What follows belongs to an exercise in optimizing a design on an open flow for small area, a short achievable clock period and few clock cycles per item; a production flow would make more cautious choices. At most, simulation tests tie the RTL to the original design; equivalence was not proved. The series may have gaps, and a smaller design here may also do less where the tests do not look. For runs 3 to 7, only the layout was checked, not whether the RTL still works.

File: flow/design.v
`timescale 1ns/10ps
module IOTDF( clk, rst, in_en, iot_in, fn_sel, busy, valid, iot_out);
input          clk;
input          rst;
input          in_en;
input  [7:0]   iot_in;
input  [2:0]   fn_sel;
output         busy;
output         valid;
output [127:0] iot_out;
    localparam S_IDLE = 0;
    localparam S_LOAD = 1;
    localparam S_ENC  = 2;
    localparam S_DEC  = 3;
    localparam S_CRC  = 4;
    localparam S_SORT = 5;
    localparam S_DONE = 6;
    reg [2:0]   state_r, state_w;
    reg [127:0] data_r, data_w, iot_out;
    reg [6:0]   cnt_r, cnt_w;
    reg [55:0]  cypher_key_r, cypher_key_w;
    reg [3:0]   crc_temp1_w;
    reg [3:0]   crc_one_r, crc_one_w;
    reg         busy, valid;
    integer i;
    wire [6:0] index_w = cnt_r << 3;
    wire [47:0] sub_key_w = PC2(cypher_key_r);
    wire xor1_w = crc_one_r[3];
    wire xor2_w = crc_temp1_w[3];
    wire pad_1_w = (cnt_r >= 4) ? data_r[cnt_r - 4] : 0;
    wire pad_2_w = (cnt_r >= 5) ? data_r[cnt_r - 5] : 0;
    wire cypher_key_en = (state_r == S_ENC || state_r == S_DEC);
    wire crc_en = (state_r == S_CRC || state_r == S_LOAD);
    wire high_en = (state_r == S_LOAD) || (state_r == S_SORT) || (state_r == S_CRC && cnt_r == 1);
    wire low_en = (state_r == S_LOAD) || (state_r == S_SORT) || (state_r == S_DEC) || (state_r == S_ENC) || (state_r == S_CRC && cnt_r == 1);
    always @(*) begin
        state_w = state_r;
        data_w = data_r;
        cnt_w = cnt_r;
        cypher_key_w = cypher_key_r;
        crc_one_w = crc_one_r;
        busy = 1;
        valid = 0;
        iot_out = data_r;
        crc_temp1_w = data_r[127 -: 4];
        case (state_r)
            S_IDLE: begin
                state_w = S_LOAD;
            end 
            S_LOAD: begin
                busy = 0;
                valid = 0;
                if (in_en) begin
                    data_w[index_w +: 8] = iot_in;
                    if (cnt_r == 15) begin
                        case (fn_sel)
                            1: state_w = S_ENC;
                            2: state_w = S_DEC;
                            3: begin
                                state_w = S_CRC;
                                crc_one_w = data_w[127:124];
                            end
                            4: state_w = S_SORT;
                        endcase
                        cnt_w = (state_w == S_CRC) ? 127 : 0;
                    end
                    else begin
                        cnt_w = cnt_r + 1;
                        state_w = S_LOAD;
                    end
                end
            end
            S_ENC: begin
                if (cnt_r == 0) begin
                    data_w[63:0] = initial_permutation(data_r[63:0]);
                    cypher_key_w = PC1(data_r[127:64]);
                    cypher_key_w[27:0] = {cypher_key_w[26:0], cypher_key_w[27]};
                    cypher_key_w[55:28] = {cypher_key_w[54:28], cypher_key_w[55]};
                    cnt_w = cnt_r + 1;
                end
                else if (cnt_r == 17) begin
                    data_w[63:0] = final_permutation({data_r[31:0], data_r[63:32]});
                    cnt_w = 0;
                    state_w = S_DONE;
                end
                else if (cnt_r == 1 || cnt_r == 8 || cnt_r == 15) begin
                    data_w[63:0] = {data_r[31:0], data_r[63:32] ^ F(data_r[31:0], sub_key_w)};
                    cypher_key_w[27:0] = {cypher_key_r[26:0], cypher_key_r[27]};
                    cypher_key_w[55:28] = {cypher_key_r[54:28], cypher_key_r[55]};
                    cnt_w = cnt_r + 1;
                end
                else begin
                    data_w[63:0] = {data_r[31:0], data_r[63:32] ^ F(data_r[31:0], sub_key_w)};
                    cypher_key_w[27:0] = {cypher_key_r[25:0], cypher_key_r[27:26]};
                    cypher_key_w[55:28] = {cypher_key_r[53:28], cypher_key_r[55:54]};
                    cnt_w = cnt_r + 1;
                end
            end
            S_DEC: begin
                if (cnt_r == 0) begin
                    data_w[63:0] = initial_permutation(data_r[63:0]);
                    cypher_key_w = PC1(data_r[127:64]);
                    cnt_w = cnt_r + 1;
                end
                else if (cnt_r == 17) begin
                    data_w[63:0] = final_permutation({data_r[31:0], data_r[63:32]});
                    cnt_w = 0;
                    state_w = S_DONE;
                end
                else if (cnt_r == 1 || cnt_r == 8 || cnt_r == 15) begin
                    data_w[63:0] = {data_r[31:0], data_r[63:32] ^ F(data_r[31:0], sub_key_w)};
                    cypher_key_w[27:0] = {cypher_key_r[0], cypher_key_r[27:1]};
                    cypher_key_w[55:28] = {cypher_key_r[28], cypher_key_r[55:29]};
                    cnt_w = cnt_r + 1;
                end
                else begin
                    data_w[63:0] = {data_r[31:0], data_r[63:32] ^ F(data_r[31:0], sub_key_w)};
                    cypher_key_w[27:0] = {cypher_key_r[1:0], cypher_key_r[27:2]};
                    cypher_key_w[55:28] = {cypher_key_r[29:28], cypher_key_r[55:30]};
                    cnt_w = cnt_r + 1;
                end
            end
            S_CRC: begin
                crc_temp1_w = xor1_w ? {(crc_one_r[2:0] ^ 3'b101), pad_1_w} : {crc_one_r[2:0], pad_1_w};
                crc_one_w = xor2_w ? {(crc_temp1_w[2:0] ^ 3'b101), pad_2_w} : {crc_temp1_w[2:0], pad_2_w};
                cnt_w = cnt_r - 2;
                if (cnt_r == 1) begin
                    state_w = S_DONE;
                    cnt_w = 0;
                    data_w = {125'b0, crc_one_w[3:1]};   
                    crc_one_w = 3'b0;
                end
            end
            S_SORT: begin
                if (cnt_r == 16) begin
                    state_w = S_DONE;
                    cnt_w = 0;
                end
                else begin
                    state_w = S_SORT;
                    cnt_w = cnt_r + 1;
                    if (cnt_r[0]) begin
                        for (i = 0; i < 16; i = i + 2) begin
                            if (data_r[i * 8 +: 8] > data_r[(i + 1) * 8 +: 8]) begin
                                data_w[i * 8 +: 8] = data_r[(i + 1) * 8 +: 8];
                                data_w[(i + 1) * 8 +: 8] = data_r[i * 8 +: 8];
                            end
                        end
                    end
                    else begin
                        for (i = 1; i < 15; i = i + 2) begin
                            if (data_r[i * 8 +: 8] > data_r[(i + 1) * 8 +: 8]) begin
                                data_w[i * 8 +: 8] = data_r[(i + 1) * 8 +: 8];
                                data_w[(i + 1) * 8 +: 8] = data_r[i * 8 +: 8];
                            end
                        end
                    end
                end
            end
            S_DONE: begin
                valid = 1;
                state_w = S_LOAD;
            end
        endcase
    end
    always @(posedge clk or posedge rst) begin
        if (rst) begin
            state_r <= S_IDLE;
            data_r <= 0;
            cnt_r <= 0;
            cypher_key_r <= 0;
            crc_one_r <= 0;
        end
        else begin
            state_r <= state_w;
            cnt_r <= cnt_w;
            if (cypher_key_en) begin
                cypher_key_r <= cypher_key_w;
            end
            if (high_en) begin
                data_r[127:64] <= data_w[127:64];
            end
            if (low_en) begin
                data_r[63:0] <= data_w[63:0];
            end
            if (crc_en) begin
                crc_one_r <= crc_one_w;
            end
        end
    end
    function automatic [63:0] initial_permutation;
        input [63:0] i_data;
        begin
            initial_permutation = {i_data[6],  i_data[14], i_data[22], i_data[30],
                                   i_data[38], i_data[46], i_data[54], i_data[62],
                                   i_data[4],  i_data[12], i_data[20], i_data[28],
                                   i_data[36], i_data[44], i_data[52], i_data[60],
                                   i_data[2],  i_data[10], i_data[18], i_data[26],
                                   i_data[34], i_data[42], i_data[50], i_data[58],
                                   i_data[0],  i_data[8],  i_data[16], i_data[24],
                                   i_data[32], i_data[40], i_data[48], i_data[56],
                                   i_data[7],  i_data[15], i_data[23], i_data[31],
                                   i_data[39], i_data[47], i_data[55], i_data[63],
                                   i_data[5],  i_data[13], i_data[21], i_data[29],
                                   i_data[37], i_data[45], i_data[53], i_data[61],
                                   i_data[3],  i_data[11], i_data[19], i_data[27],
                                   i_data[35], i_data[43], i_data[51], i_data[59],
                                   i_data[1],  i_data[9],  i_data[17], i_data[25],
                                   i_data[33], i_data[41], i_data[49], i_data[57]};
        end
    endfunction
    function automatic [63:0] final_permutation;
        input [63:0] i_data;
        begin
            final_permutation = {i_data[24], i_data[56], i_data[16], i_data[48],
                                 i_data[8],  i_data[40], i_data[0],  i_data[32],
                                 i_data[25], i_data[57], i_data[17], i_data[49],
                                 i_data[9],  i_data[41], i_data[1],  i_data[33],
                                 i_data[26], i_data[58], i_data[18], i_data[50],
                                 i_data[10], i_data[42], i_data[2],  i_data[34],
                                 i_data[27], i_data[59], i_data[19], i_data[51],
                                 i_data[11], i_data[43], i_data[3],  i_data[35],
                                 i_data[28], i_data[60], i_data[20], i_data[52],
                                 i_data[12], i_data[44], i_data[4],  i_data[36],
                                 i_data[29], i_data[61], i_data[21], i_data[53],
                                 i_data[13], i_data[45], i_data[5],  i_data[37],
                                 i_data[30], i_data[62], i_data[22], i_data[54],
                                 i_data[14], i_data[46], i_data[6],  i_data[38],
                                 i_data[31], i_data[63], i_data[23], i_data[55],
                                 i_data[15], i_data[47], i_data[7],  i_data[39]};
        end
    endfunction
    function automatic [31:0] P;
        input [31:0] i_data;
        begin
            P = {i_data[16], i_data[25], i_data[12], i_data[11],
                 i_data[3],  i_data[20], i_data[4],  i_data[15],
                 i_data[31], i_data[17], i_data[9],  i_data[6],
                 i_data[27], i_data[14], i_data[1],  i_data[22],
                 i_data[30], i_data[24], i_data[8],  i_data[18],
                 i_data[0],  i_data[5],  i_data[29], i_data[23],
                 i_data[13], i_data[19], i_data[2],  i_data[26],
                 i_data[10], i_data[21], i_data[28], i_data[7]};
        end
    endfunction
    function automatic [55:0] PC1;
        input [63:0] i_data;
        begin
            PC1 = {i_data[7],  i_data[15], i_data[23], i_data[31],
                   i_data[39], i_data[47], i_data[55], i_data[63],
                   i_data[6],  i_data[14], i_data[22], i_data[30],
                   i_data[38], i_data[46], i_data[54], i_data[62],
                   i_data[5],  i_data[13], i_data[21], i_data[29],
                   i_data[37], i_data[45], i_data[53], i_data[61],
                   i_data[4],  i_data[12], i_data[20], i_data[28],
                   i_data[1],  i_data[9],  i_data[17], i_data[25],
                   i_data[33], i_data[41], i_data[49], i_data[57],
                   i_data[2],  i_data[10], i_data[18], i_data[26],
                   i_data[34], i_data[42], i_data[50], i_data[58],
                   i_data[3],  i_data[11], i_data[19], i_data[27],
                   i_data[35], i_data[43], i_data[51], i_data[59],
                   i_data[36], i_data[44], i_data[52], i_data[60]};
        end
    endfunction
    function automatic [47:0] PC2;
        input [55:0] i_data;
        begin
            PC2 = {i_data[42], i_data[39], i_data[45], i_data[32], 
                   i_data[55], i_data[51], i_data[53], i_data[28],
                   i_data[41], i_data[50], i_data[35], i_data[46], 
                   i_data[33], i_data[37], i_data[44], i_data[52],
                   i_data[30], i_data[48], i_data[40], i_data[49], 
                   i_data[29], i_data[36], i_data[43], i_data[54],
                   i_data[15], i_data[4],  i_data[25], i_data[19], 
                   i_data[9],  i_data[1],  i_data[26], i_data[16],
                   i_data[5],  i_data[11], i_data[23], i_data[8], 
                   i_data[12], i_data[7],  i_data[17], i_data[0],
                   i_data[22], i_data[3],  i_data[10], i_data[14], 
                   i_data[6],  i_data[20], i_data[27], i_data[24]};
        end
    endfunction
    function automatic [47:0] expansion;
        input [31:0] i_data;
        begin
            expansion = {i_data[0],  i_data[31], i_data[30], i_data[29], i_data[28], i_data[27],
                         i_data[28], i_data[27], i_data[26], i_data[25], i_data[24], i_data[23],
                         i_data[24], i_data[23], i_data[22], i_data[21], i_data[20], i_data[19],
                         i_data[20], i_data[19], i_data[18], i_data[17], i_data[16], i_data[15],
                         i_data[16], i_data[15], i_data[14], i_data[13], i_data[12], i_data[11],
                         i_data[12], i_data[11], i_data[10], i_data[9],  i_data[8],  i_data[7],
                         i_data[8],  i_data[7],  i_data[6],  i_data[5],  i_data[4],  i_data[3],
                         i_data[4],  i_data[3],  i_data[2],  i_data[1],  i_data[0], i_data[31]};
        end
    endfunction
    function automatic [3:0] S1;
        input [5:0] i_data;
        begin
            reg [3:0] col_num_w;
            reg [1:0] row_num_w;
            col_num_w = i_data[4:1];
            row_num_w = {i_data[5], i_data[0]};
            case (col_num_w)
                4'b0000: begin
                    case (row_num_w)
                        2'b00: S1 = 14; 2'b01: S1 = 0; 2'b10: S1 = 4; 2'b11: S1 = 15; 
                    endcase
                end 
                4'b0001: begin
                    case (row_num_w)
                        2'b00: S1 = 4; 2'b01: S1 = 15; 2'b10: S1 = 1; 2'b11: S1 = 12; 
                    endcase
                end
                4'b0010: begin
                    case (row_num_w)
                        2'b00: S1 = 13; 2'b01: S1 = 7; 2'b10: S1 = 14; 2'b11: S1 = 8; 
                    endcase
                end
                4'b0011: begin
                    case (row_num_w)
                        2'b00: S1 = 1; 2'b01: S1 = 4; 2'b10: S1 = 8; 2'b11: S1 = 2; 
                    endcase
                end
                4'b0100: begin
                    case (row_num_w)
                        2'b00: S1 = 2; 2'b01: S1 = 14; 2'b10: S1 = 13; 2'b11: S1 = 4; 
                    endcase
                end
                4'b0101: begin
                    case (row_num_w)
                        2'b00: S1 = 15; 2'b01: S1 = 2; 2'b10: S1 = 6; 2'b11: S1 = 9; 
                    endcase
                end
                4'b0110: begin
                    case (row_num_w)
                        2'b00: S1 = 11; 2'b01: S1 = 13; 2'b10: S1 = 2; 2'b11: S1 = 1; 
                    endcase
                end
                4'b0111: begin
                    case (row_num_w)
                        2'b00: S1 = 8; 2'b01: S1 = 1; 2'b10: S1 = 11; 2'b11: S1 = 7; 
                    endcase
                end
                4'b1000: begin
                    case (row_num_w)
                        2'b00: S1 = 3; 2'b01: S1 = 10; 2'b10: S1 = 15; 2'b11: S1 = 5; 
                    endcase
                end
                4'b1001: begin
                    case (row_num_w)
                        2'b00: S1 = 10; 2'b01: S1 = 6; 2'b10: S1 = 12; 2'b11: S1 = 11; 
                    endcase
                end
                4'b1010: begin
                    case (row_num_w)
                        2'b00: S1 = 6; 2'b01: S1 = 12; 2'b10: S1 = 9; 2'b11: S1 = 3; 
                    endcase
                end
                4'b1011: begin
                    case (row_num_w)
                        2'b00: S1 = 12; 2'b01: S1 = 11; 2'b10: S1 = 7; 2'b11: S1 = 14; 
                    endcase
                end
                4'b1100: begin
                    case (row_num_w)
                        2'b00: S1 = 5; 2'b01: S1 = 9; 2'b10: S1 = 3; 2'b11: S1 = 10; 
                    endcase
                end
                4'b1101: begin
                    case (row_num_w)
                        2'b00: S1 = 9; 2'b01: S1 = 5; 2'b10: S1 = 10; 2'b11: S1 = 0; 
                    endcase
                end
                4'b1110: begin
                    case (row_num_w)
                        2'b00: S1 = 0; 2'b01: S1 = 3; 2'b10: S1 = 5; 2'b11: S1 = 6; 
                    endcase
                end
                4'b1111: begin
                    case (row_num_w)
                        2'b00: S1 = 7; 2'b01: S1 = 8; 2'b10: S1 = 0; 2'b11: S1 = 13; 
                    endcase
                end
            endcase
        end
    endfunction
    function automatic [3:0] S2;
        input [5:0] i_data;
        begin
            reg [3:0] col_num_w;
            reg [1:0] row_num_w;
            col_num_w = i_data[4:1];
            row_num_w = {i_data[5], i_data[0]};
            case (col_num_w)
                4'b0000: begin
                    case (row_num_w)
                        2'b00: S2 = 15; 2'b01: S2 = 3; 2'b10: S2 = 0; 2'b11: S2 = 13; 
                    endcase
                end 
                4'b0001: begin
                    case (row_num_w)
                        2'b00: S2 = 1; 2'b01: S2 = 13; 2'b10: S2 = 14; 2'b11: S2 = 8; 
                    endcase
                end
                4'b0010: begin
                    case (row_num_w)
                        2'b00: S2 = 8; 2'b01: S2 = 4; 2'b10: S2 = 7; 2'b11: S2 = 10; 
                    endcase
                end
                4'b0011: begin
                    case (row_num_w)
                        2'b00: S2 = 14; 2'b01: S2 = 7; 2'b10: S2 = 11; 2'b11: S2 = 1; 
                    endcase
                end
                4'b0100: begin
                    case (row_num_w)
                        2'b00: S2 = 6; 2'b01: S2 = 15; 2'b10: S2 = 10; 2'b11: S2 = 3; 
                    endcase
                end
                4'b0101: begin
                    case (row_num_w)
                        2'b00: S2 = 11; 2'b01: S2 = 2; 2'b10: S2 = 4; 2'b11: S2 = 15; 
                    endcase
                end
                4'b0110: begin
                    case (row_num_w)
                        2'b00: S2 = 3; 2'b01: S2 = 8; 2'b10: S2 = 13; 2'b11: S2 = 4; 
                    endcase
                end
                4'b0111: begin
                    case (row_num_w)
                        2'b00: S2 = 4; 2'b01: S2 = 14; 2'b10: S2 = 1; 2'b11: S2 = 2; 
                    endcase
                end
                4'b1000: begin
                    case (row_num_w)
                        2'b00: S2 = 9; 2'b01: S2 = 12; 2'b10: S2 = 5; 2'b11: S2 = 11; 
                    endcase
                end
                4'b1001: begin
                    case (row_num_w)
                        2'b00: S2 = 7; 2'b01: S2 = 0; 2'b10: S2 = 8; 2'b11: S2 = 6; 
                    endcase
                end
                4'b1010: begin
                    case (row_num_w)
                        2'b00: S2 = 2; 2'b01: S2 = 1; 2'b10: S2 = 12; 2'b11: S2 = 7; 
                    endcase
                end
                4'b1011: begin
                    case (row_num_w)
                        2'b00: S2 = 13; 2'b01: S2 = 10; 2'b10: S2 = 6; 2'b11: S2 = 12; 
                    endcase
                end
                4'b1100: begin
                    case (row_num_w)
                        2'b00: S2 = 12; 2'b01: S2 = 6; 2'b10: S2 = 9; 2'b11: S2 = 0; 
                    endcase
                end
                4'b1101: begin
                    case (row_num_w)
                        2'b00: S2 = 0; 2'b01: S2 = 9; 2'b10: S2 = 3; 2'b11: S2 = 5; 
                    endcase
                end
                4'b1110: begin
                    case (row_num_w)
                        2'b00: S2 = 5; 2'b01: S2 = 11; 2'b10: S2 = 2; 2'b11: S2 = 14; 
                    endcase
                end
                4'b1111: begin
                    case (row_num_w)
                        2'b00: S2 = 10; 2'b01: S2 = 5; 2'b10: S2 = 15; 2'b11: S2 = 9; 
                    endcase
                end
            endcase
        end
    endfunction
    function automatic [3:0] S3;
        input [5:0] i_data;
        begin
            reg [3:0] col_num_w;
            reg [1:0] row_num_w;
            col_num_w = i_data[4:1];
            row_num_w = {i_data[5], i_data[0]};
            case (col_num_w)
                4'b0000: begin
                    case (row_num_w)
                        2'b00: S3 = 10; 2'b01: S3 = 13; 2'b10: S3 = 13; 2'b11: S3 = 1; 
                    endcase
                end
                4'b0001: begin
                    case (row_num_w)
                        2'b00: S3 = 0; 2'b01: S3 = 7; 2'b10: S3 = 6; 2'b11: S3 = 10; 
                    endcase
                end
                4'b0010: begin
                    case (row_num_w)
                        2'b00: S3 = 9; 2'b01: S3 = 0; 2'b10: S3 = 4; 2'b11: S3 = 13; 
                    endcase
                end
                4'b0011: begin
                    case (row_num_w)
                        2'b00: S3 = 14; 2'b01: S3 = 9; 2'b10: S3 = 9; 2'b11: S3 = 0; 
                    endcase
                end
                4'b0100: begin
                    case (row_num_w)
                        2'b00: S3 = 6; 2'b01: S3 = 3; 2'b10: S3 = 8; 2'b11: S3 = 6; 
                    endcase
                end
                4'b0101: begin
                    case (row_num_w)
                        2'b00: S3 = 3; 2'b01: S3 = 4; 2'b10: S3 = 15; 2'b11: S3 = 9; 
                    endcase
                end
                4'b0110: begin
                    case (row_num_w)
                        2'b00: S3 = 15; 2'b01: S3 = 6; 2'b10: S3 = 3; 2'b11: S3 = 8; 
                    endcase
                end
                4'b0111: begin
                    case (row_num_w)
                        2'b00: S3 = 5; 2'b01: S3 = 10; 2'b10: S3 = 0; 2'b11: S3 = 7; 
                    endcase
                end
                4'b1000: begin
                    case (row_num_w)
                        2'b00: S3 = 1; 2'b01: S3 = 2; 2'b10: S3 = 11; 2'b11: S3 = 4; 
                    endcase
                end
                4'b1001: begin
                    case (row_num_w)
                        2'b00: S3 = 13; 2'b01: S3 = 8; 2'b10: S3 = 1; 2'b11: S3 = 15; 
                    endcase
                end
                4'b1010: begin
                    case (row_num_w)
                        2'b00: S3 = 12; 2'b01: S3 = 5; 2'b10: S3 = 2; 2'b11: S3 = 14; 
                    endcase
                end
                4'b1011: begin
                    case (row_num_w)
                        2'b00: S3 = 7; 2'b01: S3 = 14; 2'b10: S3 = 12; 2'b11: S3 = 3; 
                    endcase
                end
                4'b1100: begin
                    case (row_num_w)
                        2'b00: S3 = 11; 2'b01: S3 = 12; 2'b10: S3 = 5; 2'b11: S3 = 11; 
                    endcase
                end
                4'b1101: begin
                    case (row_num_w)
                        2'b00: S3 = 4; 2'b01: S3 = 11; 2'b10: S3 = 10; 2'b11: S3 = 5; 
                    endcase
                end
                4'b1110: begin
                    case (row_num_w)
                        2'b00: S3 = 2; 2'b01: S3 = 15; 2'b10: S3 = 14; 2'b11: S3 = 2; 
                    endcase
                end
                4'b1111: begin
                    case (row_num_w)
                        2'b00: S3 = 8; 2'b01: S3 = 1; 2'b10: S3 = 7; 2'b11: S3 = 12; 
                    endcase
                end
            endcase
        end
    endfunction
    function automatic [3:0] S4;
        input [5:0] i_data;
        begin
            reg [3:0] col_num_w;
            reg [1:0] row_num_w;
            col_num_w = i_data[4:1];
            row_num_w = {i_data[5], i_data[0]};
            case (col_num_w)
                4'b0000: begin
                    case (row_num_w)
                        2'b00: S4 = 7; 2'b01: S4 = 13; 2'b10: S4 = 10; 2'b11: S4 = 3; 
                    endcase
                end
                4'b0001: begin
                    case (row_num_w)
                        2'b00: S4 = 13; 2'b01: S4 = 8; 2'b10: S4 = 6; 2'b11: S4 = 15; 
                    endcase
                end
                4'b0010: begin
                    case (row_num_w)
                        2'b00: S4 = 14; 2'b01: S4 = 11; 2'b10: S4 = 9; 2'b11: S4 = 0; 
                    endcase
                end
                4'b0011: begin
                    case (row_num_w)
                        2'b00: S4 = 3; 2'b01: S4 = 5; 2'b10: S4 = 0; 2'b11: S4 = 6; 
                    endcase
                end
                4'b0100: begin
                    case (row_num_w)
                        2'b00: S4 = 0; 2'b01: S4 = 6; 2'b10: S4 = 12; 2'b11: S4 = 10; 
                    endcase
                end
                4'b0101: begin
                    case (row_num_w)
                        2'b00: S4 = 6; 2'b01: S4 = 15; 2'b10: S4 = 11; 2'b11: S4 = 1; 
                    endcase
                end
                4'b0110: begin
                    case (row_num_w)
                        2'b00: S4 = 9; 2'b01: S4 = 0; 2'b10: S4 = 7; 2'b11: S4 = 13; 
                    endcase
                end
                4'b0111: begin
                    case (row_num_w)
                        2'b00: S4 = 10; 2'b01: S4 = 3; 2'b10: S4 = 13; 2'b11: S4 = 8; 
                    endcase
                end
                4'b1000: begin
                    case (row_num_w)
                        2'b00: S4 = 1; 2'b01: S4 = 4; 2'b10: S4 = 15; 2'b11: S4 = 9; 
                    endcase
                end
                4'b1001: begin
                    case (row_num_w)
                        2'b00: S4 = 2; 2'b01: S4 = 7; 2'b10: S4 = 1; 2'b11: S4 = 4; 
                    endcase
                end
                4'b1010: begin
                    case (row_num_w)
                        2'b00: S4 = 8; 2'b01: S4 = 2; 2'b10: S4 = 3; 2'b11: S4 = 5; 
                    endcase
                end
                4'b1011: begin
                    case (row_num_w)
                        2'b00: S4 = 5; 2'b01: S4 = 12; 2'b10: S4 = 14; 2'b11: S4 = 11; 
                    endcase
                end
                4'b1100: begin
                    case (row_num_w)
                        2'b00: S4 = 11; 2'b01: S4 = 1; 2'b10: S4 = 5; 2'b11: S4 = 12; 
                    endcase
                end
                4'b1101: begin
                    case (row_num_w)
                        2'b00: S4 = 12; 2'b01: S4 = 10; 2'b10: S4 = 2; 2'b11: S4 = 7; 
                    endcase
                end
                4'b1110: begin
                    case (row_num_w)
                        2'b00: S4 = 4; 2'b01: S4 = 14; 2'b10: S4 = 8; 2'b11: S4 = 2; 
                    endcase
                end
                4'b1111: begin
                    case (row_num_w)
                        2'b00: S4 = 15; 2'b01: S4 = 9; 2'b10: S4 = 4; 2'b11: S4 = 14; 
                    endcase
                end
            endcase
        end
    endfunction
    function automatic [3:0] S5;
        input [5:0] i_data;
        begin
            reg [3:0] col_num_w;
            reg [1:0] row_num_w;
            col_num_w = i_data[4:1];
            row_num_w = {i_data[5], i_data[0]};
            case (col_num_w)
                4'b0000: begin
                    case (row_num_w)
                        2'b00: S5 = 2; 2'b01: S5 = 14; 2'b10: S5 = 4; 2'b11: S5 = 11; 
                    endcase
                end
                4'b0001: begin
                    case (row_num_w)
                        2'b00: S5 = 12; 2'b01: S5 = 11; 2'b10: S5 = 2; 2'b11: S5 = 8; 
                    endcase
                end
                4'b0010: begin
                    case (row_num_w)
                        2'b00: S5 = 4; 2'b01: S5 = 2; 2'b10: S5 = 1; 2'b11: S5 = 12; 
                    endcase
                end
                4'b0011: begin
                    case (row_num_w)
                        2'b00: S5 = 1; 2'b01: S5 = 12; 2'b10: S5 = 11; 2'b11: S5 = 7; 
                    endcase
                end
                4'b0100: begin
                    case (row_num_w)
                        2'b00: S5 = 7; 2'b01: S5 = 4; 2'b10: S5 = 10; 2'b11: S5 = 1; 
                    endcase
                end
                4'b0101: begin
                    case (row_num_w)
                        2'b00: S5 = 10; 2'b01: S5 = 7; 2'b10: S5 = 13; 2'b11: S5 = 14; 
                    endcase
                end
                4'b0110: begin
                    case (row_num_w)
                        2'b00: S5 = 11; 2'b01: S5 = 13; 2'b10: S5 = 7; 2'b11: S5 = 2; 
                    endcase
                end
                4'b0111: begin
                    case (row_num_w)
                        2'b00: S5 = 6; 2'b01: S5 = 1; 2'b10: S5 = 8; 2'b11: S5 = 13; 
                    endcase
                end
                4'b1000: begin
                    case (row_num_w)
                        2'b00: S5 = 8; 2'b01: S5 = 5; 2'b10: S5 = 15; 2'b11: S5 = 6; 
                    endcase
                end
                4'b1001: begin
                    case (row_num_w)
                        2'b00: S5 = 5; 2'b01: S5 = 0; 2'b10: S5 = 9; 2'b11: S5 = 15; 
                    endcase
                end
                4'b1010: begin
                    case (row_num_w)
                        2'b00: S5 = 3; 2'b01: S5 = 15; 2'b10: S5 = 12; 2'b11: S5 = 0; 
                    endcase
                end
                4'b1011: begin
                    case (row_num_w)
                        2'b00: S5 = 15; 2'b01: S5 = 10; 2'b10: S5 = 5; 2'b11: S5 = 9; 
                    endcase
                end
                4'b1100: begin
                    case (row_num_w)
                        2'b00: S5 = 13; 2'b01: S5 = 3; 2'b10: S5 = 6; 2'b11: S5 = 10; 
                    endcase
                end
                4'b1101: begin
                    case (row_num_w)
                        2'b00: S5 = 0; 2'b01: S5 = 9; 2'b10: S5 = 3; 2'b11: S5 = 4; 
                    endcase
                end
                4'b1110: begin
                    case (row_num_w)
                        2'b00: S5 = 14; 2'b01: S5 = 8; 2'b10: S5 = 0; 2'b11: S5 = 5; 
                    endcase
                end
                4'b1111: begin
                    case (row_num_w)
                        2'b00: S5 = 9; 2'b01: S5 = 6; 2'b10: S5 = 14; 2'b11: S5 = 3; 
                    endcase
                end
            endcase
        end
    endfunction
    function automatic [3:0] S6;
        input [5:0] i_data;
        begin
            reg [3:0] col_num_w;
            reg [1:0] row_num_w;
            col_num_w = i_data[4:1];
            row_num_w = {i_data[5], i_data[0]};
            case (col_num_w)
                4'b0000: begin
                    case (row_num_w)
                        2'b00: S6 = 12; 2'b01: S6 = 10; 2'b10: S6 = 9; 2'b11: S6 = 4; 
                    endcase
                end
                4'b0001: begin
                    case (row_num_w)
                        2'b00: S6 = 1; 2'b01: S6 = 15; 2'b10: S6 = 14; 2'b11: S6 = 3; 
                    endcase
                end
                4'b0010: begin
                    case (row_num_w)
                        2'b00: S6 = 10; 2'b01: S6 = 4; 2'b10: S6 = 15; 2'b11: S6 = 2; 
                    endcase
                end
                4'b0011: begin
                    case (row_num_w)
                        2'b00: S6 = 15; 2'b01: S6 = 2; 2'b10: S6 = 5; 2'b11: S6 = 12; 
                    endcase
                end
                4'b0100: begin
                    case (row_num_w)
                        2'b00: S6 = 9; 2'b01: S6 = 7; 2'b10: S6 = 2; 2'b11: S6 = 9; 
                    endcase
                end
                4'b0101: begin
                    case (row_num_w)
                        2'b00: S6 = 2; 2'b01: S6 = 12; 2'b10: S6 = 8; 2'b11: S6 = 5; 
                    endcase
                end
                4'b0110: begin
                    case (row_num_w)
                        2'b00: S6 = 6; 2'b01: S6 = 9; 2'b10: S6 = 12; 2'b11: S6 = 15; 
                    endcase
                end
                4'b0111: begin
                    case (row_num_w)
                        2'b00: S6 = 8; 2'b01: S6 = 5; 2'b10: S6 = 3; 2'b11: S6 = 10; 
                    endcase
                end
                4'b1000: begin
                    case (row_num_w)
                        2'b00: S6 = 0; 2'b01: S6 = 6; 2'b10: S6 = 7; 2'b11: S6 = 11; 
                    endcase
                end
                4'b1001: begin
                    case (row_num_w)
                        2'b00: S6 = 13; 2'b01: S6 = 1; 2'b10: S6 = 0; 2'b11: S6 = 14; 
                    endcase
                end
                4'b1010: begin
                    case (row_num_w)
                        2'b00: S6 = 3; 2'b01: S6 = 13; 2'b10: S6 = 4; 2'b11: S6 = 1; 
                    endcase
                end
                4'b1011: begin
                    case (row_num_w)
                        2'b00: S6 = 4; 2'b01: S6 = 14; 2'b10: S6 = 10; 2'b11: S6 = 7; 
                    endcase
                end
                4'b1100: begin
                    case (row_num_w)
                        2'b00: S6 = 14; 2'b01: S6 = 0; 2'b10: S6 = 1; 2'b11: S6 = 6; 
                    endcase
                end
                4'b1101: begin
                    case (row_num_w)
                        2'b00: S6 = 7; 2'b01: S6 = 11; 2'b10: S6 = 13; 2'b11: S6 = 0; 
                    endcase
                end
                4'b1110: begin
                    case (row_num_w)
                        2'b00: S6 = 5; 2'b01: S6 = 3; 2'b10: S6 = 11; 2'b11: S6 = 8; 
                    endcase
                end
                4'b1111: begin
                    case (row_num_w)
                        2'b00: S6 = 11; 2'b01: S6 = 8; 2'b10: S6 = 6; 2'b11: S6 = 13; 
                    endcase
                end
            endcase
        end
    endfunction
    function automatic [3:0] S7;
        input [5:0] i_data;
        begin
            reg [3:0] col_num_w;
            reg [1:0] row_num_w;
            col_num_w = i_data[4:1];
            row_num_w = {i_data[5], i_data[0]};
            case (col_num_w)
                4'b0000: begin
                    case (row_num_w)
                        2'b00: S7 = 4; 2'b01: S7 = 13; 2'b10: S7 = 1; 2'b11: S7 = 6; 
                    endcase
                end
                4'b0001: begin
                    case (row_num_w)
                        2'b00: S7 = 11; 2'b01: S7 = 0; 2'b10: S7 = 4; 2'b11: S7 = 11; 
                    endcase
                end
                4'b0010: begin
                    case (row_num_w)
                        2'b00: S7 = 2; 2'b01: S7 = 11; 2'b10: S7 = 11; 2'b11: S7 = 13; 
                    endcase
                end
                4'b0011: begin
                    case (row_num_w)
                        2'b00: S7 = 14; 2'b01: S7 = 7; 2'b10: S7 = 13; 2'b11: S7 = 8; 
                    endcase
                end
                4'b0100: begin
                    case (row_num_w)
                        2'b00: S7 = 15; 2'b01: S7 = 4; 2'b10: S7 = 12; 2'b11: S7 = 1; 
                    endcase
                end
                4'b0101: begin
                    case (row_num_w)
                        2'b00: S7 = 0; 2'b01: S7 = 9; 2'b10: S7 = 3; 2'b11: S7 = 4; 
                    endcase
                end
                4'b0110: begin
                    case (row_num_w)
                        2'b00: S7 = 8; 2'b01: S7 = 1; 2'b10: S7 = 7; 2'b11: S7 = 10; 
                    endcase
                end
                4'b0111: begin
                    case (row_num_w)
                        2'b00: S7 = 13; 2'b01: S7 = 10; 2'b10: S7 = 14; 2'b11: S7 = 7; 
                    endcase
                end
                4'b1000: begin
                    case (row_num_w)
                        2'b00: S7 = 3; 2'b01: S7 = 14; 2'b10: S7 = 10; 2'b11: S7 = 9; 
                    endcase
                end
                4'b1001: begin
                    case (row_num_w)
                        2'b00: S7 = 12; 2'b01: S7 = 3; 2'b10: S7 = 15; 2'b11: S7 = 5; 
                    endcase
                end
                4'b1010: begin
                    case (row_num_w)
                        2'b00: S7 = 9; 2'b01: S7 = 5; 2'b10: S7 = 6; 2'b11: S7 = 0; 
                    endcase
                end
                4'b1011: begin
                    case (row_num_w)
                        2'b00: S7 = 7; 2'b01: S7 = 12; 2'b10: S7 = 8; 2'b11: S7 = 15; 
                    endcase
                end
                4'b1100: begin
                    case (row_num_w)
                        2'b00: S7 = 5; 2'b01: S7 = 2; 2'b10: S7 = 0; 2'b11: S7 = 14; 
                    endcase
                end
                4'b1101: begin
                    case (row_num_w)
                        2'b00: S7 = 10; 2'b01: S7 = 15; 2'b10: S7 = 5; 2'b11: S7 = 2; 
                    endcase
                end
                4'b1110: begin
                    case (row_num_w)
                        2'b00: S7 = 6; 2'b01: S7 = 8; 2'b10: S7 = 9; 2'b11: S7 = 3; 
                    endcase
                end
                4'b1111: begin
                    case (row_num_w)
                        2'b00: S7 = 1; 2'b01: S7 = 6; 2'b10: S7 = 2; 2'b11: S7 = 12; 
                    endcase
                end
            endcase
        end
    endfunction
    function automatic [3:0] S8;
        input [5:0] i_data;
        begin
            reg [3:0] col_num_w;
            reg [1:0] row_num_w;
            col_num_w = i_data[4:1];
            row_num_w = {i_data[5], i_data[0]};
            case (col_num_w)
                4'b0000: begin
                    case (row_num_w)
                        2'b00: S8 = 13; 2'b01: S8 = 1; 2'b10: S8 = 7; 2'b11: S8 = 2; 
                    endcase
                end
                4'b0001: begin
                    case (row_num_w)
                        2'b00: S8 = 2; 2'b01: S8 = 15; 2'b10: S8 = 11; 2'b11: S8 = 1; 
                    endcase
                end
                4'b0010: begin
                    case (row_num_w)
                        2'b00: S8 = 8; 2'b01: S8 = 13; 2'b10: S8 = 4; 2'b11: S8 = 14; 
                    endcase
                end
                4'b0011: begin
                    case (row_num_w)
                        2'b00: S8 = 4; 2'b01: S8 = 8; 2'b10: S8 = 1; 2'b11: S8 = 7; 
                    endcase
                end
                4'b0100: begin
                    case (row_num_w)
                        2'b00: S8 = 6; 2'b01: S8 = 10; 2'b10: S8 = 9; 2'b11: S8 = 4; 
                    endcase
                end
                4'b0101: begin
                    case (row_num_w)
                        2'b00: S8 = 15; 2'b01: S8 = 3; 2'b10: S8 = 12; 2'b11: S8 = 10; 
                    endcase
                end
                4'b0110: begin
                    case (row_num_w)
                        2'b00: S8 = 11; 2'b01: S8 = 7; 2'b10: S8 = 14; 2'b11: S8 = 8; 
                    endcase
                end
                4'b0111: begin
                    case (row_num_w)
                        2'b00: S8 = 1; 2'b01: S8 = 4; 2'b10: S8 = 2; 2'b11: S8 = 13; 
                    endcase
                end
                4'b1000: begin
                    case (row_num_w)
                        2'b00: S8 = 10; 2'b01: S8 = 12; 2'b10: S8 = 0; 2'b11: S8 = 15; 
                    endcase
                end
                4'b1001: begin
                    case (row_num_w)
                        2'b00: S8 = 9; 2'b01: S8 = 5; 2'b10: S8 = 6; 2'b11: S8 = 12; 
                    endcase
                end
                4'b1010: begin
                    case (row_num_w)
                        2'b00: S8 = 3; 2'b01: S8 = 6; 2'b10: S8 = 10; 2'b11: S8 = 9; 
                    endcase
                end
                4'b1011: begin
                    case (row_num_w)
                        2'b00: S8 = 14; 2'b01: S8 = 11; 2'b10: S8 = 13; 2'b11: S8 = 0; 
                    endcase
                end
                4'b1100: begin
                    case (row_num_w)
                        2'b00: S8 = 5; 2'b01: S8 = 0; 2'b10: S8 = 15; 2'b11: S8 = 3; 
                    endcase
                end
                4'b1101: begin
                    case (row_num_w)
                        2'b00: S8 = 0; 2'b01: S8 = 14; 2'b10: S8 = 3; 2'b11: S8 = 5; 
                    endcase
                end
                4'b1110: begin
                    case (row_num_w)
                        2'b00: S8 = 12; 2'b01: S8 = 9; 2'b10: S8 = 5; 2'b11: S8 = 6; 
                    endcase
                end
                4'b1111: begin
                    case (row_num_w)
                        2'b00: S8 = 7; 2'b01: S8 = 2; 2'b10: S8 = 8; 2'b11: S8 = 11; 
                    endcase
                end
            endcase
        end
    endfunction
    function automatic [31:0] F;
        input [31:0] right_data;
        input [47:0] sub_key;
        begin
            reg [47:0] s_data;
            reg [31:0] sbox_out_w;
            s_data = expansion(right_data) ^ sub_key;
            sbox_out_w = {S1(s_data[47:42]), S2(s_data[41:36]), S3(s_data[35:30]), S4(s_data[29:24]), S5(s_data[23:18]), S6(s_data[17:12]), S7(s_data[11:6]), S8(s_data[5:0])};
            F = P(sbox_out_w);
        end
    endfunction
endmodule
File: flow/run.sh
#!/bin/bash
# synth_recipe.tcl (not shown) runs the flow's synth.tcl, then flattens the netlist and writes it again
# the make line also repeats each setting of config.mk as NAME=value (left out here)
make -C /OpenROAD-flow-scripts/flow DESIGN_CONFIG=/design/flow/config.mk WORK_HOME=/design/flow/orfs CLKGATE_MAP_FILE= SYNTH_SCRIPT=/design/flow/synth_recipe.tcl finish
File: flow/config.mk
export PLATFORM = sky130hd
export DESIGN_NAME = IOTDF
export DESIGN_NICKNAME = IOTDF
export VERILOG_FILES = /design/flow/design.v
export SDC_FILE = /design/flow/constraint.sdc
export NUM_CORES = 4
export LEC_CHECK = 0
export CAP_MARGIN = 20
export CORE_MARGIN = 2
export CORE_UTILIZATION = 40
export SLEW_MARGIN = 20
File: flow/constraint.sdc
create_clock -name core_clock -period 6.0 [get_ports {clk}]
set_input_delay 1.2000 -clock core_clock [delete_from_list [all_inputs] [get_ports {clk}]]
set_output_delay 1.2000 -clock core_clock [all_outputs]
set_load 0.01 [all_outputs]
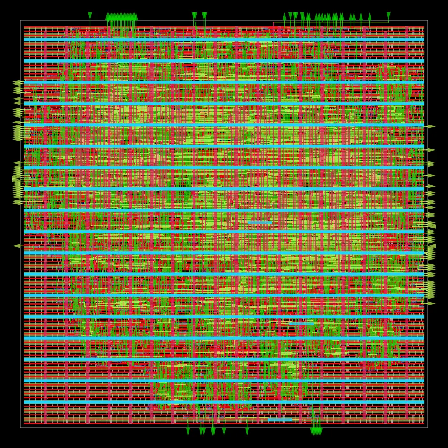
(run_1/final_all.png)
utilization after layout: 44.8%
Die Wd: 260 µm
Die ar.: 67,500 µm²

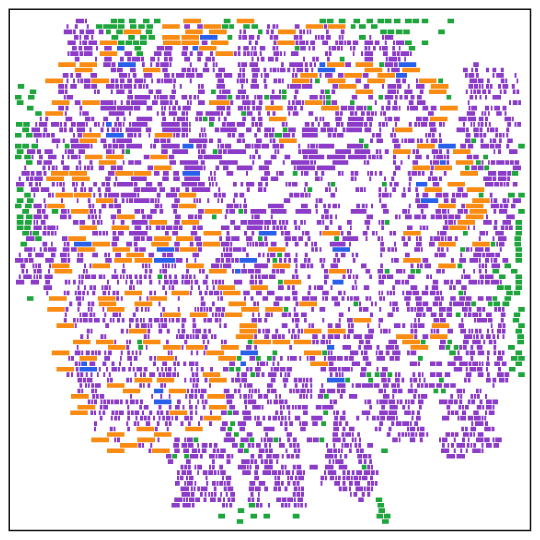
(run_1/cell_classes.png)
Drawn at 2 px/µm.
Purple stands for all other logic, cells 3,021. Orange stands for flip-flops, cells 198. Blue stands for clock drivers and dummy loads, cells 32. Green stands for other buffers and delay cells, cells 249.

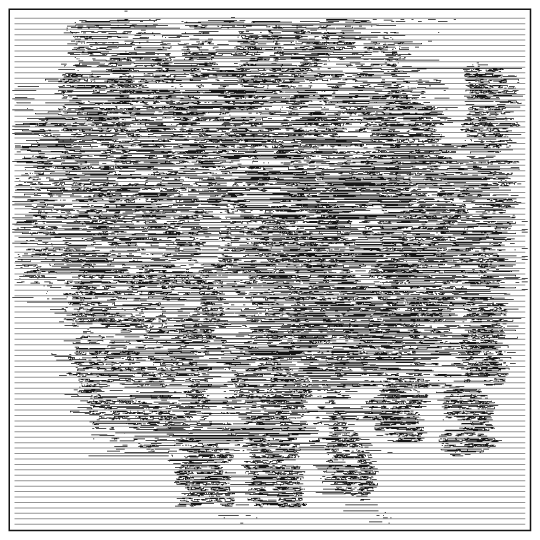
(run_1/met1.png)
Drawn at 2 px/µm. Supply wires on this layer in grey.
The wires run mostly horizontal. The longest straight run is 88.8 µm.

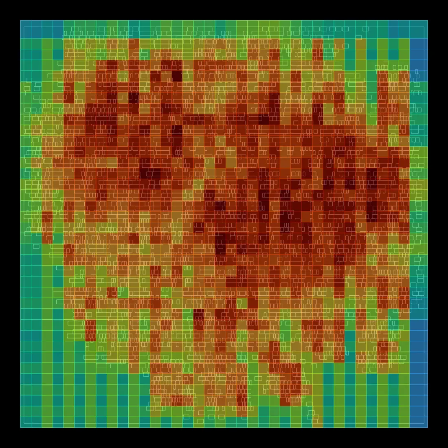
(run_1/final_congestion.png)
M3 GR Usage: 13.7%
busiest grt layer: met2
GR Util All Layers: 37.8%
DR WL/cell: 30.0 µm
met2 usage: 53.7%

==> metrics.md, run 1 <==
| Metric | Value |
|---|---|
| Post-synthesis xor/xnor area fraction | 5.09% |
| Clock-pin slew on the worst setup and hold paths | 0.09 ns |
| Synth Area per Inst | 7.44 µm² |
| Relative slew slack | 19.0% |
| Synth cell types | 90 |
| Cts repair resizes | 0 |
| Worst hold path class | register to register |
| Non-clk bufs | 249 |
| Crit-path cells | inv_1 > ha_1 > or3b_4 > nor2_4 > nand2_1 > o21a_4 > a21oi_4 > o21ai_1 > a21oi_1 > a21oi_1 > a31o_2 |
| Max Slew Vio Count | 0 |
| HPWL after DPL | 91,300 µm |
| Wl on met1 | 49,300 µm |
| Initial Util | 40.5% |
| Top-count cell post-synth | a21oi_1 |
| Top-level I/O count | 144 |
| Final ANT Viol Nets | 0 |
| Placed cells | 4,323 |
| Worst Setup Start Kind | register |
| Synth warnings | 1 |
| Worst setup startpoint | cnt_r[3] |
| Final Critical Period | 4.28 ns |
| Non-CTS inverters | 169 |
| Synth top area share | 18.9% |
| Layout net count | 3,685 |
| Minimum hold slack | 0.556 ns |
| WHS Endpoint | crc_one_r[0] |
| Setup TNS | 0 ns |
| Clock Sinks | 198 |
| Gate Count Post-Synth | 3,518 |
| Worst r2r dst | data_r[42] |
| Register area share after synthesis | 18.9% |
| Syn nets | 3,716 |
| CTS tree | built |
| Final Non-Filler Cells | 4,359 |
| # setup viols final | 0 |
| Largest stage delay, worst path | 0.79 ns |
| Synth top area cells | dfrtp_1, ha_1, a21oi_1, nand2_1, o21ai_0 |
| Met2 wire length | 52,800 µm |
| Multi-input combinational cell count | 2,852 |
| Top_reg_cell synth | dfrtp_1 |
| Simple-Gate Fraction of Synth Area | 16.9% |
| H-tree depth | 4 |
| Tapcells | 855 |
| Worst Path Max Fanout | 16 |
| FILL cells | 6,668 |
| Buf/Inv on CP | 1 |
| Status | timing/DRC/antenna clean |
Testbench counts for the RTL of run 1, summed over its fixed seeds: cycles 48,104, blocks 1,024.
--- run 2 (changed files replaced; the others as in run 1) ---
==> flow/design.v <==
`timescale 1ns/10ps
module IOTDF( clk, rst, in_en, iot_in, fn_sel, busy, valid, iot_out);
input          clk;
input          rst;
input          in_en;
input  [7:0]   iot_in;
input  [2:0]   fn_sel;
output         busy;
output         valid;
output [127:0] iot_out;
    reg        v_r;           
    reg  [7:0] x_r;
    reg  [1:0] f_r;           
    reg  [3:0] cnt;           
    reg        ld;            
    reg  [1:0] ldf;           
    reg  [2:0] crc;           
    reg  [4:0] rnd;           
    reg        valid_r;
    reg        enc;           
    reg  [127:0] ir;
    reg  [55:0] kreg;         
    reg  [7:0]  par;          
    reg  [63:0] lr;           
    wire is16 = v_r ? (cnt == 4'd14) : (cnt == 4'd15);
    assign busy = is16 & (rnd > 5'd2);
    assign valid = valid_r;
    wire take = in_en & ~busy;
    always @(posedge clk or posedge rst) begin
        if (rst) v_r <= 1'b0;
        else     v_r <= take;
    end
    always @(posedge clk) begin
        x_r <= iot_in;
        f_r <= fn_sel[1:0];
    end
    wire smode = (f_r == 2'b00);
    wire cmode = (f_r == 2'b11);
    wire [7:0] xe = cmode ? 8'd0 : x_r;
    wire [7:0] ib0 = ir[7:0];
    wire [7:0] ib1 = ir[15:8];
    wire [7:0] ib2 = ir[23:16];
    wire [7:0] ib3 = ir[31:24];
    wire [7:0] ib4 = ir[39:32];
    wire [7:0] ib5 = ir[47:40];
    wire [7:0] ib6 = ir[55:48];
    wire [7:0] ib7 = ir[63:56];
    wire [7:0] ib8 = ir[71:64];
    wire [7:0] ib9 = ir[79:72];
    wire [7:0] ib10 = ir[87:80];
    wire [7:0] ib11 = ir[95:88];
    wire [7:0] ib12 = ir[103:96];
    wire [7:0] ib13 = ir[111:104];
    wire [7:0] ib14 = ir[119:112];
    wire [7:0] ib15 = ir[127:120];
    wire [7:0] xs = {xe[6], xe[7], xe[4], xe[5], xe[2], xe[3], xe[0], xe[1]};
    wire [7:0] cv0 = {ib0[6], ib0[7], ib0[4], ib0[5], ib0[2], ib0[3], ib0[0], ib0[1]};
    wire [7:0] cv1 = {ib1[6], ib1[7], ib1[4], ib1[5], ib1[2], ib1[3], ib1[0], ib1[1]};
    wire [7:0] cv2 = {ib2[6], ib2[7], ib2[4], ib2[5], ib2[2], ib2[3], ib2[0], ib2[1]};
    wire [7:0] cv3 = {ib3[6], ib3[7], ib3[4], ib3[5], ib3[2], ib3[3], ib3[0], ib3[1]};
    wire [7:0] cv4 = {ib4[6], ib4[7], ib4[4], ib4[5], ib4[2], ib4[3], ib4[0], ib4[1]};
    wire [7:0] cv5 = {ib5[6], ib5[7], ib5[4], ib5[5], ib5[2], ib5[3], ib5[0], ib5[1]};
    wire [7:0] cv6 = {ib6[6], ib6[7], ib6[4], ib6[5], ib6[2], ib6[3], ib6[0], ib6[1]};
    wire [7:0] cv7 = {ib7[6], ib7[7], ib7[4], ib7[5], ib7[2], ib7[3], ib7[0], ib7[1]};
    wire [7:0] cv8 = ib8;
    wire [7:0] cv9 = ib9;
    wire [7:0] cv10 = ib10;
    wire [7:0] cv11 = ib11;
    wire [7:0] cv12 = ib12;
    wire [7:0] cv13 = ib13;
    wire [7:0] cv14 = ib14;
    wire [7:0] cv15 = ib15;
    wire [15:0] c;
    assign c[0] = v_r & (~smode | 1'b1 | (cv0 < x_r));
    assign c[1] = v_r & (~smode | (cnt < 4'd15) | (cv1 < x_r));
    assign c[2] = v_r & (~smode | (cnt < 4'd14) | (cv2 < x_r));
    assign c[3] = v_r & (~smode | (cnt < 4'd13) | (cv3 < x_r));
    assign c[4] = v_r & (~smode | (cnt < 4'd12) | (cv4 < x_r));
    assign c[5] = v_r & (~smode | (cnt < 4'd11) | (cv5 < x_r));
    assign c[6] = v_r & (~smode | (cnt < 4'd10) | (cv6 < x_r));
    assign c[7] = v_r & (~smode | (cnt < 4'd9) | (cv7 < x_r));
    assign c[8] = v_r & (~smode | (cnt < 4'd8) | (cv8 < x_r));
    assign c[9] = v_r & (~smode | (cnt < 4'd7) | (cv9 < x_r));
    assign c[10] = v_r & (~smode | (cnt < 4'd6) | (cv10 < x_r));
    assign c[11] = v_r & (~smode | (cnt < 4'd5) | (cv11 < x_r));
    assign c[12] = v_r & (~smode | (cnt < 4'd4) | (cv12 < x_r));
    assign c[13] = v_r & (~smode | (cnt < 4'd3) | (cv13 < x_r));
    assign c[14] = v_r & (~smode | (cnt < 4'd2) | (cv14 < x_r));
    assign c[15] = v_r & (~smode | (cnt < 4'd1) | (cv15 < x_r));
    wire [127:0] ir_n;
    assign ir_n[7:0] = c[1] ? ib1 : (c[0] ? xs : ib0);
    assign ir_n[15:8] = c[2] ? ib2 : (c[1] ? xs : ib1);
    assign ir_n[23:16] = c[3] ? ib3 : (c[2] ? xs : ib2);
    assign ir_n[31:24] = c[4] ? ib4 : (c[3] ? xs : ib3);
    assign ir_n[39:32] = c[5] ? ib5 : (c[4] ? xs : ib4);
    assign ir_n[47:40] = c[6] ? ib6 : (c[5] ? xs : ib5);
    assign ir_n[55:48] = c[7] ? ib7 : (c[6] ? xs : ib6);
    assign ir_n[63:56] = c[8] ? (smode ? {ib8[6], ib8[7], ib8[4], ib8[5], ib8[2], ib8[3], ib8[0], ib8[1]} : ib8) : (c[7] ? xs : ib7);
    assign ir_n[71:64] = c[9] ? ib9 : (c[8] ? xe : ib8);
    assign ir_n[79:72] = c[10] ? ib10 : (c[9] ? xe : ib9);
    assign ir_n[87:80] = c[11] ? ib11 : (c[10] ? xe : ib10);
    assign ir_n[95:88] = c[12] ? ib12 : (c[11] ? xe : ib11);
    assign ir_n[103:96] = c[13] ? ib13 : (c[12] ? xe : ib12);
    assign ir_n[111:104] = c[14] ? ib14 : (c[13] ? xe : ib13);
    assign ir_n[119:112] = c[15] ? ib15 : (c[14] ? xe : ib14);
    assign ir_n[127:120] = c[15] ? xe : ib15;
    function [2:0] mulx;
        input [2:0] a;
        mulx = {a[1] ^ a[2], a[0], a[2]};
    endfunction
    function [2:0] bmod;
        input [7:0] bt;
        integer i;
        begin
            bmod = 3'd0;
            for (i = 7; i >= 0; i = i - 1) bmod = mulx(bmod) ^ {2'b0, bt[i]};
        end
    endfunction
    wire [2:0] crc_prev = (cnt == 4'd0) ? 3'd0 : mulx(mulx(mulx(mulx(mulx(mulx(crc))))));
    wire [2:0] crc_n = crc_prev ^ mulx(mulx(mulx(mulx(bmod(x_r)))));
    always @(posedge clk or posedge rst) begin
        if (rst) begin
            cnt <= 4'd0;
            ld <= 1'b0;
        end else begin
            if (v_r) cnt <= cnt + 4'd1;
            ld <= v_r & (cnt == 4'd15);
        end
    end
    always @(posedge clk) begin
        if (v_r) begin
            ir <= ir_n;
            crc <= crc_n;
        end
        if (v_r & (cnt == 4'd15)) ldf <= f_r;
    end
    wire ld_des = ldf[0] ^ ldf[1];
    wire ld_enc = ldf == 2'b01;
    wire ld_crc = ldf == 2'b11;
    wire [63:0] dlo = {ir[63:4], ir[3] | (ld_crc & crc[2]), ir[2], ir[1] | (ld_crc & crc[0]), ir[0] | (ld_crc & crc[1])};
    wire [63:0] dhi = ir[127:64];
    wire [63:0] ip_d = {dlo[6], dlo[14], dlo[22], dlo[30], dlo[38], dlo[46], dlo[54], dlo[62], dlo[4], dlo[12], dlo[20], dlo[28], dlo[36], dlo[44], dlo[52], dlo[60], dlo[2], dlo[10], dlo[18], dlo[26], dlo[34], dlo[42], dlo[50], dlo[58], dlo[0], dlo[8], dlo[16], dlo[24], dlo[32], dlo[40], dlo[48], dlo[56], dlo[7], dlo[15], dlo[23], dlo[31], dlo[39], dlo[47], dlo[55], dlo[63], dlo[5], dlo[13], dlo[21], dlo[29], dlo[37], dlo[45], dlo[53], dlo[61], dlo[3], dlo[11], dlo[19], dlo[27], dlo[35], dlo[43], dlo[51], dlo[59], dlo[1], dlo[9], dlo[17], dlo[25], dlo[33], dlo[41], dlo[49], dlo[57]};
    wire [55:0] pc1_d = {dhi[7], dhi[15], dhi[23], dhi[31], dhi[39], dhi[47], dhi[55], dhi[63], dhi[6], dhi[14], dhi[22], dhi[30], dhi[38], dhi[46], dhi[54], dhi[62], dhi[5], dhi[13], dhi[21], dhi[29], dhi[37], dhi[45], dhi[53], dhi[61], dhi[4], dhi[12], dhi[20], dhi[28], dhi[1], dhi[9], dhi[17], dhi[25], dhi[33], dhi[41], dhi[49], dhi[57], dhi[2], dhi[10], dhi[18], dhi[26], dhi[34], dhi[42], dhi[50], dhi[58], dhi[3], dhi[11], dhi[19], dhi[27], dhi[35], dhi[43], dhi[51], dhi[59], dhi[36], dhi[44], dhi[52], dhi[60]};
    wire [7:0] par_d = {dhi[56], dhi[48], dhi[40], dhi[32], dhi[24], dhi[16], dhi[8], dhi[0]};
    wire [31:0] L = lr[63:32];
    wire [31:0] R = lr[31:0];
    wire [47:0] K = {kreg[42], kreg[39], kreg[45], kreg[32], kreg[55], kreg[51], kreg[53], kreg[28], kreg[41], kreg[50], kreg[35], kreg[46], kreg[33], kreg[37], kreg[44], kreg[52], kreg[30], kreg[48], kreg[40], kreg[49], kreg[29], kreg[36], kreg[43], kreg[54], kreg[15], kreg[4], kreg[25], kreg[19], kreg[9], kreg[1], kreg[26], kreg[16], kreg[5], kreg[11], kreg[23], kreg[8], kreg[12], kreg[7], kreg[17], kreg[0], kreg[22], kreg[3], kreg[10], kreg[14], kreg[6], kreg[20], kreg[27], kreg[24]};
    wire [47:0] ER = {R[0], R[31], R[30], R[29], R[28], R[27], R[28], R[27], R[26], R[25], R[24], R[23], R[24], R[23], R[22], R[21], R[20], R[19], R[20], R[19], R[18], R[17], R[16], R[15], R[16], R[15], R[14], R[13], R[12], R[11], R[12], R[11], R[10], R[9], R[8], R[7], R[8], R[7], R[6], R[5], R[4], R[3], R[4], R[3], R[2], R[1], R[0], R[31]};
    wire [47:0] SX = ER ^ K;
    wire [31:0] SO;
    sbox1 u_s1 (.a(SX[47:42]), .y(SO[31:28]));
    sbox2 u_s2 (.a(SX[41:36]), .y(SO[27:24]));
    sbox3 u_s3 (.a(SX[35:30]), .y(SO[23:20]));
    sbox4 u_s4 (.a(SX[29:24]), .y(SO[19:16]));
    sbox5 u_s5 (.a(SX[23:18]), .y(SO[15:12]));
    sbox6 u_s6 (.a(SX[17:12]), .y(SO[11:8]));
    sbox7 u_s7 (.a(SX[11:6]), .y(SO[7:4]));
    sbox8 u_s8 (.a(SX[5:0]), .y(SO[3:0]));
    wire [31:0] F = {SO[16], SO[25], SO[12], SO[11], SO[3], SO[20], SO[4], SO[15], SO[31], SO[17], SO[9], SO[6], SO[27], SO[14], SO[1], SO[22], SO[30], SO[24], SO[8], SO[18], SO[0], SO[5], SO[29], SO[23], SO[13], SO[19], SO[2], SO[26], SO[10], SO[21], SO[28], SO[7]};
    wire [55:0] km = ld ? pc1_d : kreg;
    wire [27:0] kc = km[55:28];
    wire [27:0] kd = km[27:0];
    wire [55:0] k_l1 = {kc[26:0], kc[27], kd[26:0], kd[27]};
    wire [55:0] k_l2 = {kc[25:0], kc[27:26], kd[25:0], kd[27:26]};
    wire [55:0] k_r1 = {kc[0], kc[27:1], kd[0], kd[27:1]};
    wire [55:0] k_r2 = {kc[1:0], kc[27:2], kd[1:0], kd[27:2]};
    wire single = (rnd == 5'd16) | (rnd == 5'd9) | (rnd == 5'd2);
    reg [55:0] k_n;
    always @(*) begin
        if (ld)                   k_n = ld_enc ? k_l1 : km;
        else if (rnd == 5'd1)     k_n = enc ? km : k_r1;
        else if (single)          k_n = enc ? k_l1 : k_r1;
        else                      k_n = enc ? k_l2 : k_r2;
    end
    always @(posedge clk or posedge rst) begin
        if (rst) begin
            rnd <= 5'd0;
            valid_r <= 1'b0;
        end else begin
            if (ld) rnd <= ld_des ? 5'd16 : 5'd0;
            else if (rnd != 5'd0) rnd <= rnd - 5'd1;
            valid_r <= (ld & ~ld_des) | (rnd == 5'd1);
        end
    end
    always @(posedge clk) begin
        kreg <= k_n;
        lr <= ld ? ip_d : {R, L ^ F};
        if (ld) begin
            par <= par_d;
            enc <= ld_enc;
        end
    end
    wire [63:0] okey = {kreg[48], kreg[40], kreg[32], kreg[0], kreg[4], kreg[12], kreg[20], par[7], kreg[49], kreg[41], kreg[33], kreg[1], kreg[5], kreg[13], kreg[21], par[6], kreg[50], kreg[42], kreg[34], kreg[2], kreg[6], kreg[14], kreg[22], par[5], kreg[51], kreg[43], kreg[35], kreg[3], kreg[7], kreg[15], kreg[23], par[4], kreg[52], kreg[44], kreg[36], kreg[28], kreg[8], kreg[16], kreg[24], par[3], kreg[53], kreg[45], kreg[37], kreg[29], kreg[9], kreg[17], kreg[25], par[2], kreg[54], kreg[46], kreg[38], kreg[30], kreg[10], kreg[18], kreg[26], par[1], kreg[55], kreg[47], kreg[39], kreg[31], kreg[11], kreg[19], kreg[27], par[0]};
    wire [63:0] rl = {R, L};
    wire [63:0] odat = {rl[24], rl[56], rl[16], rl[48], rl[8], rl[40], rl[0], rl[32], rl[25], rl[57], rl[17], rl[49], rl[9], rl[41], rl[1], rl[33], rl[26], rl[58], rl[18], rl[50], rl[10], rl[42], rl[2], rl[34], rl[27], rl[59], rl[19], rl[51], rl[11], rl[43], rl[3], rl[35], rl[28], rl[60], rl[20], rl[52], rl[12], rl[44], rl[4], rl[36], rl[29], rl[61], rl[21], rl[53], rl[13], rl[45], rl[5], rl[37], rl[30], rl[62], rl[22], rl[54], rl[14], rl[46], rl[6], rl[38], rl[31], rl[63], rl[23], rl[55], rl[15], rl[47], rl[7], rl[39]};
    assign iot_out = {okey, odat};
endmodule
module sbox1(input [5:0] a, output reg [3:0] y);
    always @(*) begin
        case (a)
            6'd0: y = 4'd14;
            6'd1: y = 4'd0;
            6'd2: y = 4'd4;
            6'd3: y = 4'd15;
            6'd4: y = 4'd13;
            6'd5: y = 4'd7;
            6'd6: y = 4'd1;
            6'd7: y = 4'd4;
            6'd8: y = 4'd2;
            6'd9: y = 4'd14;
            6'd10: y = 4'd15;
            6'd11: y = 4'd2;
            6'd12: y = 4'd11;
            6'd13: y = 4'd13;
            6'd14: y = 4'd8;
            6'd15: y = 4'd1;
            6'd16: y = 4'd3;
            6'd17: y = 4'd10;
            6'd18: y = 4'd10;
            6'd19: y = 4'd6;
            6'd20: y = 4'd6;
            6'd21: y = 4'd12;
            6'd22: y = 4'd12;
            6'd23: y = 4'd11;
            6'd24: y = 4'd5;
            6'd25: y = 4'd9;
            6'd26: y = 4'd9;
            6'd27: y = 4'd5;
            6'd28: y = 4'd0;
            6'd29: y = 4'd3;
            6'd30: y = 4'd7;
            6'd31: y = 4'd8;
            6'd32: y = 4'd4;
            6'd33: y = 4'd15;
            6'd34: y = 4'd1;
            6'd35: y = 4'd12;
            6'd36: y = 4'd14;
            6'd37: y = 4'd8;
            6'd38: y = 4'd8;
            6'd39: y = 4'd2;
            6'd40: y = 4'd13;
            6'd41: y = 4'd4;
            6'd42: y = 4'd6;
            6'd43: y = 4'd9;
            6'd44: y = 4'd2;
            6'd45: y = 4'd1;
            6'd46: y = 4'd11;
            6'd47: y = 4'd7;
            6'd48: y = 4'd15;
            6'd49: y = 4'd5;
            6'd50: y = 4'd12;
            6'd51: y = 4'd11;
            6'd52: y = 4'd9;
            6'd53: y = 4'd3;
            6'd54: y = 4'd7;
            6'd55: y = 4'd14;
            6'd56: y = 4'd3;
            6'd57: y = 4'd10;
            6'd58: y = 4'd10;
            6'd59: y = 4'd0;
            6'd60: y = 4'd5;
            6'd61: y = 4'd6;
            6'd62: y = 4'd0;
            6'd63: y = 4'd13;
        endcase
    end
endmodule
module sbox2(input [5:0] a, output reg [3:0] y);
    always @(*) begin
        case (a)
            6'd0: y = 4'd15;
            6'd1: y = 4'd3;
            6'd2: y = 4'd1;
            6'd3: y = 4'd13;
            6'd4: y = 4'd8;
            6'd5: y = 4'd4;
            6'd6: y = 4'd14;
            6'd7: y = 4'd7;
            6'd8: y = 4'd6;
            6'd9: y = 4'd15;
            6'd10: y = 4'd11;
            6'd11: y = 4'd2;
            6'd12: y = 4'd3;
            6'd13: y = 4'd8;
            6'd14: y = 4'd4;
            6'd15: y = 4'd14;
            6'd16: y = 4'd9;
            6'd17: y = 4'd12;
            6'd18: y = 4'd7;
            6'd19: y = 4'd0;
            6'd20: y = 4'd2;
            6'd21: y = 4'd1;
            6'd22: y = 4'd13;
            6'd23: y = 4'd10;
            6'd24: y = 4'd12;
            6'd25: y = 4'd6;
            6'd26: y = 4'd0;
            6'd27: y = 4'd9;
            6'd28: y = 4'd5;
            6'd29: y = 4'd11;
            6'd30: y = 4'd10;
            6'd31: y = 4'd5;
            6'd32: y = 4'd0;
            6'd33: y = 4'd13;
            6'd34: y = 4'd14;
            6'd35: y = 4'd8;
            6'd36: y = 4'd7;
            6'd37: y = 4'd10;
            6'd38: y = 4'd11;
            6'd39: y = 4'd1;
            6'd40: y = 4'd10;
            6'd41: y = 4'd3;
            6'd42: y = 4'd4;
            6'd43: y = 4'd15;
            6'd44: y = 4'd13;
            6'd45: y = 4'd4;
            6'd46: y = 4'd1;
            6'd47: y = 4'd2;
            6'd48: y = 4'd5;
            6'd49: y = 4'd11;
            6'd50: y = 4'd8;
            6'd51: y = 4'd6;
            6'd52: y = 4'd12;
            6'd53: y = 4'd7;
            6'd54: y = 4'd6;
            6'd55: y = 4'd12;
            6'd56: y = 4'd9;
            6'd57: y = 4'd0;
            6'd58: y = 4'd3;
            6'd59: y = 4'd5;
            6'd60: y = 4'd2;
            6'd61: y = 4'd14;
            6'd62: y = 4'd15;
            6'd63: y = 4'd9;
        endcase
    end
endmodule
module sbox3(input [5:0] a, output reg [3:0] y);
    always @(*) begin
        case (a)
            6'd0: y = 4'd10;
            6'd1: y = 4'd13;
            6'd2: y = 4'd0;
            6'd3: y = 4'd7;
            6'd4: y = 4'd9;
            6'd5: y = 4'd0;
            6'd6: y = 4'd14;
            6'd7: y = 4'd9;
            6'd8: y = 4'd6;
            6'd9: y = 4'd3;
            6'd10: y = 4'd3;
            6'd11: y = 4'd4;
            6'd12: y = 4'd15;
            6'd13: y = 4'd6;
            6'd14: y = 4'd5;
            6'd15: y = 4'd10;
            6'd16: y = 4'd1;
            6'd17: y = 4'd2;
            6'd18: y = 4'd13;
            6'd19: y = 4'd8;
            6'd20: y = 4'd12;
            6'd21: y = 4'd5;
            6'd22: y = 4'd7;
            6'd23: y = 4'd14;
            6'd24: y = 4'd11;
            6'd25: y = 4'd12;
            6'd26: y = 4'd4;
            6'd27: y = 4'd11;
            6'd28: y = 4'd2;
            6'd29: y = 4'd15;
            6'd30: y = 4'd8;
            6'd31: y = 4'd1;
            6'd32: y = 4'd13;
            6'd33: y = 4'd1;
            6'd34: y = 4'd6;
            6'd35: y = 4'd10;
            6'd36: y = 4'd4;
            6'd37: y = 4'd13;
            6'd38: y = 4'd9;
            6'd39: y = 4'd0;
            6'd40: y = 4'd8;
            6'd41: y = 4'd6;
            6'd42: y = 4'd15;
            6'd43: y = 4'd9;
            6'd44: y = 4'd3;
            6'd45: y = 4'd8;
            6'd46: y = 4'd0;
            6'd47: y = 4'd7;
            6'd48: y = 4'd11;
            6'd49: y = 4'd4;
            6'd50: y = 4'd1;
            6'd51: y = 4'd15;
            6'd52: y = 4'd2;
            6'd53: y = 4'd14;
            6'd54: y = 4'd12;
            6'd55: y = 4'd3;
            6'd56: y = 4'd5;
            6'd57: y = 4'd11;
            6'd58: y = 4'd10;
            6'd59: y = 4'd5;
            6'd60: y = 4'd14;
            6'd61: y = 4'd2;
            6'd62: y = 4'd7;
            6'd63: y = 4'd12;
        endcase
    end
endmodule
module sbox4(input [5:0] a, output reg [3:0] y);
    always @(*) begin
        case (a)
            6'd0: y = 4'd7;
            6'd1: y = 4'd13;
            6'd2: y = 4'd13;
            6'd3: y = 4'd8;
            6'd4: y = 4'd14;
            6'd5: y = 4'd11;
            6'd6: y = 4'd3;
            6'd7: y = 4'd5;
            6'd8: y = 4'd0;
            6'd9: y = 4'd6;
            6'd10: y = 4'd6;
            6'd11: y = 4'd15;
            6'd12: y = 4'd9;
            6'd13: y = 4'd0;
            6'd14: y = 4'd10;
            6'd15: y = 4'd3;
            6'd16: y = 4'd1;
            6'd17: y = 4'd4;
            6'd18: y = 4'd2;
            6'd19: y = 4'd7;
            6'd20: y = 4'd8;
            6'd21: y = 4'd2;
            6'd22: y = 4'd5;
            6'd23: y = 4'd12;
            6'd24: y = 4'd11;
            6'd25: y = 4'd1;
            6'd26: y = 4'd12;
            6'd27: y = 4'd10;
            6'd28: y = 4'd4;
            6'd29: y = 4'd14;
            6'd30: y = 4'd15;
            6'd31: y = 4'd9;
            6'd32: y = 4'd10;
            6'd33: y = 4'd3;
            6'd34: y = 4'd6;
            6'd35: y = 4'd15;
            6'd36: y = 4'd9;
            6'd37: y = 4'd0;
            6'd38: y = 4'd0;
            6'd39: y = 4'd6;
            6'd40: y = 4'd12;
            6'd41: y = 4'd10;
            6'd42: y = 4'd11;
            6'd43: y = 4'd1;
            6'd44: y = 4'd7;
            6'd45: y = 4'd13;
            6'd46: y = 4'd13;
            6'd47: y = 4'd8;
            6'd48: y = 4'd15;
            6'd49: y = 4'd9;
            6'd50: y = 4'd1;
            6'd51: y = 4'd4;
            6'd52: y = 4'd3;
            6'd53: y = 4'd5;
            6'd54: y = 4'd14;
            6'd55: y = 4'd11;
            6'd56: y = 4'd5;
            6'd57: y = 4'd12;
            6'd58: y = 4'd2;
            6'd59: y = 4'd7;
            6'd60: y = 4'd8;
            6'd61: y = 4'd2;
            6'd62: y = 4'd4;
            6'd63: y = 4'd14;
        endcase
    end
endmodule
module sbox5(input [5:0] a, output reg [3:0] y);
    always @(*) begin
        case (a)
            6'd0: y = 4'd2;
            6'd1: y = 4'd14;
            6'd2: y = 4'd12;
            6'd3: y = 4'd11;
            6'd4: y = 4'd4;
            6'd5: y = 4'd2;
            6'd6: y = 4'd1;
            6'd7: y = 4'd12;
            6'd8: y = 4'd7;
            6'd9: y = 4'd4;
            6'd10: y = 4'd10;
            6'd11: y = 4'd7;
            6'd12: y = 4'd11;
            6'd13: y = 4'd13;
            6'd14: y = 4'd6;
            6'd15: y = 4'd1;
            6'd16: y = 4'd8;
            6'd17: y = 4'd5;
            6'd18: y = 4'd5;
            6'd19: y = 4'd0;
            6'd20: y = 4'd3;
            6'd21: y = 4'd15;
            6'd22: y = 4'd15;
            6'd23: y = 4'd10;
            6'd24: y = 4'd13;
            6'd25: y = 4'd3;
            6'd26: y = 4'd0;
            6'd27: y = 4'd9;
            6'd28: y = 4'd14;
            6'd29: y = 4'd8;
            6'd30: y = 4'd9;
            6'd31: y = 4'd6;
            6'd32: y = 4'd4;
            6'd33: y = 4'd11;
            6'd34: y = 4'd2;
            6'd35: y = 4'd8;
            6'd36: y = 4'd1;
            6'd37: y = 4'd12;
            6'd38: y = 4'd11;
            6'd39: y = 4'd7;
            6'd40: y = 4'd10;
            6'd41: y = 4'd1;
            6'd42: y = 4'd13;
            6'd43: y = 4'd14;
            6'd44: y = 4'd7;
            6'd45: y = 4'd2;
            6'd46: y = 4'd8;
            6'd47: y = 4'd13;
            6'd48: y = 4'd15;
            6'd49: y = 4'd6;
            6'd50: y = 4'd9;
            6'd51: y = 4'd15;
            6'd52: y = 4'd12;
            6'd53: y = 4'd0;
            6'd54: y = 4'd5;
            6'd55: y = 4'd9;
            6'd56: y = 4'd6;
            6'd57: y = 4'd10;
            6'd58: y = 4'd3;
            6'd59: y = 4'd4;
            6'd60: y = 4'd0;
            6'd61: y = 4'd5;
            6'd62: y = 4'd14;
            6'd63: y = 4'd3;
        endcase
    end
endmodule
module sbox6(input [5:0] a, output reg [3:0] y);
    always @(*) begin
        case (a)
            6'd0: y = 4'd12;
            6'd1: y = 4'd10;
            6'd2: y = 4'd1;
            6'd3: y = 4'd15;
            6'd4: y = 4'd10;
            6'd5: y = 4'd4;
            6'd6: y = 4'd15;
            6'd7: y = 4'd2;
            6'd8: y = 4'd9;
            6'd9: y = 4'd7;
            6'd10: y = 4'd2;
            6'd11: y = 4'd12;
            6'd12: y = 4'd6;
            6'd13: y = 4'd9;
            6'd14: y = 4'd8;
            6'd15: y = 4'd5;
            6'd16: y = 4'd0;
            6'd17: y = 4'd6;
            6'd18: y = 4'd13;
            6'd19: y = 4'd1;
            6'd20: y = 4'd3;
            6'd21: y = 4'd13;
            6'd22: y = 4'd4;
            6'd23: y = 4'd14;
            6'd24: y = 4'd14;
            6'd25: y = 4'd0;
            6'd26: y = 4'd7;
            6'd27: y = 4'd11;
            6'd28: y = 4'd5;
            6'd29: y = 4'd3;
            6'd30: y = 4'd11;
            6'd31: y = 4'd8;
            6'd32: y = 4'd9;
            6'd33: y = 4'd4;
            6'd34: y = 4'd14;
            6'd35: y = 4'd3;
            6'd36: y = 4'd15;
            6'd37: y = 4'd2;
            6'd38: y = 4'd5;
            6'd39: y = 4'd12;
            6'd40: y = 4'd2;
            6'd41: y = 4'd9;
            6'd42: y = 4'd8;
            6'd43: y = 4'd5;
            6'd44: y = 4'd12;
            6'd45: y = 4'd15;
            6'd46: y = 4'd3;
            6'd47: y = 4'd10;
            6'd48: y = 4'd7;
            6'd49: y = 4'd11;
            6'd50: y = 4'd0;
            6'd51: y = 4'd14;
            6'd52: y = 4'd4;
            6'd53: y = 4'd1;
            6'd54: y = 4'd10;
            6'd55: y = 4'd7;
            6'd56: y = 4'd1;
            6'd57: y = 4'd6;
            6'd58: y = 4'd13;
            6'd59: y = 4'd0;
            6'd60: y = 4'd11;
            6'd61: y = 4'd8;
            6'd62: y = 4'd6;
            6'd63: y = 4'd13;
        endcase
    end
endmodule
module sbox7(input [5:0] a, output reg [3:0] y);
    always @(*) begin
        case (a)
            6'd0: y = 4'd4;
            6'd1: y = 4'd13;
            6'd2: y = 4'd11;
            6'd3: y = 4'd0;
            6'd4: y = 4'd2;
            6'd5: y = 4'd11;
            6'd6: y = 4'd14;
            6'd7: y = 4'd7;
            6'd8: y = 4'd15;
            6'd9: y = 4'd4;
            6'd10: y = 4'd0;
            6'd11: y = 4'd9;
            6'd12: y = 4'd8;
            6'd13: y = 4'd1;
            6'd14: y = 4'd13;
            6'd15: y = 4'd10;
            6'd16: y = 4'd3;
            6'd17: y = 4'd14;
            6'd18: y = 4'd12;
            6'd19: y = 4'd3;
            6'd20: y = 4'd9;
            6'd21: y = 4'd5;
            6'd22: y = 4'd7;
            6'd23: y = 4'd12;
            6'd24: y = 4'd5;
            6'd25: y = 4'd2;
            6'd26: y = 4'd10;
            6'd27: y = 4'd15;
            6'd28: y = 4'd6;
            6'd29: y = 4'd8;
            6'd30: y = 4'd1;
            6'd31: y = 4'd6;
            6'd32: y = 4'd1;
            6'd33: y = 4'd6;
            6'd34: y = 4'd4;
            6'd35: y = 4'd11;
            6'd36: y = 4'd11;
            6'd37: y = 4'd13;
            6'd38: y = 4'd13;
            6'd39: y = 4'd8;
            6'd40: y = 4'd12;
            6'd41: y = 4'd1;
            6'd42: y = 4'd3;
            6'd43: y = 4'd4;
            6'd44: y = 4'd7;
            6'd45: y = 4'd10;
            6'd46: y = 4'd14;
            6'd47: y = 4'd7;
            6'd48: y = 4'd10;
            6'd49: y = 4'd9;
            6'd50: y = 4'd15;
            6'd51: y = 4'd5;
            6'd52: y = 4'd6;
            6'd53: y = 4'd0;
            6'd54: y = 4'd8;
            6'd55: y = 4'd15;
            6'd56: y = 4'd0;
            6'd57: y = 4'd14;
            6'd58: y = 4'd5;
            6'd59: y = 4'd2;
            6'd60: y = 4'd9;
            6'd61: y = 4'd3;
            6'd62: y = 4'd2;
            6'd63: y = 4'd12;
        endcase
    end
endmodule
module sbox8(input [5:0] a, output reg [3:0] y);
    always @(*) begin
        case (a)
            6'd0: y = 4'd13;
            6'd1: y = 4'd1;
            6'd2: y = 4'd2;
            6'd3: y = 4'd15;
            6'd4: y = 4'd8;
            6'd5: y = 4'd13;
            6'd6: y = 4'd4;
            6'd7: y = 4'd8;
            6'd8: y = 4'd6;
            6'd9: y = 4'd10;
            6'd10: y = 4'd15;
            6'd11: y = 4'd3;
            6'd12: y = 4'd11;
            6'd13: y = 4'd7;
            6'd14: y = 4'd1;
            6'd15: y = 4'd4;
            6'd16: y = 4'd10;
            6'd17: y = 4'd12;
            6'd18: y = 4'd9;
            6'd19: y = 4'd5;
            6'd20: y = 4'd3;
            6'd21: y = 4'd6;
            6'd22: y = 4'd14;
            6'd23: y = 4'd11;
            6'd24: y = 4'd5;
            6'd25: y = 4'd0;
            6'd26: y = 4'd0;
            6'd27: y = 4'd14;
            6'd28: y = 4'd12;
            6'd29: y = 4'd9;
            6'd30: y = 4'd7;
            6'd31: y = 4'd2;
            6'd32: y = 4'd7;
            6'd33: y = 4'd2;
            6'd34: y = 4'd11;
            6'd35: y = 4'd1;
            6'd36: y = 4'd4;
            6'd37: y = 4'd14;
            6'd38: y = 4'd1;
            6'd39: y = 4'd7;
            6'd40: y = 4'd9;
            6'd41: y = 4'd4;
            6'd42: y = 4'd12;
            6'd43: y = 4'd10;
            6'd44: y = 4'd14;
            6'd45: y = 4'd8;
            6'd46: y = 4'd2;
            6'd47: y = 4'd13;
            6'd48: y = 4'd0;
            6'd49: y = 4'd15;
            6'd50: y = 4'd6;
            6'd51: y = 4'd12;
            6'd52: y = 4'd10;
            6'd53: y = 4'd9;
            6'd54: y = 4'd13;
            6'd55: y = 4'd0;
            6'd56: y = 4'd15;
            6'd57: y = 4'd3;
            6'd58: y = 4'd3;
            6'd59: y = 4'd5;
            6'd60: y = 4'd5;
            6'd61: y = 4'd6;
            6'd62: y = 4'd8;
            6'd63: y = 4'd11;
        endcase
    end
endmodule
==> run 2 against run 1 <==
Compared with the run above:
- still clean on timing, DRC and antenna
- area after synthesis is 15% lower
- register-to-register slack better by 0.75 ns
- core utilization is 1.1 points higher
- die area is 15% lower
- global-route usage is 13 points lower
- via count is 38% lower
- flip-flop and latch count is 86 higher
- critical endpoint is now busy
- largest cell class unchanged
- highest routed layer is now met4
==> metrics.md, run 2 <==
| Metric | Value |
|---|---|
| Non-clk bufs | 169 (-32%) |
| Placed cells | 3,087 (-29%) |
| # hold bufs at CTS | 0 |
| Crit-path cells | ha_1 > mux2i_1 > nor3b_1 > clkdlybuf4s50_1 |
| HPWL after DPL | 54,200 µm (-41%) |
| Met2 wire length | 33,700 µm (-36%) |
| Minimum hold slack | 0.472 ns (-0.0840 ns) |
| Relative slew slack | 24.2% (+5.2 points) |
| Die ar. | 57,200 µm² (-15%) |
| Busiest grt layer | met2 |
| CTS tree | built |
| Synth Area per Inst | 9.36 µm² (+26%) |
| Met2 usage | 40.4% (-13 points) |
| Wl on met1 | 31,900 µm (-35%) |
| Top_reg_cell synth | edfxtp_1 |
| WHS Endpoint | lr[63] |
| Fin. Hold Viols | 0 |
| Worst Path Max Fanout | 8 (-8) |
| Worst hold path class | register to register |
| Synth top area share | 19.3% (+0.34 points) |
| Post-synthesis xor/xnor area fraction | 6.13% (+1.0 points) |
| Top-level I/O count | 144 (unchanged) |
| Final Critical Period | 3.84 ns (-0.446 ns) |
| M3 GR Usage | 3.85% (-9.8 points) |
| Largest stage delay, worst path | 0.63 ns (-0.16 ns) |
| Top-count cell post-synth | nor2_1 |
| Final ANT Viol Nets | 0 (unchanged) |
| Worst Setup Start Kind | register |
| Cell area after synthesis | 22,100 µm² |
| Worst r2r dst | lr[23] |
| Synth top area cells | edfxtp_1, dfxtp_1, ha_1, mux2_2, mux2i_1 |
| Buf/Inv on CP | 1 (unchanged) |
| Die Wd | 239 µm (-7.9%) |
| FILL cells | 5,258 (-21%) |
| Register area share after synthesis | 32.4% (+13 points) |
| Routed vias/inst | 6.00 |
| Final Non-Filler Cells | 3,149 (-28%) |
| Initial Util | 40.3% (-0.21 points) |
| Simple-Gate Fraction of Synth Area | 13.8% (-3.0 points) |
| Status | timing/DRC/antenna clean |
| Cts repair resizes | 0 (unchanged) |
| Tapcells | 704 (-18%) |
| Layout net count | 2,605 (-29%) |
| Gate Count Post-Synth | 2,365 (-33%) |
| Max Slew Vio Count | 0 (unchanged) |
| Syn nets | 2,551 (-31%) |
| Clock-pin slew on the worst setup and hold paths | 0.06 ns (-0.03 ns) |
| Setup TNS | 0 ns (unchanged) |
| Multi-input combinational cell count | 1,862 (-35%) |
| Worst setup startpoint | cnt[1] |
| H-tree depth | 2 (-2) |
| Utilization after layout | 45.9% (+1.1 points) |
| DRT Wirelength | 73,600 µm |
| # setup viols final | 0 (unchanged) |
| Non-CTS inverters | 68 (-60%) |
| Synth warnings | 9 (+8) |
Testbench counts for the RTL of run 2, summed over its fixed seeds: cycles 16,979, blocks 1,024.
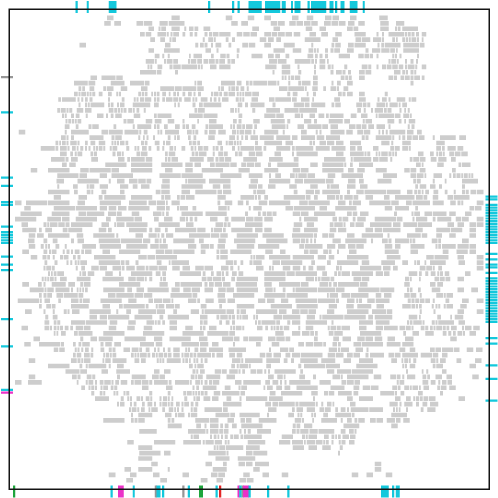
(run_2/pins.png)
Drawn at 2 px/µm. Pins as bars across the die edge, other pins in grey.
Red stands for in_en, pins 1, direction input, edge south. Green stands for fn_sel, pins 3, direction input, edge south. Magenta stands for iot_in, pins 8, direction input, edge 7 south, 1 west. Cyan stands for iot_out, pins 128, direction output, edge 49 north, 44 east, 18 south, 17 west.
All pins by edge: 49 north, 44 east, 32 south, 19 west.

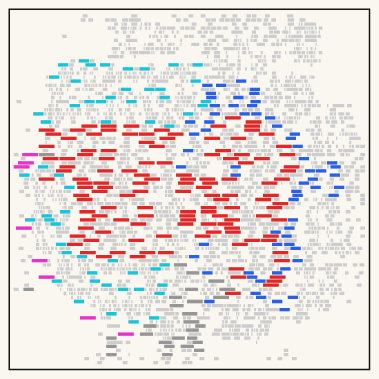
(run_2/registers.png)
Drawn at 1.5 px/µm. Other sequential cells in the stronger grey, the rest of the logic in the fainter grey.
Cyan stands for kreg, placed flops 56. Blue stands for lr, placed flops 64. Magenta stands for par, placed flops 8. Red stands for ir, placed flops 128.

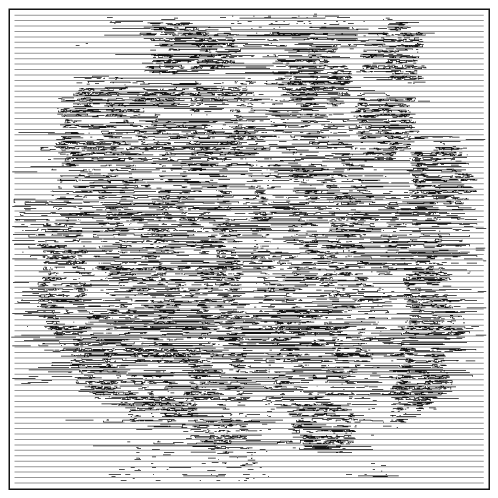
(run_2/met1.png)
Drawn at 2 px/µm. Supply wires on this layer in grey.
The wires run mostly horizontal. 2,372 nets have wire on it. The layer carries 31.9 mm of wire. The layer holds 43% of the routed length. The longest straight run is 65.8 µm.

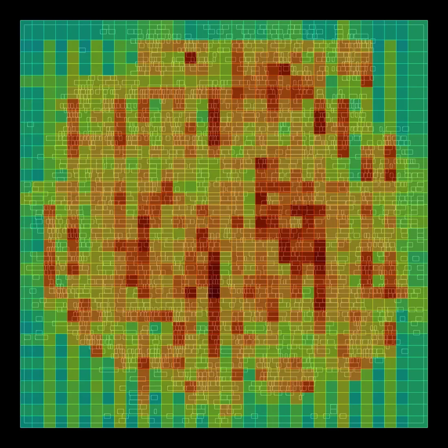
(run_2/final_congestion.png)
GR Util All Layers: 25.0%
DR WL/cell: 23.4 µm

==> run 2 -> run 3 <==
--- a/flow/design.v
+++ b/flow/design.v
@@ -23,11 +23,22 @@
     reg  [7:0]  par;          
     reg  [63:0] lr;           
-    wire is16 = v_r ? (cnt == 4'd14) : (cnt == 4'd15);
-    assign busy = is16 & (rnd > 5'd2);
+    wire ld_des = ldf[0] ^ ldf[1];
+    wire ld_enc = ldf == 2'b01;
+    wire ld_crc = ldf == 2'b11;
+    reg busy_r;
+    assign busy = busy_r;
     assign valid = valid_r;
-    wire take = in_en & ~busy;
+    wire take = in_en & ~busy_r;
+    wire [3:0] cnt_nx = cnt + {3'd0, v_r};
+    wire [4:0] rnd_nx = ld ? (ld_des ? 5'd16 : 5'd0) : (rnd != 5'd0) ? rnd - 5'd1 : 5'd0;
+    wire is16_nx = take ? (cnt_nx == 4'd14) : (cnt_nx == 4'd15);
     always @(posedge clk or posedge rst) begin
-        if (rst) v_r <= 1'b0;
-        else     v_r <= take;
+        if (rst) begin
+            v_r <= 1'b0;
+            busy_r <= 1'b0;
+        end else begin
+            v_r <= take;
+            busy_r <= is16_nx & (rnd_nx > 5'd2);
+        end
     end
     always @(posedge clk) begin
@@ -89,20 +100,21 @@
     assign c[15] = v_r & (~smode | (cnt < 4'd1) | (cv15 < x_r));
     wire [127:0] ir_n;
-    assign ir_n[7:0] = c[1] ? ib1 : (c[0] ? xs : ib0);
-    assign ir_n[15:8] = c[2] ? ib2 : (c[1] ? xs : ib1);
-    assign ir_n[23:16] = c[3] ? ib3 : (c[2] ? xs : ib2);
-    assign ir_n[31:24] = c[4] ? ib4 : (c[3] ? xs : ib3);
-    assign ir_n[39:32] = c[5] ? ib5 : (c[4] ? xs : ib4);
-    assign ir_n[47:40] = c[6] ? ib6 : (c[5] ? xs : ib5);
-    assign ir_n[55:48] = c[7] ? ib7 : (c[6] ? xs : ib6);
-    assign ir_n[63:56] = c[8] ? (smode ? {ib8[6], ib8[7], ib8[4], ib8[5], ib8[2], ib8[3], ib8[0], ib8[1]} : ib8) : (c[7] ? xs : ib7);
-    assign ir_n[71:64] = c[9] ? ib9 : (c[8] ? xe : ib8);
-    assign ir_n[79:72] = c[10] ? ib10 : (c[9] ? xe : ib9);
-    assign ir_n[87:80] = c[11] ? ib11 : (c[10] ? xe : ib10);
-    assign ir_n[95:88] = c[12] ? ib12 : (c[11] ? xe : ib11);
-    assign ir_n[103:96] = c[13] ? ib13 : (c[12] ? xe : ib12);
-    assign ir_n[111:104] = c[14] ? ib14 : (c[13] ? xe : ib13);
-    assign ir_n[119:112] = c[15] ? ib15 : (c[14] ? xe : ib14);
-    assign ir_n[127:120] = c[15] ? xe : ib15;
+    assign ir_n[7:0] = c[1] ? ib1 : xs;
+    assign ir_n[15:8] = c[2] ? ib2 : xs;
+    assign ir_n[23:16] = c[3] ? ib3 : xs;
+    assign ir_n[31:24] = c[4] ? ib4 : xs;
+    assign ir_n[39:32] = c[5] ? ib5 : xs;
+    assign ir_n[47:40] = c[6] ? ib6 : xs;
+    assign ir_n[55:48] = c[7] ? ib7 : xs;
+    assign ir_n[63:56] = c[8] ? (smode ? {ib8[6], ib8[7], ib8[4], ib8[5], ib8[2], ib8[3], ib8[0], ib8[1]} : ib8) : xs;
+    assign ir_n[71:64] = c[9] ? ib9 : xe;
+    assign ir_n[79:72] = c[10] ? ib10 : xe;
+    assign ir_n[87:80] = c[11] ? ib11 : xe;
+    assign ir_n[95:88] = c[12] ? ib12 : xe;
+    assign ir_n[103:96] = c[13] ? ib13 : xe;
+    assign ir_n[111:104] = c[14] ? ib14 : xe;
+    assign ir_n[119:112] = c[15] ? ib15 : xe;
+    assign ir_n[127:120] = xe;
+    integer i;
     function [2:0] mulx;
         input [2:0] a;
@@ -124,18 +136,14 @@
             ld <= 1'b0;
         end else begin
-            if (v_r) cnt <= cnt + 4'd1;
+            cnt <= cnt_nx;
             ld <= v_r & (cnt == 4'd15);
         end
     end
     always @(posedge clk) begin
-        if (v_r) begin
-            ir <= ir_n;
-            crc <= crc_n;
-        end
+        if (v_r) crc <= crc_n;
+        for (i = 0; i < 16; i = i + 1)
+            if (c[i]) ir[8*i +: 8] <= ir_n[8*i +: 8];
         if (v_r & (cnt == 4'd15)) ldf <= f_r;
     end
-    wire ld_des = ldf[0] ^ ldf[1];
-    wire ld_enc = ldf == 2'b01;
-    wire ld_crc = ldf == 2'b11;
     wire [63:0] dlo = {ir[63:4], ir[3] | (ld_crc & crc[2]), ir[2], ir[1] | (ld_crc & crc[0]), ir[0] | (ld_crc & crc[1])};
     wire [63:0] dhi = ir[127:64];
@@ -166,11 +174,12 @@
     wire [55:0] k_r2 = {kc[1:0], kc[27:2], kd[1:0], kd[27:2]};
     wire single = (rnd == 5'd16) | (rnd == 5'd9) | (rnd == 5'd2);
-    reg [55:0] k_n;
-    always @(*) begin
-        if (ld)                   k_n = ld_enc ? k_l1 : km;
-        else if (rnd == 5'd1)     k_n = enc ? km : k_r1;
-        else if (single)          k_n = enc ? k_l1 : k_r1;
-        else                      k_n = enc ? k_l2 : k_r2;
-    end
+    wire last = (rnd == 5'd1);
+    wire s_id = ld ? ~ld_enc : last & enc;
+    wire s_l1 = ld ? ld_enc : ~last & single & enc;
+    wire s_r1 = ~ld & (last | single) & ~enc;
+    wire s_l2 = ~ld & ~single & ~last & enc;
+    wire s_r2 = ~ld & ~single & ~last & ~enc;
+    wire [55:0] k_n = ({56{s_id}} & km) | ({56{s_l1}} & k_l1) | ({56{s_l2}} & k_l2) |
+                      ({56{s_r1}} & k_r1) | ({56{s_r2}} & k_r2);
     always @(posedge clk or posedge rst) begin
         if (rst) begin
@@ -178,6 +187,5 @@
             valid_r <= 1'b0;
         end else begin
-            if (ld) rnd <= ld_des ? 5'd16 : 5'd0;
-            else if (rnd != 5'd0) rnd <= rnd - 5'd1;
+            rnd <= rnd_nx;
             valid_r <= (ld & ~ld_des) | (rnd == 5'd1);
         end
--- a/flow/config.mk
+++ b/flow/config.mk
@@ -9,3 +9,4 @@
 export CORE_MARGIN = 2
 export CORE_UTILIZATION = 40
+export SETUP_SLACK_MARGIN = 3.0
 export SLEW_MARGIN = 20
==> run 3 against run 2 <==
Compared with the run above:
- still clean
- area after synthesis fell by 6.1%
- flip-flop and latch count rose by 1
- hold slack got worse by 0.024 ns
- critical endpoint is now iot_out[28]
- core utilization rose by 2.9 points
- first-iteration DRC count fell by 22%
- fmax rose by 27%
==> metrics.md, run 3 <==
| Metric | Value |
|---|---|
| Clock-pin slew on the worst setup and hold paths | 0.06 ns (about the same) |
| Synth Area per Inst | 10.1 µm² (+7.9%) |
| Cell area after synthesis | 20,800 µm² (-6.1%) |
| Number of global-route vias before repair | 16,522 |
| Multi-input combinational cell count | 1,593 (-14%) |
| Largest net degree at the start of global routing | 114 |
| Fin. Hold Viols | 0 (unchanged) |
| Met2 usage | 38.5% (-1.9 points) |
| Die ar. | 53,800 µm² (-6.0%) |
| CTS tree | built |
| DRT Pass-1 Iters | 5 |
| Die Wd | 232 µm (-3.0%) |
| M3 GR Usage | 3.13% (-0.72 points) |
| Layout clock area frac | 4.59% |
| Simple-Gate Fraction of Synth Area | 9.70% (-4.1 points) |
| Clock Sinks | 285 |
| Placed Area | 22,800 µm² |
| Tapcells | 680 (-3.4%) |
| Most frequent cells in the layout | mux2_2, ha_1, edfxtp_1, clkdlybuf4s50_1, a21oi_1 |
| Hold path start | ir[7] |
| Final ANT Viol Nets | 0 (unchanged) |
| Minimum hold slack | 0.448 ns (-0.0243 ns) |
| Largest register by flop count | ir |
| Worst Setup Start Kind | register |
| Setup TNS | 0 ns (unchanged) |
| Gate Count Post-Synth | 2,059 (-13%) |
| Status | timing/DRC/antenna clean |
| Tcrit/Tclk final | 50.5% |
| DR WL/cell | 22.7 µm (-3.0%) |
| Final Non-Filler Cells | 2,908 (-7.7%) |
| Worst hold path class | register to register |
| Top-count cell post-synth | mux2_2 |
| Post-synthesis compound-gate area fraction | 19.5% |
| P&R area growth vs syn | 20.4% |
| Final Critical Period | 3.03 ns (-0.807 ns) |
| FILL cells | 4,695 (-11%) |
| Largest stage delay, worst path | 0.66 ns (+0.03 ns) |
| CP Data Arrival Time | 1.83 ns |
| Layout non-clock buf frac | 9.00% |
| Crit path capture | iot_out[28] |
| Core area | 51,300 µm² |
| Min-Delay Path Depth | 2 |
| Max Slew Vio Count | 0 (unchanged) |
| Final worst setup slack | 2.97 ns |
| Register area | 7240 µm² |
| Commonest non-fill, non-tap cell in the layout | mux2_2 |
| Routed vias/inst | 5.93 (-1.1%) |
| H-tree depth | 2 (unchanged) |
| Busiest grt layer | met2 |
| Worst Path Max Fanout | 5 (-3) |
| Non-clk bufs | 236 (+40%) |
| Synth warnings | 9 (unchanged) |
| Crit-path cells | clkdlybuf4s50_1 |
| Sequential cell area share | 28.9% |
| Synth cell types | 81 |
| Non-CTS inverters | 53 (-22%) |
| Max reg flops | 128 |
| Worst r2r dst | lr[29] |
| Worst setup startpoint | lr[20] |
| DRT Wirelength | 66,000 µm (-10%) |
| Worst Path Required | 4.80 ns |
| Register area share after synthesis | 34.6% (+2.2 points) |
| Async set or reset register ratio after synthesis | 4.56% |
| Peak Freq | 330 MHz |
| Placed cells | 2,780 (-9.9%) |
| Cts repair resizes | 48 (+48) |
| Relative slew slack | 26.2% (+2.0 points) |
| Largest family of logic cells by synthesized area | compound AO/OA/AOI/OAI gates |
| Synth top cells by count | mux2_2, ha_1, edfxtp_1, a21oi_1, dfxtp_1 |
| Root Driver | clkbuf_16 |
| Multi-input combinational area share | 53.2% |
| Synth top area share | 20.5% (+1.3 points) |
| Grt total ovfl | 0 |
| Layout net count | 2,386 (-8.4%) |
| R2r setup slk | 3.02 ns |
| Met2 wire length | 30,700 µm (-9.1%) |
| Synth top area cells | edfxtp_1, dfxtp_1, ha_1, mux2_2, mux2i_1 |
| HPWL after DPL | 47,900 µm (-12%) |
| Buf/Inv on CP | 1 (unchanged) |
| EDFF count, synth | 142 |
| Initial Util | 40.5% (+0.18 points) |
| Top class by area | multi-input combinational cells |
| Worst slew pin tran | 1.11 ns |
| GR Util All Layers | 24.0% (-1.0 points) |
| # hold bufs at CTS | 0 (unchanged) |
| Wl on met1 | 29,400 µm (-8.0%) |
| Post-synthesis xor/xnor area fraction | 6.91% (+0.78 points) |
| Top_reg_cell synth | edfxtp_1 |
| Clock latency (worst-skew pair) | 0.53 ns |
| # setup viols final | 0 (unchanged) |
| Synthesized flop and latch total | 285 |
| Sequential cell count | 285 |
| FF-to-FF path depth | 7 |
| WHS Endpoint | lr[31] |
| Syn nets | 2,242 (-12%) |
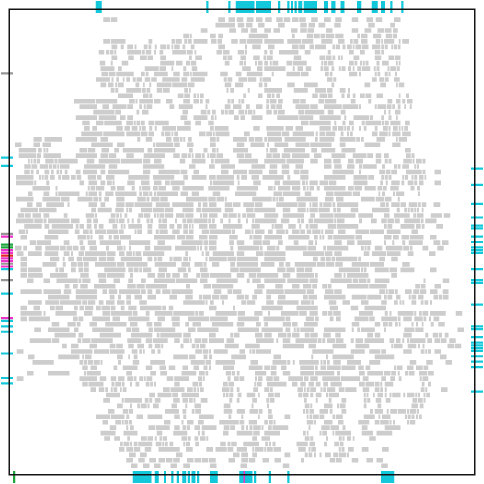
(run_3/pins.png)
Drawn at 2 px/µm. Pins as bars across the die edge, other pins in grey.
Magenta stands for iot_in, pins 8, direction input, edge 7 west, 1 south. Cyan stands for iot_out, pins 128, direction output, edge 51 north, 41 south, 26 east, 10 west. Red stands for in_en, pins 1, direction input, edge west. Green stands for fn_sel, pins 3, direction input, edge 2 west, 1 south.
All pins by edge: 51 north, 43 south, 26 east, 24 west.

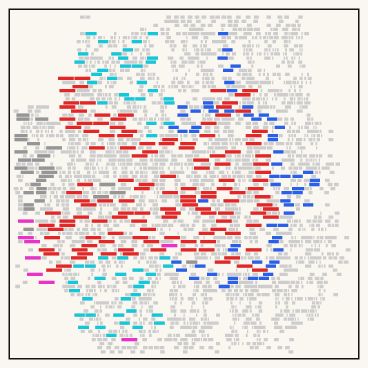
(run_3/registers.png)
Drawn at 1.5 px/µm. Other sequential cells in the stronger grey, the rest of the logic in the fainter grey.
Magenta stands for par, placed flops 8. Blue stands for lr, placed flops 64. Red stands for ir, placed flops 128. Cyan stands for kreg, placed flops 56.
Another 29 sequential cells are not coloured.

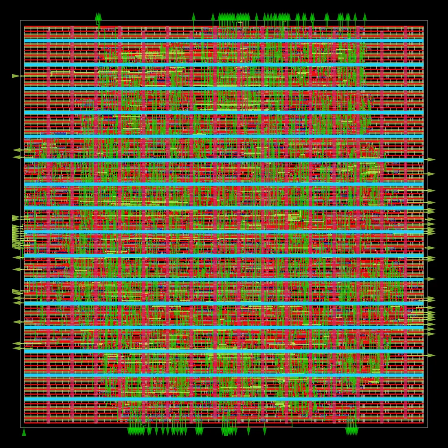
(run_3/final_all.png)
utilization after layout: 48.8%
top-level I/O count: 144
num rows: 83

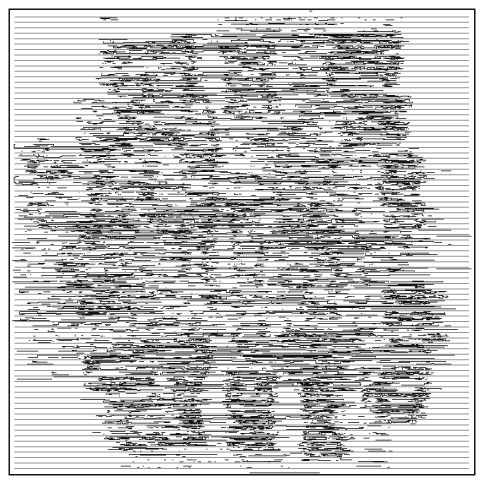
(run_3/met1.png)
Drawn at 2 px/µm. Supply wires on this layer in grey.
The wires run mostly horizontal. The layer carries 29.4 mm of wire. The longest straight run is 79.6 µm. 2,173 nets have wire on it.

==> run 3 -> run 4 <==
--- a/flow/config.mk
+++ b/flow/config.mk
@@ -9,4 +9,3 @@
 export CORE_MARGIN = 2
 export CORE_UTILIZATION = 40
-export SETUP_SLACK_MARGIN = 3.0
 export SLEW_MARGIN = 20
==> run 4 against run 3 <==
Compared with the run above:
- still clean on timing, DRC and antenna
- final area decreased by 4.0%
- die area unchanged
- critical path depth increased by 9
- critical endpoint is now lr[29]
==> metrics.md, run 4 <==
| Metric | Value |
|---|---|
| Status | timing/DRC/antenna clean |
| Minimum hold slack | 0.442 ns (-0.00528 ns) |
| Root Driver | clkbuf_16 |
| Relative slew slack | 25.9% (-0.36 points) |
| Met2 usage | 38.3% (-0.24 points) |
| Top-count cell post-synth | mux2_2 |
| CP Data Arrival Time | 4.19 ns (+2.36 ns) |
| Register area share after synthesis | 34.6% (unchanged) |
| Clock Sinks | 285 (unchanged) |
| Cts repair resizes | 0 (-100%) |
| Final worst setup slack | 2.22 ns (-0.747 ns) |
| Max reg flops | 128 (unchanged) |
| Busiest grt layer | met2 |
| Crit-path cells | xnor2_1 > inv_1 > ha_1 > inv_1 > nand2b_1 > a21o_1 > a311oi_1 > nor3_1 > xor2_1 > mux2_2 |
| DRT Pass-1 Iters | 5 (unchanged) |
| Utilization after layout | 46.8% (-2.0 points) |
| Grt total ovfl | 0 (unchanged) |
| Buf/Inv on CP | 2 (+1) |
| FILL cells | 4,811 (+2.5%) |
| Cell area after synthesis | 20,800 µm² (unchanged) |
| Worst r2r dst | lr[29] |
| IO Port Bufs | 142 |
| Met2 wire length | 30,400 µm (-0.99%) |
| Post-synthesis xor/xnor area fraction | 6.91% (unchanged) |
| Max cap viols | 0 |
| Worst Path Required | 6.42 ns (+1.62 ns) |
| Synth top area cells | edfxtp_1, dfxtp_1, ha_1, mux2_2, mux2i_1 |
| Top-level I/O count | 144 (unchanged) |
| R2r setup slk | 2.22 ns (-0.80 ns) |
| Placed Area | 22,800 µm² (unchanged) |
| Worst Setup Start Kind | register |
| # setup viols final | 0 (unchanged) |
| Placed cells | 2,780 (unchanged) |
| Gate Count Post-Synth | 2,059 (unchanged) |
| # diodes | 1 |
| Tapcells | 680 (unchanged) |
| P&R area growth vs syn | 15.6% |
| Largest net degree at the start of global routing | 114 (unchanged) |
| Multi-input combinational area share | 54.0% (+0.72 points) |
| Commonest non-fill, non-tap cell in the layout | mux2_2 |
| Synth Area per Inst | 10.1 µm² (unchanged) |
| Num rows | 83 (unchanged) |
| Layout non-clock buf frac | 6.92% (-2.1 points) |
| Max Slew Vio Count | 0 (unchanged) |
| Clock latency (worst-skew pair) | 0.54 ns (about the same) |
| Leading area contributor after synthesis | edfxtp_1 |
| Synth top area share | 20.5% (unchanged) |
| Synth cell types | 81 (unchanged) |
| Vias after detailed routing | 16,961 |
| Worst Path Max Fanout | 9 (+4) |
| Synthesized flop and latch total | 285 (unchanged) |
| Multi-input combinational cell count | 1,593 (unchanged) |
| Hold path start | ir[7] |
| Routed vias/inst | 5.96 (+0.48%) |
| Core area | 51,300 µm² (unchanged) |
| H-tree depth | 2 (unchanged) |
| # hold bufs at CTS | 0 (unchanged) |
| Worst hold path class | register to register |
| Layout net count | 2,322 (-2.7%) |
| Non-clk bufs | 172 (-27%) |
| Layout clock area frac | 4.78% (+0.19 points) |
| Sequential cell count | 285 (unchanged) |
| DRT Wirelength | 65,300 µm (-1.1%) |
| Largest stage delay, worst path | 0.75 ns (+0.09 ns) |
| Sequential cell area share | 30.0% (+1.0 points) |
| Die Wd | 232 µm (unchanged) |
| Post-synthesis compound-gate area fraction | 19.5% (unchanged) |
| Syn nets | 2,242 (unchanged) |
| Die ar. | 53,800 µm² (unchanged) |
| Top class by area | multi-input combinational cells |
| Setup TNS | 0 ns (unchanged) |
| EDFF count, synth | 142 (unchanged) |
| Number of global-route vias before repair | 16,353 (-1.0%) |
| Final ANT Viol Nets | 0 (unchanged) |
| Worst setup startpoint | lr[12] |
| Async set or reset register ratio after synthesis | 4.56% (unchanged) |
| Initial Util | 40.5% (unchanged) |
| Most frequent cells in the layout | mux2_2, ha_1, edfxtp_1, clkdlybuf4s50_1, a21oi_1 |
| Final Non-Filler Cells | 2,845 (-2.2%) |
| Crit path capture | lr[29] |
| Peak Freq | 265 MHz (-20%) |
| FF-to-FF path depth | 10 (+3) |
| Top_reg_cell synth | edfxtp_1 |
| Largest register by flop count | ir |
| Wl on met1 | 29,200 µm (-0.65%) |
| Synth warnings | 9 (unchanged) |
| WHS Endpoint | lr[31] |
| Fin. Hold Viols | 0 (unchanged) |
| DR WL/cell | 22.9 µm (+1.1%) |
| Non-CTS inverters | 53 (unchanged) |
| Worst slew pin tran | 1.11 ns (+0.00541 ns) |
| Largest family of logic cells by synthesized area | compound AO/OA/AOI/OAI gates |
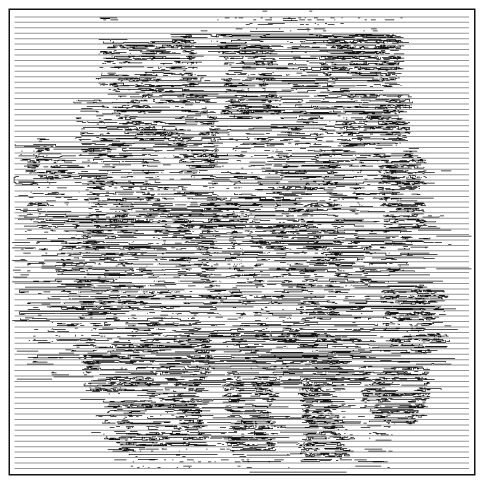
(run_4/met1.png)
Drawn at 2 px/µm. Supply wires on this layer in grey.
The layer carries 29.2 mm of wire. The wires run mostly horizontal.

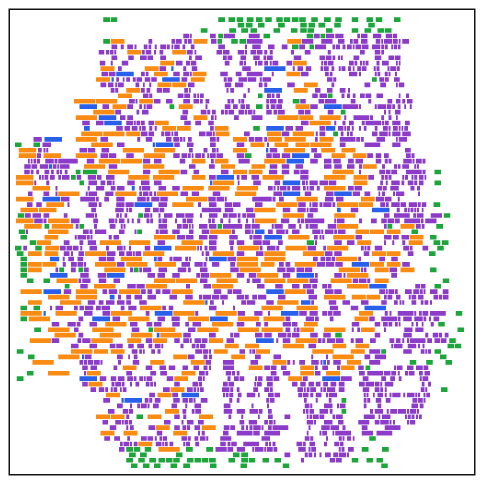
(run_4/cell_classes.png)
Drawn at 2 px/µm.
Orange stands for flip-flops, cells 285. Green stands for other buffers and delay cells, cells 172. Purple stands for all other logic, cells 1,646. Blue stands for clock drivers and dummy loads, cells 61.

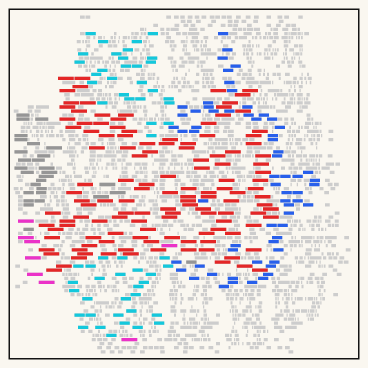
(run_4/registers.png)
Drawn at 1.5 px/µm. Other sequential cells in the stronger grey, the rest of the logic in the fainter grey.
Magenta stands for par, placed flops 8. Red stands for ir, placed flops 128. Blue stands for lr, placed flops 64. Cyan stands for kreg, placed flops 56.
Another 29 sequential cells are not coloured.

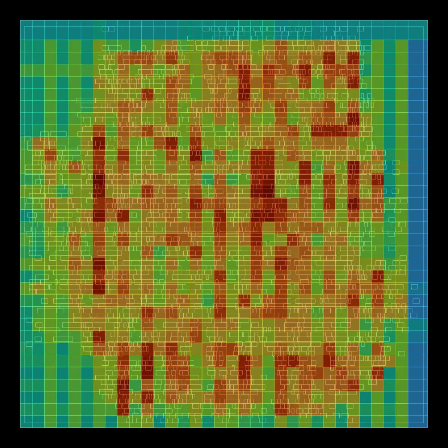
(run_4/final_congestion.png)
GRT met1 Usage: 32.7%
GR Util All Layers: 23.8%

==> run 4 -> run 5 <==
--- a/flow/config.mk
+++ b/flow/config.mk
@@ -9,3 +9,4 @@
 export CORE_MARGIN = 2
 export CORE_UTILIZATION = 40
+export SETUP_SLACK_MARGIN = 3.5
 export SLEW_MARGIN = 20
==> run 5 against run 4 <==
Compared with the run above:
- via count is 8.4% higher
- flip-flop and latch count is the same
- highest routed layer unchanged
- still clean
- clock-buffer cell count fell by 3
==> metrics.md, run 5 <==
| Metric | Value |
|---|---|
| Status | timing/DRC/antenna clean |
| Synthesized flop and latch total | 285 (unchanged) |
| # setup viols final | 0 (unchanged) |
| Commonest non-fill, non-tap cell in the layout | edfxtp_1 |
| Clock latency (worst-skew pair) | 0.56 ns (+0.02 ns) |
| Worst Path Required | 6.31 ns (-0.11 ns) |
| Busiest grt layer | met2 |
| Final worst setup slack | 3.33 ns (+1.11 ns) |
| Grt total ovfl | 0 (unchanged) |
| WHS Endpoint | lr[31] |
| Vias after detailed routing | 18,389 (+8.4%) |
| Worst Setup Start Kind | register |
| Top-count cell post-synth | mux2_2 |
| Synth top area cells | edfxtp_1, dfxtp_1, ha_1, mux2_2, mux2i_1 |
| Largest net degree at the start of global routing | 113 (-0.88%) |
| DR WL/cell | 23.8 µm (+3.9%) |
| Multi-input combinational area share | 52.9% (-1.1 points) |
| Met2 usage | 42.1% (+3.8 points) |
| Worst hold path class | register to register |
| P&R area growth vs syn | 34.2% |
| Non-clk bufs | 359 (+110%) |
| Non-CTS inverters | 53 (unchanged) |
| Synth Area per Inst | 10.1 µm² (unchanged) |
| Synth cell types | 81 (unchanged) |
| Setup TNS | 0 ns (unchanged) |
| Most frequent cells in the layout | edfxtp_1, buf_4, ha_1, nor2_1, dlygate4sd2_1 |
| FILL cells | 4,360 (-9.4%) |
| Relative slew slack | 24.7% (-1.2 points) |
| Crit path capture | ir[91] |
| Max cap viols | 0 (unchanged) |
| Gate Count Post-Synth | 2,059 (unchanged) |
| Synth warnings | 9 (unchanged) |
| Synth top area share | 20.5% (unchanged) |
| EDFF count, synth | 142 (unchanged) |
| Core area | 51,300 µm² (unchanged) |
| Initial Util | 40.5% (unchanged) |
| Layout non-clock buf frac | 12.2% (+5.3 points) |
| Largest family of logic cells by synthesized area | compound AO/OA/AOI/OAI gates |
| Sequential cell area share | 26.9% (-3.1 points) |
| FF-to-FF path depth | 12 (+2) |
| Clock Sinks | 285 (unchanged) |
| Placed cells | 2,779 (-0.036%) |
| DRT Wirelength | 72,400 µm (+11%) |
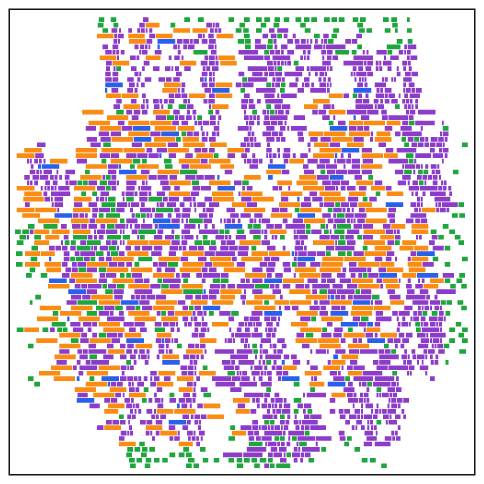
(run_5/cell_classes.png)
Drawn at 2 px/µm.
Blue stands for clock drivers and dummy loads, cells 64. Green stands for other buffers and delay cells, cells 359. Orange stands for flip-flops, cells 285. Purple stands for all other logic, cells 1,652.

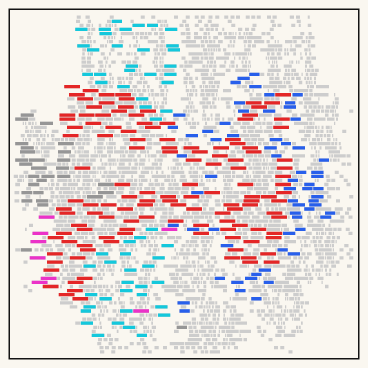
(run_5/registers.png)
Drawn at 1.5 px/µm. Other sequential cells in the stronger grey, the rest of the logic in the fainter grey.
Red stands for ir, placed flops 128. Magenta stands for par, placed flops 8. Blue stands for lr, placed flops 64. Cyan stands for kreg, placed flops 56.
Another 29 sequential cells are not coloured.

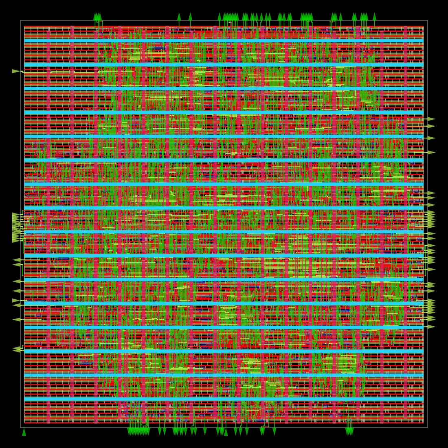
(run_5/final_all.png)
Die ar.: 53,800 µm²
Design Area, Final: 27,900 µm²
Die Wd: 232 µm
utilization after layout: 54.4%
Final Non-Filler Cells: 3,040

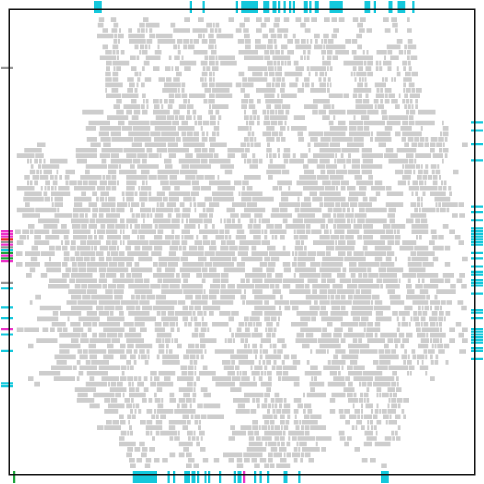
(run_5/pins.png)
Drawn at 2 px/µm. Pins as bars across the die edge, other pins in grey.
Green stands for fn_sel, pins 3, direction input, edge 2 west, 1 south. Red stands for in_en, pins 1, direction input, edge west. Cyan stands for iot_out, pins 128, direction output, edge 48 north, 37 south, 35 east, 8 west. Magenta stands for iot_in, pins 8, direction input, edge 7 west, 1 south.
All pins by edge: 48 north, 39 south, 35 east, 22 west.

==> run 5 -> run 6 <==
--- a/flow/config.mk
+++ b/flow/config.mk
@@ -9,4 +9,4 @@
 export CORE_MARGIN = 2
 export CORE_UTILIZATION = 40
-export SETUP_SLACK_MARGIN = 3.5
+export SETUP_SLACK_MARGIN = 4.0
 export SLEW_MARGIN = 20
==> run 6 against run 5 <==
Compared with the run above:
- hold slack better by 0.032 ns
- still clean on timing, DRC and antenna
- first-iteration DRC count up 12%
- core utilization up 6.9 points
==> metrics.md, run 6 <==
| Metric | Value |
|---|---|
| Synthesized flop and latch total | 285 (unchanged) |
| FILL cells | 4,058 (-6.9%) |
| H-tree depth | 2 |
| Clock latency (worst-skew pair) | 0.55 ns (about the same) |
| Layout non-clock buf frac | 18.8% (+6.6 points) |
| Initial Util | 40.5% (unchanged) |
| Grt total ovfl | 0 (unchanged) |
| Sequential cell area share | 24.2% (-2.7 points) |
| Commonest non-fill, non-tap cell in the layout | buf_4 |
| # setup viols final | 0 (unchanged) |
| Multi-input combinational area share | 49.8% (-3.0 points) |
| Setup crit end kind | register |
| GRT met1 Usage | 38.1% |
| Status | timing/DRC/antenna clean |
| Core area | 51,300 µm² (unchanged) |
| Synth warnings | 9 (unchanged) |
| Max cap viols | 0 (unchanged) |
| Synth top area cells | edfxtp_1, dfxtp_1, ha_1, mux2_2, mux2i_1 |
| Multi-input gate area | 15,700 µm² |
| DR WL/cell | 25.2 µm (+5.8%) |
| Design Area, Final | 31,500 µm² (+13%) |
| Gate Count Post-Synth | 2,059 (unchanged) |
| Hold path start | busy_r |
| Busiest grt layer | met2 |
| Synth top area share | 20.5% (unchanged) |
| Most frequent cells in the layout | buf_4, buf_6, mux2_2, edfxtp_1, ha_1 |
| WHS Endpoint | v_r |
| Inserted Clock Buffers | 36 |
| Non-CTS inverters | 53 (unchanged) |
| Setup TNS | 0 ns (unchanged) |
| Largest net degree at the start of global routing | 114 (+0.88%) |
| Post-CTS setup buffers | 330 |
| Die ar. | 53,800 µm² (unchanged) |
| Top-count cell post-synth | mux2_2 |
| Final worst setup slack | 3.41 ns (+0.0815 ns) |
| Worst slew pin tran | 1.11 ns |
| WS Path Type | register to register |
| Minimum hold slack | 0.477 ns |
| Synth Area per Inst | 10.1 µm² (unchanged) |
| Post-synthesis xor/xnor area fraction | 6.91% |
| Placed cells | 2,774 (-0.18%) |
| Die Wd | 232 µm (unchanged) |
| Worst Path Required | 6.43 ns (+0.12 ns) |
| Syn nets | 2,242 |
| Clock Sinks | 285 (unchanged) |
| Largest family of logic cells by synthesized area | compound AO/OA/AOI/OAI gates |
| Worst Setup Start Kind | register |
| FF-to-FF path depth | 7 (-5) |
| Worst hold path class | register to register |
| EDFF count, synth | 142 (unchanged) |
| Non-clk bufs | 587 (+64%) |
| Synth cell types | 81 (unchanged) |
| Max reg flops | 128 |
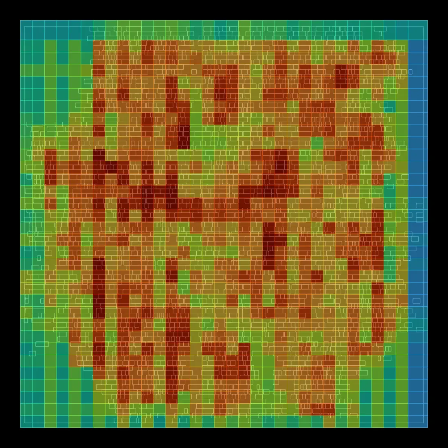
(run_6/final_congestion.png)
utilization after layout: 61.3%
met2 usage: 48.7%

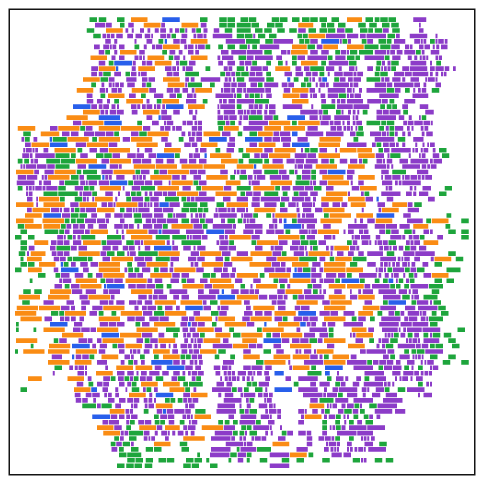
(run_6/cell_classes.png)
Drawn at 2 px/µm.
Blue stands for clock drivers and dummy loads, cells 66. Purple stands for all other logic, cells 1,662. Orange stands for flip-flops, cells 285. Green stands for other buffers and delay cells, cells 587.

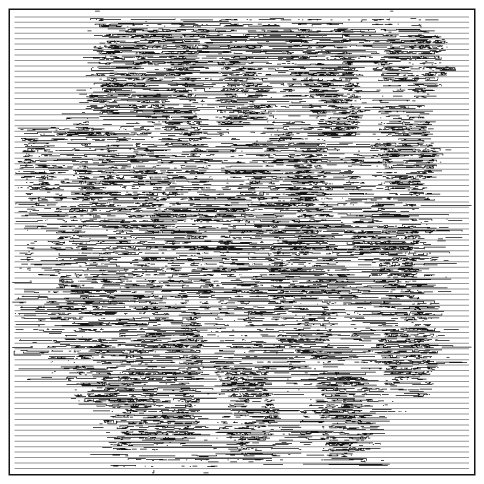
(run_6/met1.png)
Drawn at 2 px/µm. Supply wires on this layer in grey.
The layer holds 41% of the routed length. The layer carries 33.7 mm of wire. The longest straight run is 114 µm.

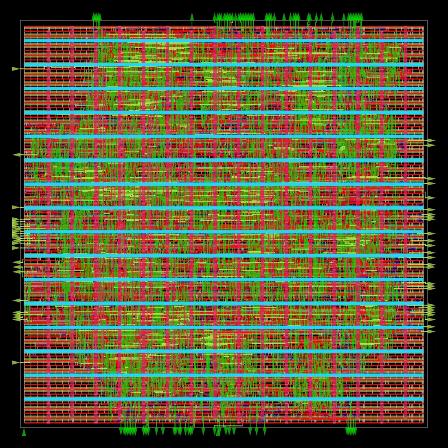
(run_6/final_all.png)
Final Non-Filler Cells: 3,280
DRT Wirelength: 82,700 µm

==> run 6 -> run 7 <==
--- a/flow/config.mk
+++ b/flow/config.mk
@@ -8,5 +8,6 @@
 export CAP_MARGIN = 20
 export CORE_MARGIN = 2
-export CORE_UTILIZATION = 40
-export SETUP_SLACK_MARGIN = 4.0
+export CORE_UTILIZATION = 65
+export PLACE_DENSITY = 0.75
+export SETUP_SLACK_MARGIN = 3.0
 export SLEW_MARGIN = 20
==> run 7 against run 6 <==
Compared with the run above:
- first-iteration DRC count is 2.5% lower
- wire length is 23% lower
- worst setup slack worse by 0.48 ns
==> metrics.md, run 7 <==
| Metric | Value |
|---|---|
| CLK BUF | 42 |
| Design Area, Final | 24,300 µm² (-23%) |
| Max reg flops | 128 (unchanged) |
| Initial Util | 65.9% (+25 points) |
| Post-synthesis compound-gate area fraction | 19.5% |
| FILL cells | 2,084 (-49%) |
| CTS tree | built |
| Simple-Gate Fraction of Synth Area | 9.70% |
| Sequential cell area share | 29.8% (+5.6 points) |
| Non-clk bufs | 228 (-61%) |
| Initial antenna violation count | 2 |
| Register area | 7230 µm² |
| Worst hold path class | register to register |
| Setup TNS | 0 ns (unchanged) |
| Layout net count | 2,374 |
| Synth Area in Adders | 10.2% |
| Minimum hold slack | 0.468 ns (-0.00855 ns) |
| Worst slew pin tran | 1.14 ns (+0.0255 ns) |
| Post-CTS setup buffers | 43 (-87%) |
| Most frequent cells in the layout | mux2_2, ha_1, edfxtp_1, clkdlybuf4s50_1, a21oi_1 |
| Synthesized flop and latch total | 285 (unchanged) |
| Root Driver | clkbuf_16 |
| Async set or reset register ratio after synthesis | 4.56% |
| Synth top area cells | edfxtp_1, dfxtp_1, ha_1, mux2_2, mux2i_1 |
| IO Port Bufs | 142 |
| Final ANT Viol Nets | 0 |
| Final Non-Filler Cells | 2,618 (-20%) |
| Gate Count Post-Synth | 2,059 (unchanged) |
| Clock latency (worst-skew pair) | 0.57 ns (+0.02 ns) |
| # setup viols final | 0 (unchanged) |
| Core area | 31,600 µm² (-38%) |
| Max cap viols | 0 (unchanged) |
| Final worst setup slack | 2.93 ns (-0.479 ns) |
| Met3 routed WL | 5870 µm |
| Die Wd | 183 µm (-21%) |
| Commonest non-fill, non-tap cell in the layout | mux2_2 |
| Busiest grt layer | met2 |
| WS Path Type | register to register |
| Top class by area | multi-input combinational cells |
| Top-level I/O count | 144 |
| Cell area after synthesis | 20,800 µm² |
| Layout non-clock buf frac | 8.95% (-9.8 points) |
| Top_reg_cell synth | edfxtp_1 |
| Relative slew slack | 23.6% |
| Worst Path Required | 6.31 ns (-0.12 ns) |
| Syn nets | 2,242 (unchanged) |
| DR DRC count | 0 |
| H-tree depth | 1 (-1) |
| # hold bufs at CTS | 0 |
| Clock Sinks | 285 (unchanged) |
| Hold path start | ir[7] |
| Largest family of logic cells by synthesized area | compound AO/OA/AOI/OAI gates |
| Synth top area share | 20.5% (unchanged) |
| Multi-input gate area | 13,300 µm² (-15%) |
| Placed cells | 2,504 (-9.7%) |
| CP max-delay cell | dfxtp_2 |
| Setup crit end kind | register |
| Sequential cell count | 285 |
| Worst r2r dst | ir[114] |
| Largest net degree at the start of global routing | 115 (+0.88%) |
| Leading area contributor after synthesis | edfxtp_1 |
| Status | timing/DRC/antenna clean |
| Inserted Clock Buffers | 30 (-17%) |
| Post-synthesis xor/xnor area fraction | 6.91% (unchanged) |
| Buf/Inv on CP | 4 |
| WHS Endpoint | lr[31] |
| Tcrit/Tclk final | 51.2% |
| Synth warnings | 9 (unchanged) |
| Worst Setup Start Kind | register |
| Largest stage delay, worst path | 0.39 ns |
| Number of global-route vias before repair | 17,048 |
| RSZ-0062 raised after global routing | true |
| FF-to-FF path depth | 11 (+4) |
| Synth cell types | 81 (unchanged) |
| Max Slew Vio Count | 0 |
| Cts repair resizes | 42 |
| Non-CTS inverters | 53 (unchanged) |
| DRT Pass-1 Iters | 6 |
| EDFF count, synth | 142 (unchanged) |
| Clock Tree Buf Depth | 3 |
| Top-count cell post-synth | mux2_2 |
| Crit path top cell by count | buf_4 |
| Die ar. | 33,400 µm² (-38%) |
| Synth Area per Inst | 10.1 µm² (unchanged) |
| Multi-input combinational area share | 54.6% (+4.7 points) |
| Min-Delay Path Depth | 2 |
| Grt total ovfl | 0 (unchanged) |
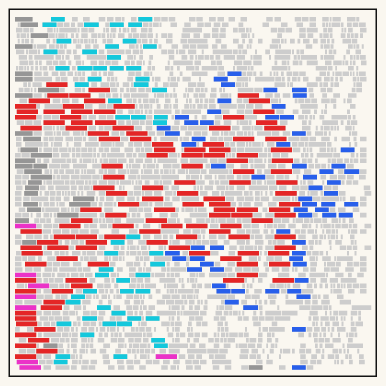
(run_7/registers.png)
Drawn at 2 px/µm. Other sequential cells in the stronger grey, the rest of the logic in the fainter grey.
Magenta stands for par, placed flops 8, where south-west. Red stands for ir, placed flops 128. Blue stands for lr, placed flops 64. Cyan stands for kreg, placed flops 56.

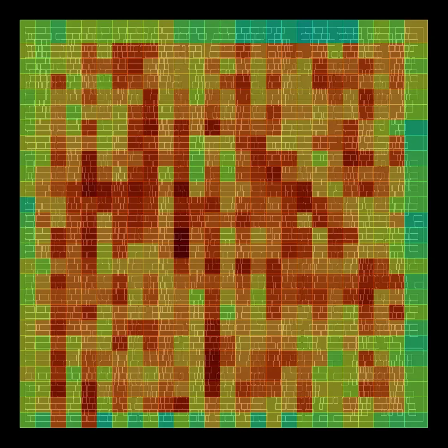
(run_7/final_congestion.png)
utilization after layout: 77.0%
M3 GR Usage: 6.41%
DR WL/cell: 24.5 µm
met2 usage: 61.4%
GRT met1 Usage: 48.8%

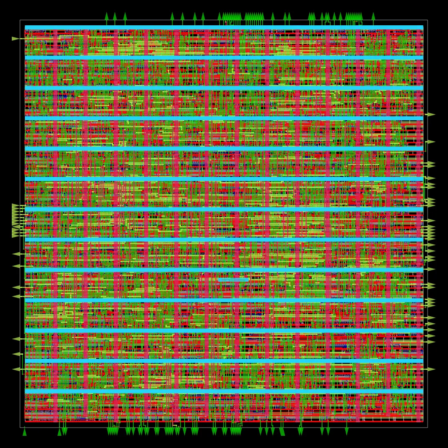
(run_7/final_all.png)
Die H: 183 µm
num rows: 65
DRT Wirelength: 64,100 µm

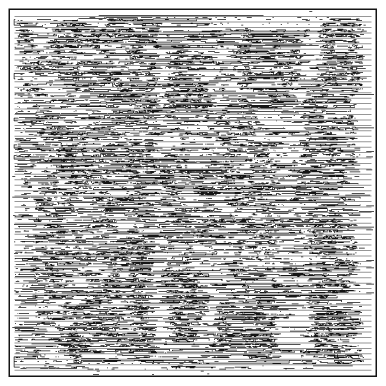
(run_7/met1.png)
Drawn at 2 px/µm. Supply wires on this layer in grey.
The layer carries 24.8 mm of wire. The layer holds 39% of the routed length.

==> run 7 -> run 8 <==
--- a/flow/design.v
+++ b/flow/design.v
@@ -10,5 +10,6 @@
 output [127:0] iot_out;
     reg        v_r;           
-    reg  [7:0] x_r;
+    reg  [7:0] x_r;           
+    reg  [7:0] xe;            
     reg  [1:0] f_r;           
     reg  [3:0] cnt;           
@@ -44,9 +45,9 @@
     always @(posedge clk) begin
         x_r <= iot_in;
+        xe <= (fn_sel[1:0] == 2'b11) ? 8'd0 : iot_in;
         f_r <= fn_sel[1:0];
     end
     wire smode = (f_r == 2'b00);
     wire cmode = (f_r == 2'b11);
-    wire [7:0] xe = cmode ? 8'd0 : x_r;
     wire [7:0] ib0 = ir[7:0];
     wire [7:0] ib1 = ir[15:8];
@@ -82,21 +83,26 @@
     wire [7:0] cv14 = ib14;
     wire [7:0] cv15 = ib15;
+    function lt8;
+        input [7:0] a;
+        input [7:0] b;
+        lt8 = (a[7:4] < b[7:4]) | ((a[7:4] == b[7:4]) & (a[3:0] < b[3:0]));
+    endfunction
     wire [15:0] c;
-    assign c[0] = v_r & (~smode | 1'b1 | (cv0 < x_r));
-    assign c[1] = v_r & (~smode | (cnt < 4'd15) | (cv1 < x_r));
-    assign c[2] = v_r & (~smode | (cnt < 4'd14) | (cv2 < x_r));
-    assign c[3] = v_r & (~smode | (cnt < 4'd13) | (cv3 < x_r));
-    assign c[4] = v_r & (~smode | (cnt < 4'd12) | (cv4 < x_r));
-    assign c[5] = v_r & (~smode | (cnt < 4'd11) | (cv5 < x_r));
-    assign c[6] = v_r & (~smode | (cnt < 4'd10) | (cv6 < x_r));
-    assign c[7] = v_r & (~smode | (cnt < 4'd9) | (cv7 < x_r));
-    assign c[8] = v_r & (~smode | (cnt < 4'd8) | (cv8 < x_r));
-    assign c[9] = v_r & (~smode | (cnt < 4'd7) | (cv9 < x_r));
-    assign c[10] = v_r & (~smode | (cnt < 4'd6) | (cv10 < x_r));
-    assign c[11] = v_r & (~smode | (cnt < 4'd5) | (cv11 < x_r));
-    assign c[12] = v_r & (~smode | (cnt < 4'd4) | (cv12 < x_r));
-    assign c[13] = v_r & (~smode | (cnt < 4'd3) | (cv13 < x_r));
-    assign c[14] = v_r & (~smode | (cnt < 4'd2) | (cv14 < x_r));
-    assign c[15] = v_r & (~smode | (cnt < 4'd1) | (cv15 < x_r));
+    assign c[0] = v_r & (~smode | 1'b1 | lt8(cv0, x_r));
+    assign c[1] = v_r & (~smode | (cnt < 4'd15) | lt8(cv1, x_r));
+    assign c[2] = v_r & (~smode | (cnt < 4'd14) | lt8(cv2, x_r));
+    assign c[3] = v_r & (~smode | (cnt < 4'd13) | lt8(cv3, x_r));
+    assign c[4] = v_r & (~smode | (cnt < 4'd12) | lt8(cv4, x_r));
+    assign c[5] = v_r & (~smode | (cnt < 4'd11) | lt8(cv5, x_r));
+    assign c[6] = v_r & (~smode | (cnt < 4'd10) | lt8(cv6, x_r));
+    assign c[7] = v_r & (~smode | (cnt < 4'd9) | lt8(cv7, x_r));
+    assign c[8] = v_r & (~smode | (cnt < 4'd8) | lt8(cv8, x_r));
+    assign c[9] = v_r & (~smode | (cnt < 4'd7) | lt8(cv9, x_r));
+    assign c[10] = v_r & (~smode | (cnt < 4'd6) | lt8(cv10, x_r));
+    assign c[11] = v_r & (~smode | (cnt < 4'd5) | lt8(cv11, x_r));
+    assign c[12] = v_r & (~smode | (cnt < 4'd4) | lt8(cv12, x_r));
+    assign c[13] = v_r & (~smode | (cnt < 4'd3) | lt8(cv13, x_r));
+    assign c[14] = v_r & (~smode | (cnt < 4'd2) | lt8(cv14, x_r));
+    assign c[15] = v_r & (~smode | (cnt < 4'd1) | lt8(cv15, x_r));
     wire [127:0] ir_n;
     assign ir_n[7:0] = c[1] ? ib1 : xs;
--- a/flow/config.mk
+++ b/flow/config.mk
@@ -8,6 +8,5 @@
 export CAP_MARGIN = 20
 export CORE_MARGIN = 2
-export CORE_UTILIZATION = 65
-export PLACE_DENSITY = 0.75
-export SETUP_SLACK_MARGIN = 3.0
+export CORE_UTILIZATION = 40
+export SETUP_SLACK_MARGIN = 3.2
 export SLEW_MARGIN = 20
==> run 8 against run 7 <==
Compared with the run above:
- still clean
- non-clock buffer count fell by 11
- clock-buffer cell count is 9 higher
- clock skew is 0.0056 ns lower
- die area is 66% higher
- critical endpoint is now iot_out[50]
- highest routed layer is now met4
==> metrics.md, run 8 <==
| Metric | Value |
|---|---|
| Post-synthesis compound-gate area fraction | 16.3% (-3.2 points) |
| Largest net degree at the start of global routing | 87 (-24%) |
| Synth cell types | 78 (-3.7%) |
| # hold bufs at CTS | 0 (unchanged) |
| Status | timing/DRC/antenna clean |
| Synthesized flop and latch total | 293 (+2.8%) |
| Grt total ovfl | 0 (unchanged) |
| DR WL/cell | 25.0 µm (+2.0%) |
| Worst r2r dst | ir[23] |
| Inserted Clock Buffers | 36 (+20%) |
| Initial Util | 40.6% (-25 points) |
| Max cap viols | 0 (unchanged) |
| EDFF count, synth | 142 (unchanged) |
| Clock latency (worst-skew pair) | 0.54 ns (-0.03 ns) |
| Placed cells | 2,830 (+13%) |
| Largest stage delay, worst path | 0.62 ns (+0.23 ns) |
| Synth Area per Inst | 10.3 µm² (+1.8%) |
| Register area | 7580 µm² (+4.8%) |
| FF-to-FF path depth | 10 (-1) |
| Clock Sinks | 293 (+2.8%) |
| Buf/Inv on CP | 1 (-3) |
| Max Slew Vio Count | 0 (unchanged) |
| Post-synthesis xor/xnor area fraction | 5.95% (-0.96 points) |
| Most frequent cells in the layout | nand2_1, ha_1, mux2_2, edfxtp_1 |
| Top_reg_cell synth | edfxtp_1 |
| Hold path start | f_r[0] |
| IO Port Bufs | 142 (unchanged) |
| Layout non-clock buf frac | 7.92% (-1.0 points) |
| Synth Area in Adders | 9.87% (-0.30 points) |
| Utilization after layout | 49.3% (-28 points) |
| FILL cells | 4,734 (+130%) |
| RSZ-0062 raised after global routing | true |
| Minimum hold slack | 0.448 ns (-0.0199 ns) |
| GRT met1 Usage | 34.5% (-14 points) |
| Setup TNS | 0 ns (unchanged) |
| Cell area after synthesis | 21,400 µm² (+3.1%) |
| Core area | 52,800 µm² (+67%) |
| Busiest grt layer | met2 |
| Syn nets | 2,267 (+1.1%) |
| Setup crit end kind | primary output |
| Worst slew pin tran | 1.12 ns (-0.0142 ns) |
| CP max-delay cell | clkdlybuf4s50_1 |
Testbench counts for the RTL of run 8, summed over its fixed seeds: cycles 16,979, blocks 1,024.
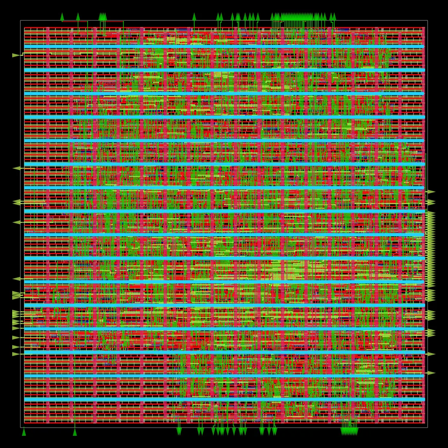
(run_8/final_all.png)
Die ar.: 55,400 µm²
num rows: 84
Die Wd: 235 µm

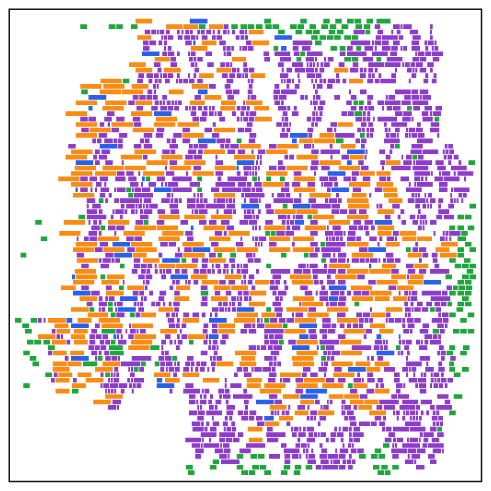
(run_8/cell_classes.png)
Drawn at 2 px/µm.
Green stands for other buffers and delay cells, cells 217. Orange stands for flip-flops, cells 293. Blue stands for clock drivers and dummy loads, cells 64. Purple stands for all other logic, cells 1,678.

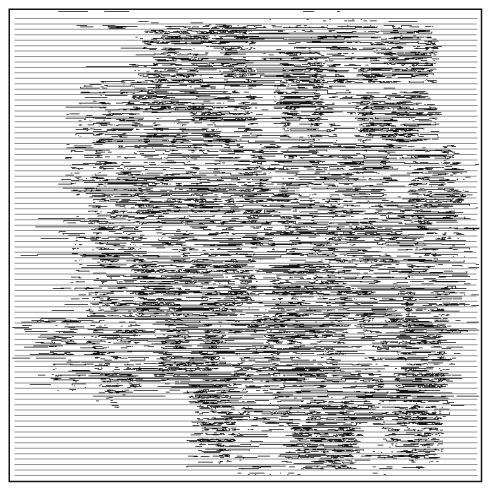
(run_8/met1.png)
Drawn at 2 px/µm. Supply wires on this layer in grey.
The wires run mostly horizontal. The layer carries 30.9 mm of wire.

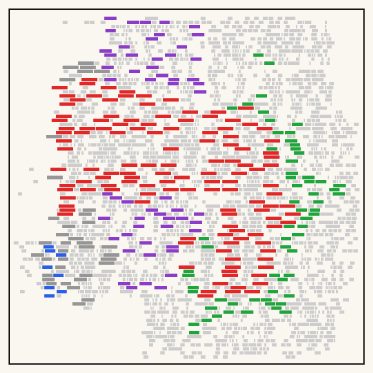
(run_8/registers.png)
Drawn at 1.5 px/µm. Other sequential cells in the stronger grey, the rest of the logic in the fainter grey.
Purple stands for kreg, placed flops 56, where a vertical strip down the middle. Blue stands for xe, placed flops 8, where south-west. Green stands for lr, placed flops 64. Red stands for ir, placed flops 128.
Another 37 sequential cells are not coloured.

## re-timing with driven ports
No port has a modelled driver above. Below, the same layouts with a new extraction and two added sets of constraints. Step 1: set_driving_cell puts a clkbuf_16 on clk and a buf_2 on each other input, an assumption about the parent block. Step 2 adds t to the input delays and takes it off the output delays; t is the mean of the earliest and latest rising clock arrival at the registers after step 1. Input paths then give back, and output paths get back, about the clock's delay inside the block. Slacks: ideal ports / drivers / drivers and shift; pairs: ideal ports / drivers.
| run | shift t [ns] | setup slack, ns | worst setup path after step 2 | slew at the worst register clock pin (ns) |
|---|---|---|---|---|
| run 1 | 0.579 | 1.718 / 1.718 / 1.718 | register to register | 0.09 / 0.09 |
| run 2 | 0.578 | 2.164 / 2.108 / 2.468 | register to register | 0.07 / 0.07 |
| run 3 | 0.583 | 2.971 / 2.917 / 3.017 | register to register | 0.06 / 0.06 |
| run 4 | 0.586 | 2.224 / 2.224 / 2.224 | register to register | 0.06 / 0.06 |
| run 5 | 0.603 | 3.329 / 3.329 / 3.329 | register to register | 0.06 / 0.06 |
| run 6 | 0.603 | 3.410 / 3.410 / 3.410 | register to register | 0.07 / 0.07 |
| run 7 | 0.614 | 2.931 / 2.931 / 2.931 | register to register | 0.07 / 0.07 |
| run 8 | 0.591 | 3.177 / 3.121 / 3.266 | register to register | 0.06 / 0.06 |
After both steps setup and hold are still met in every run listed.
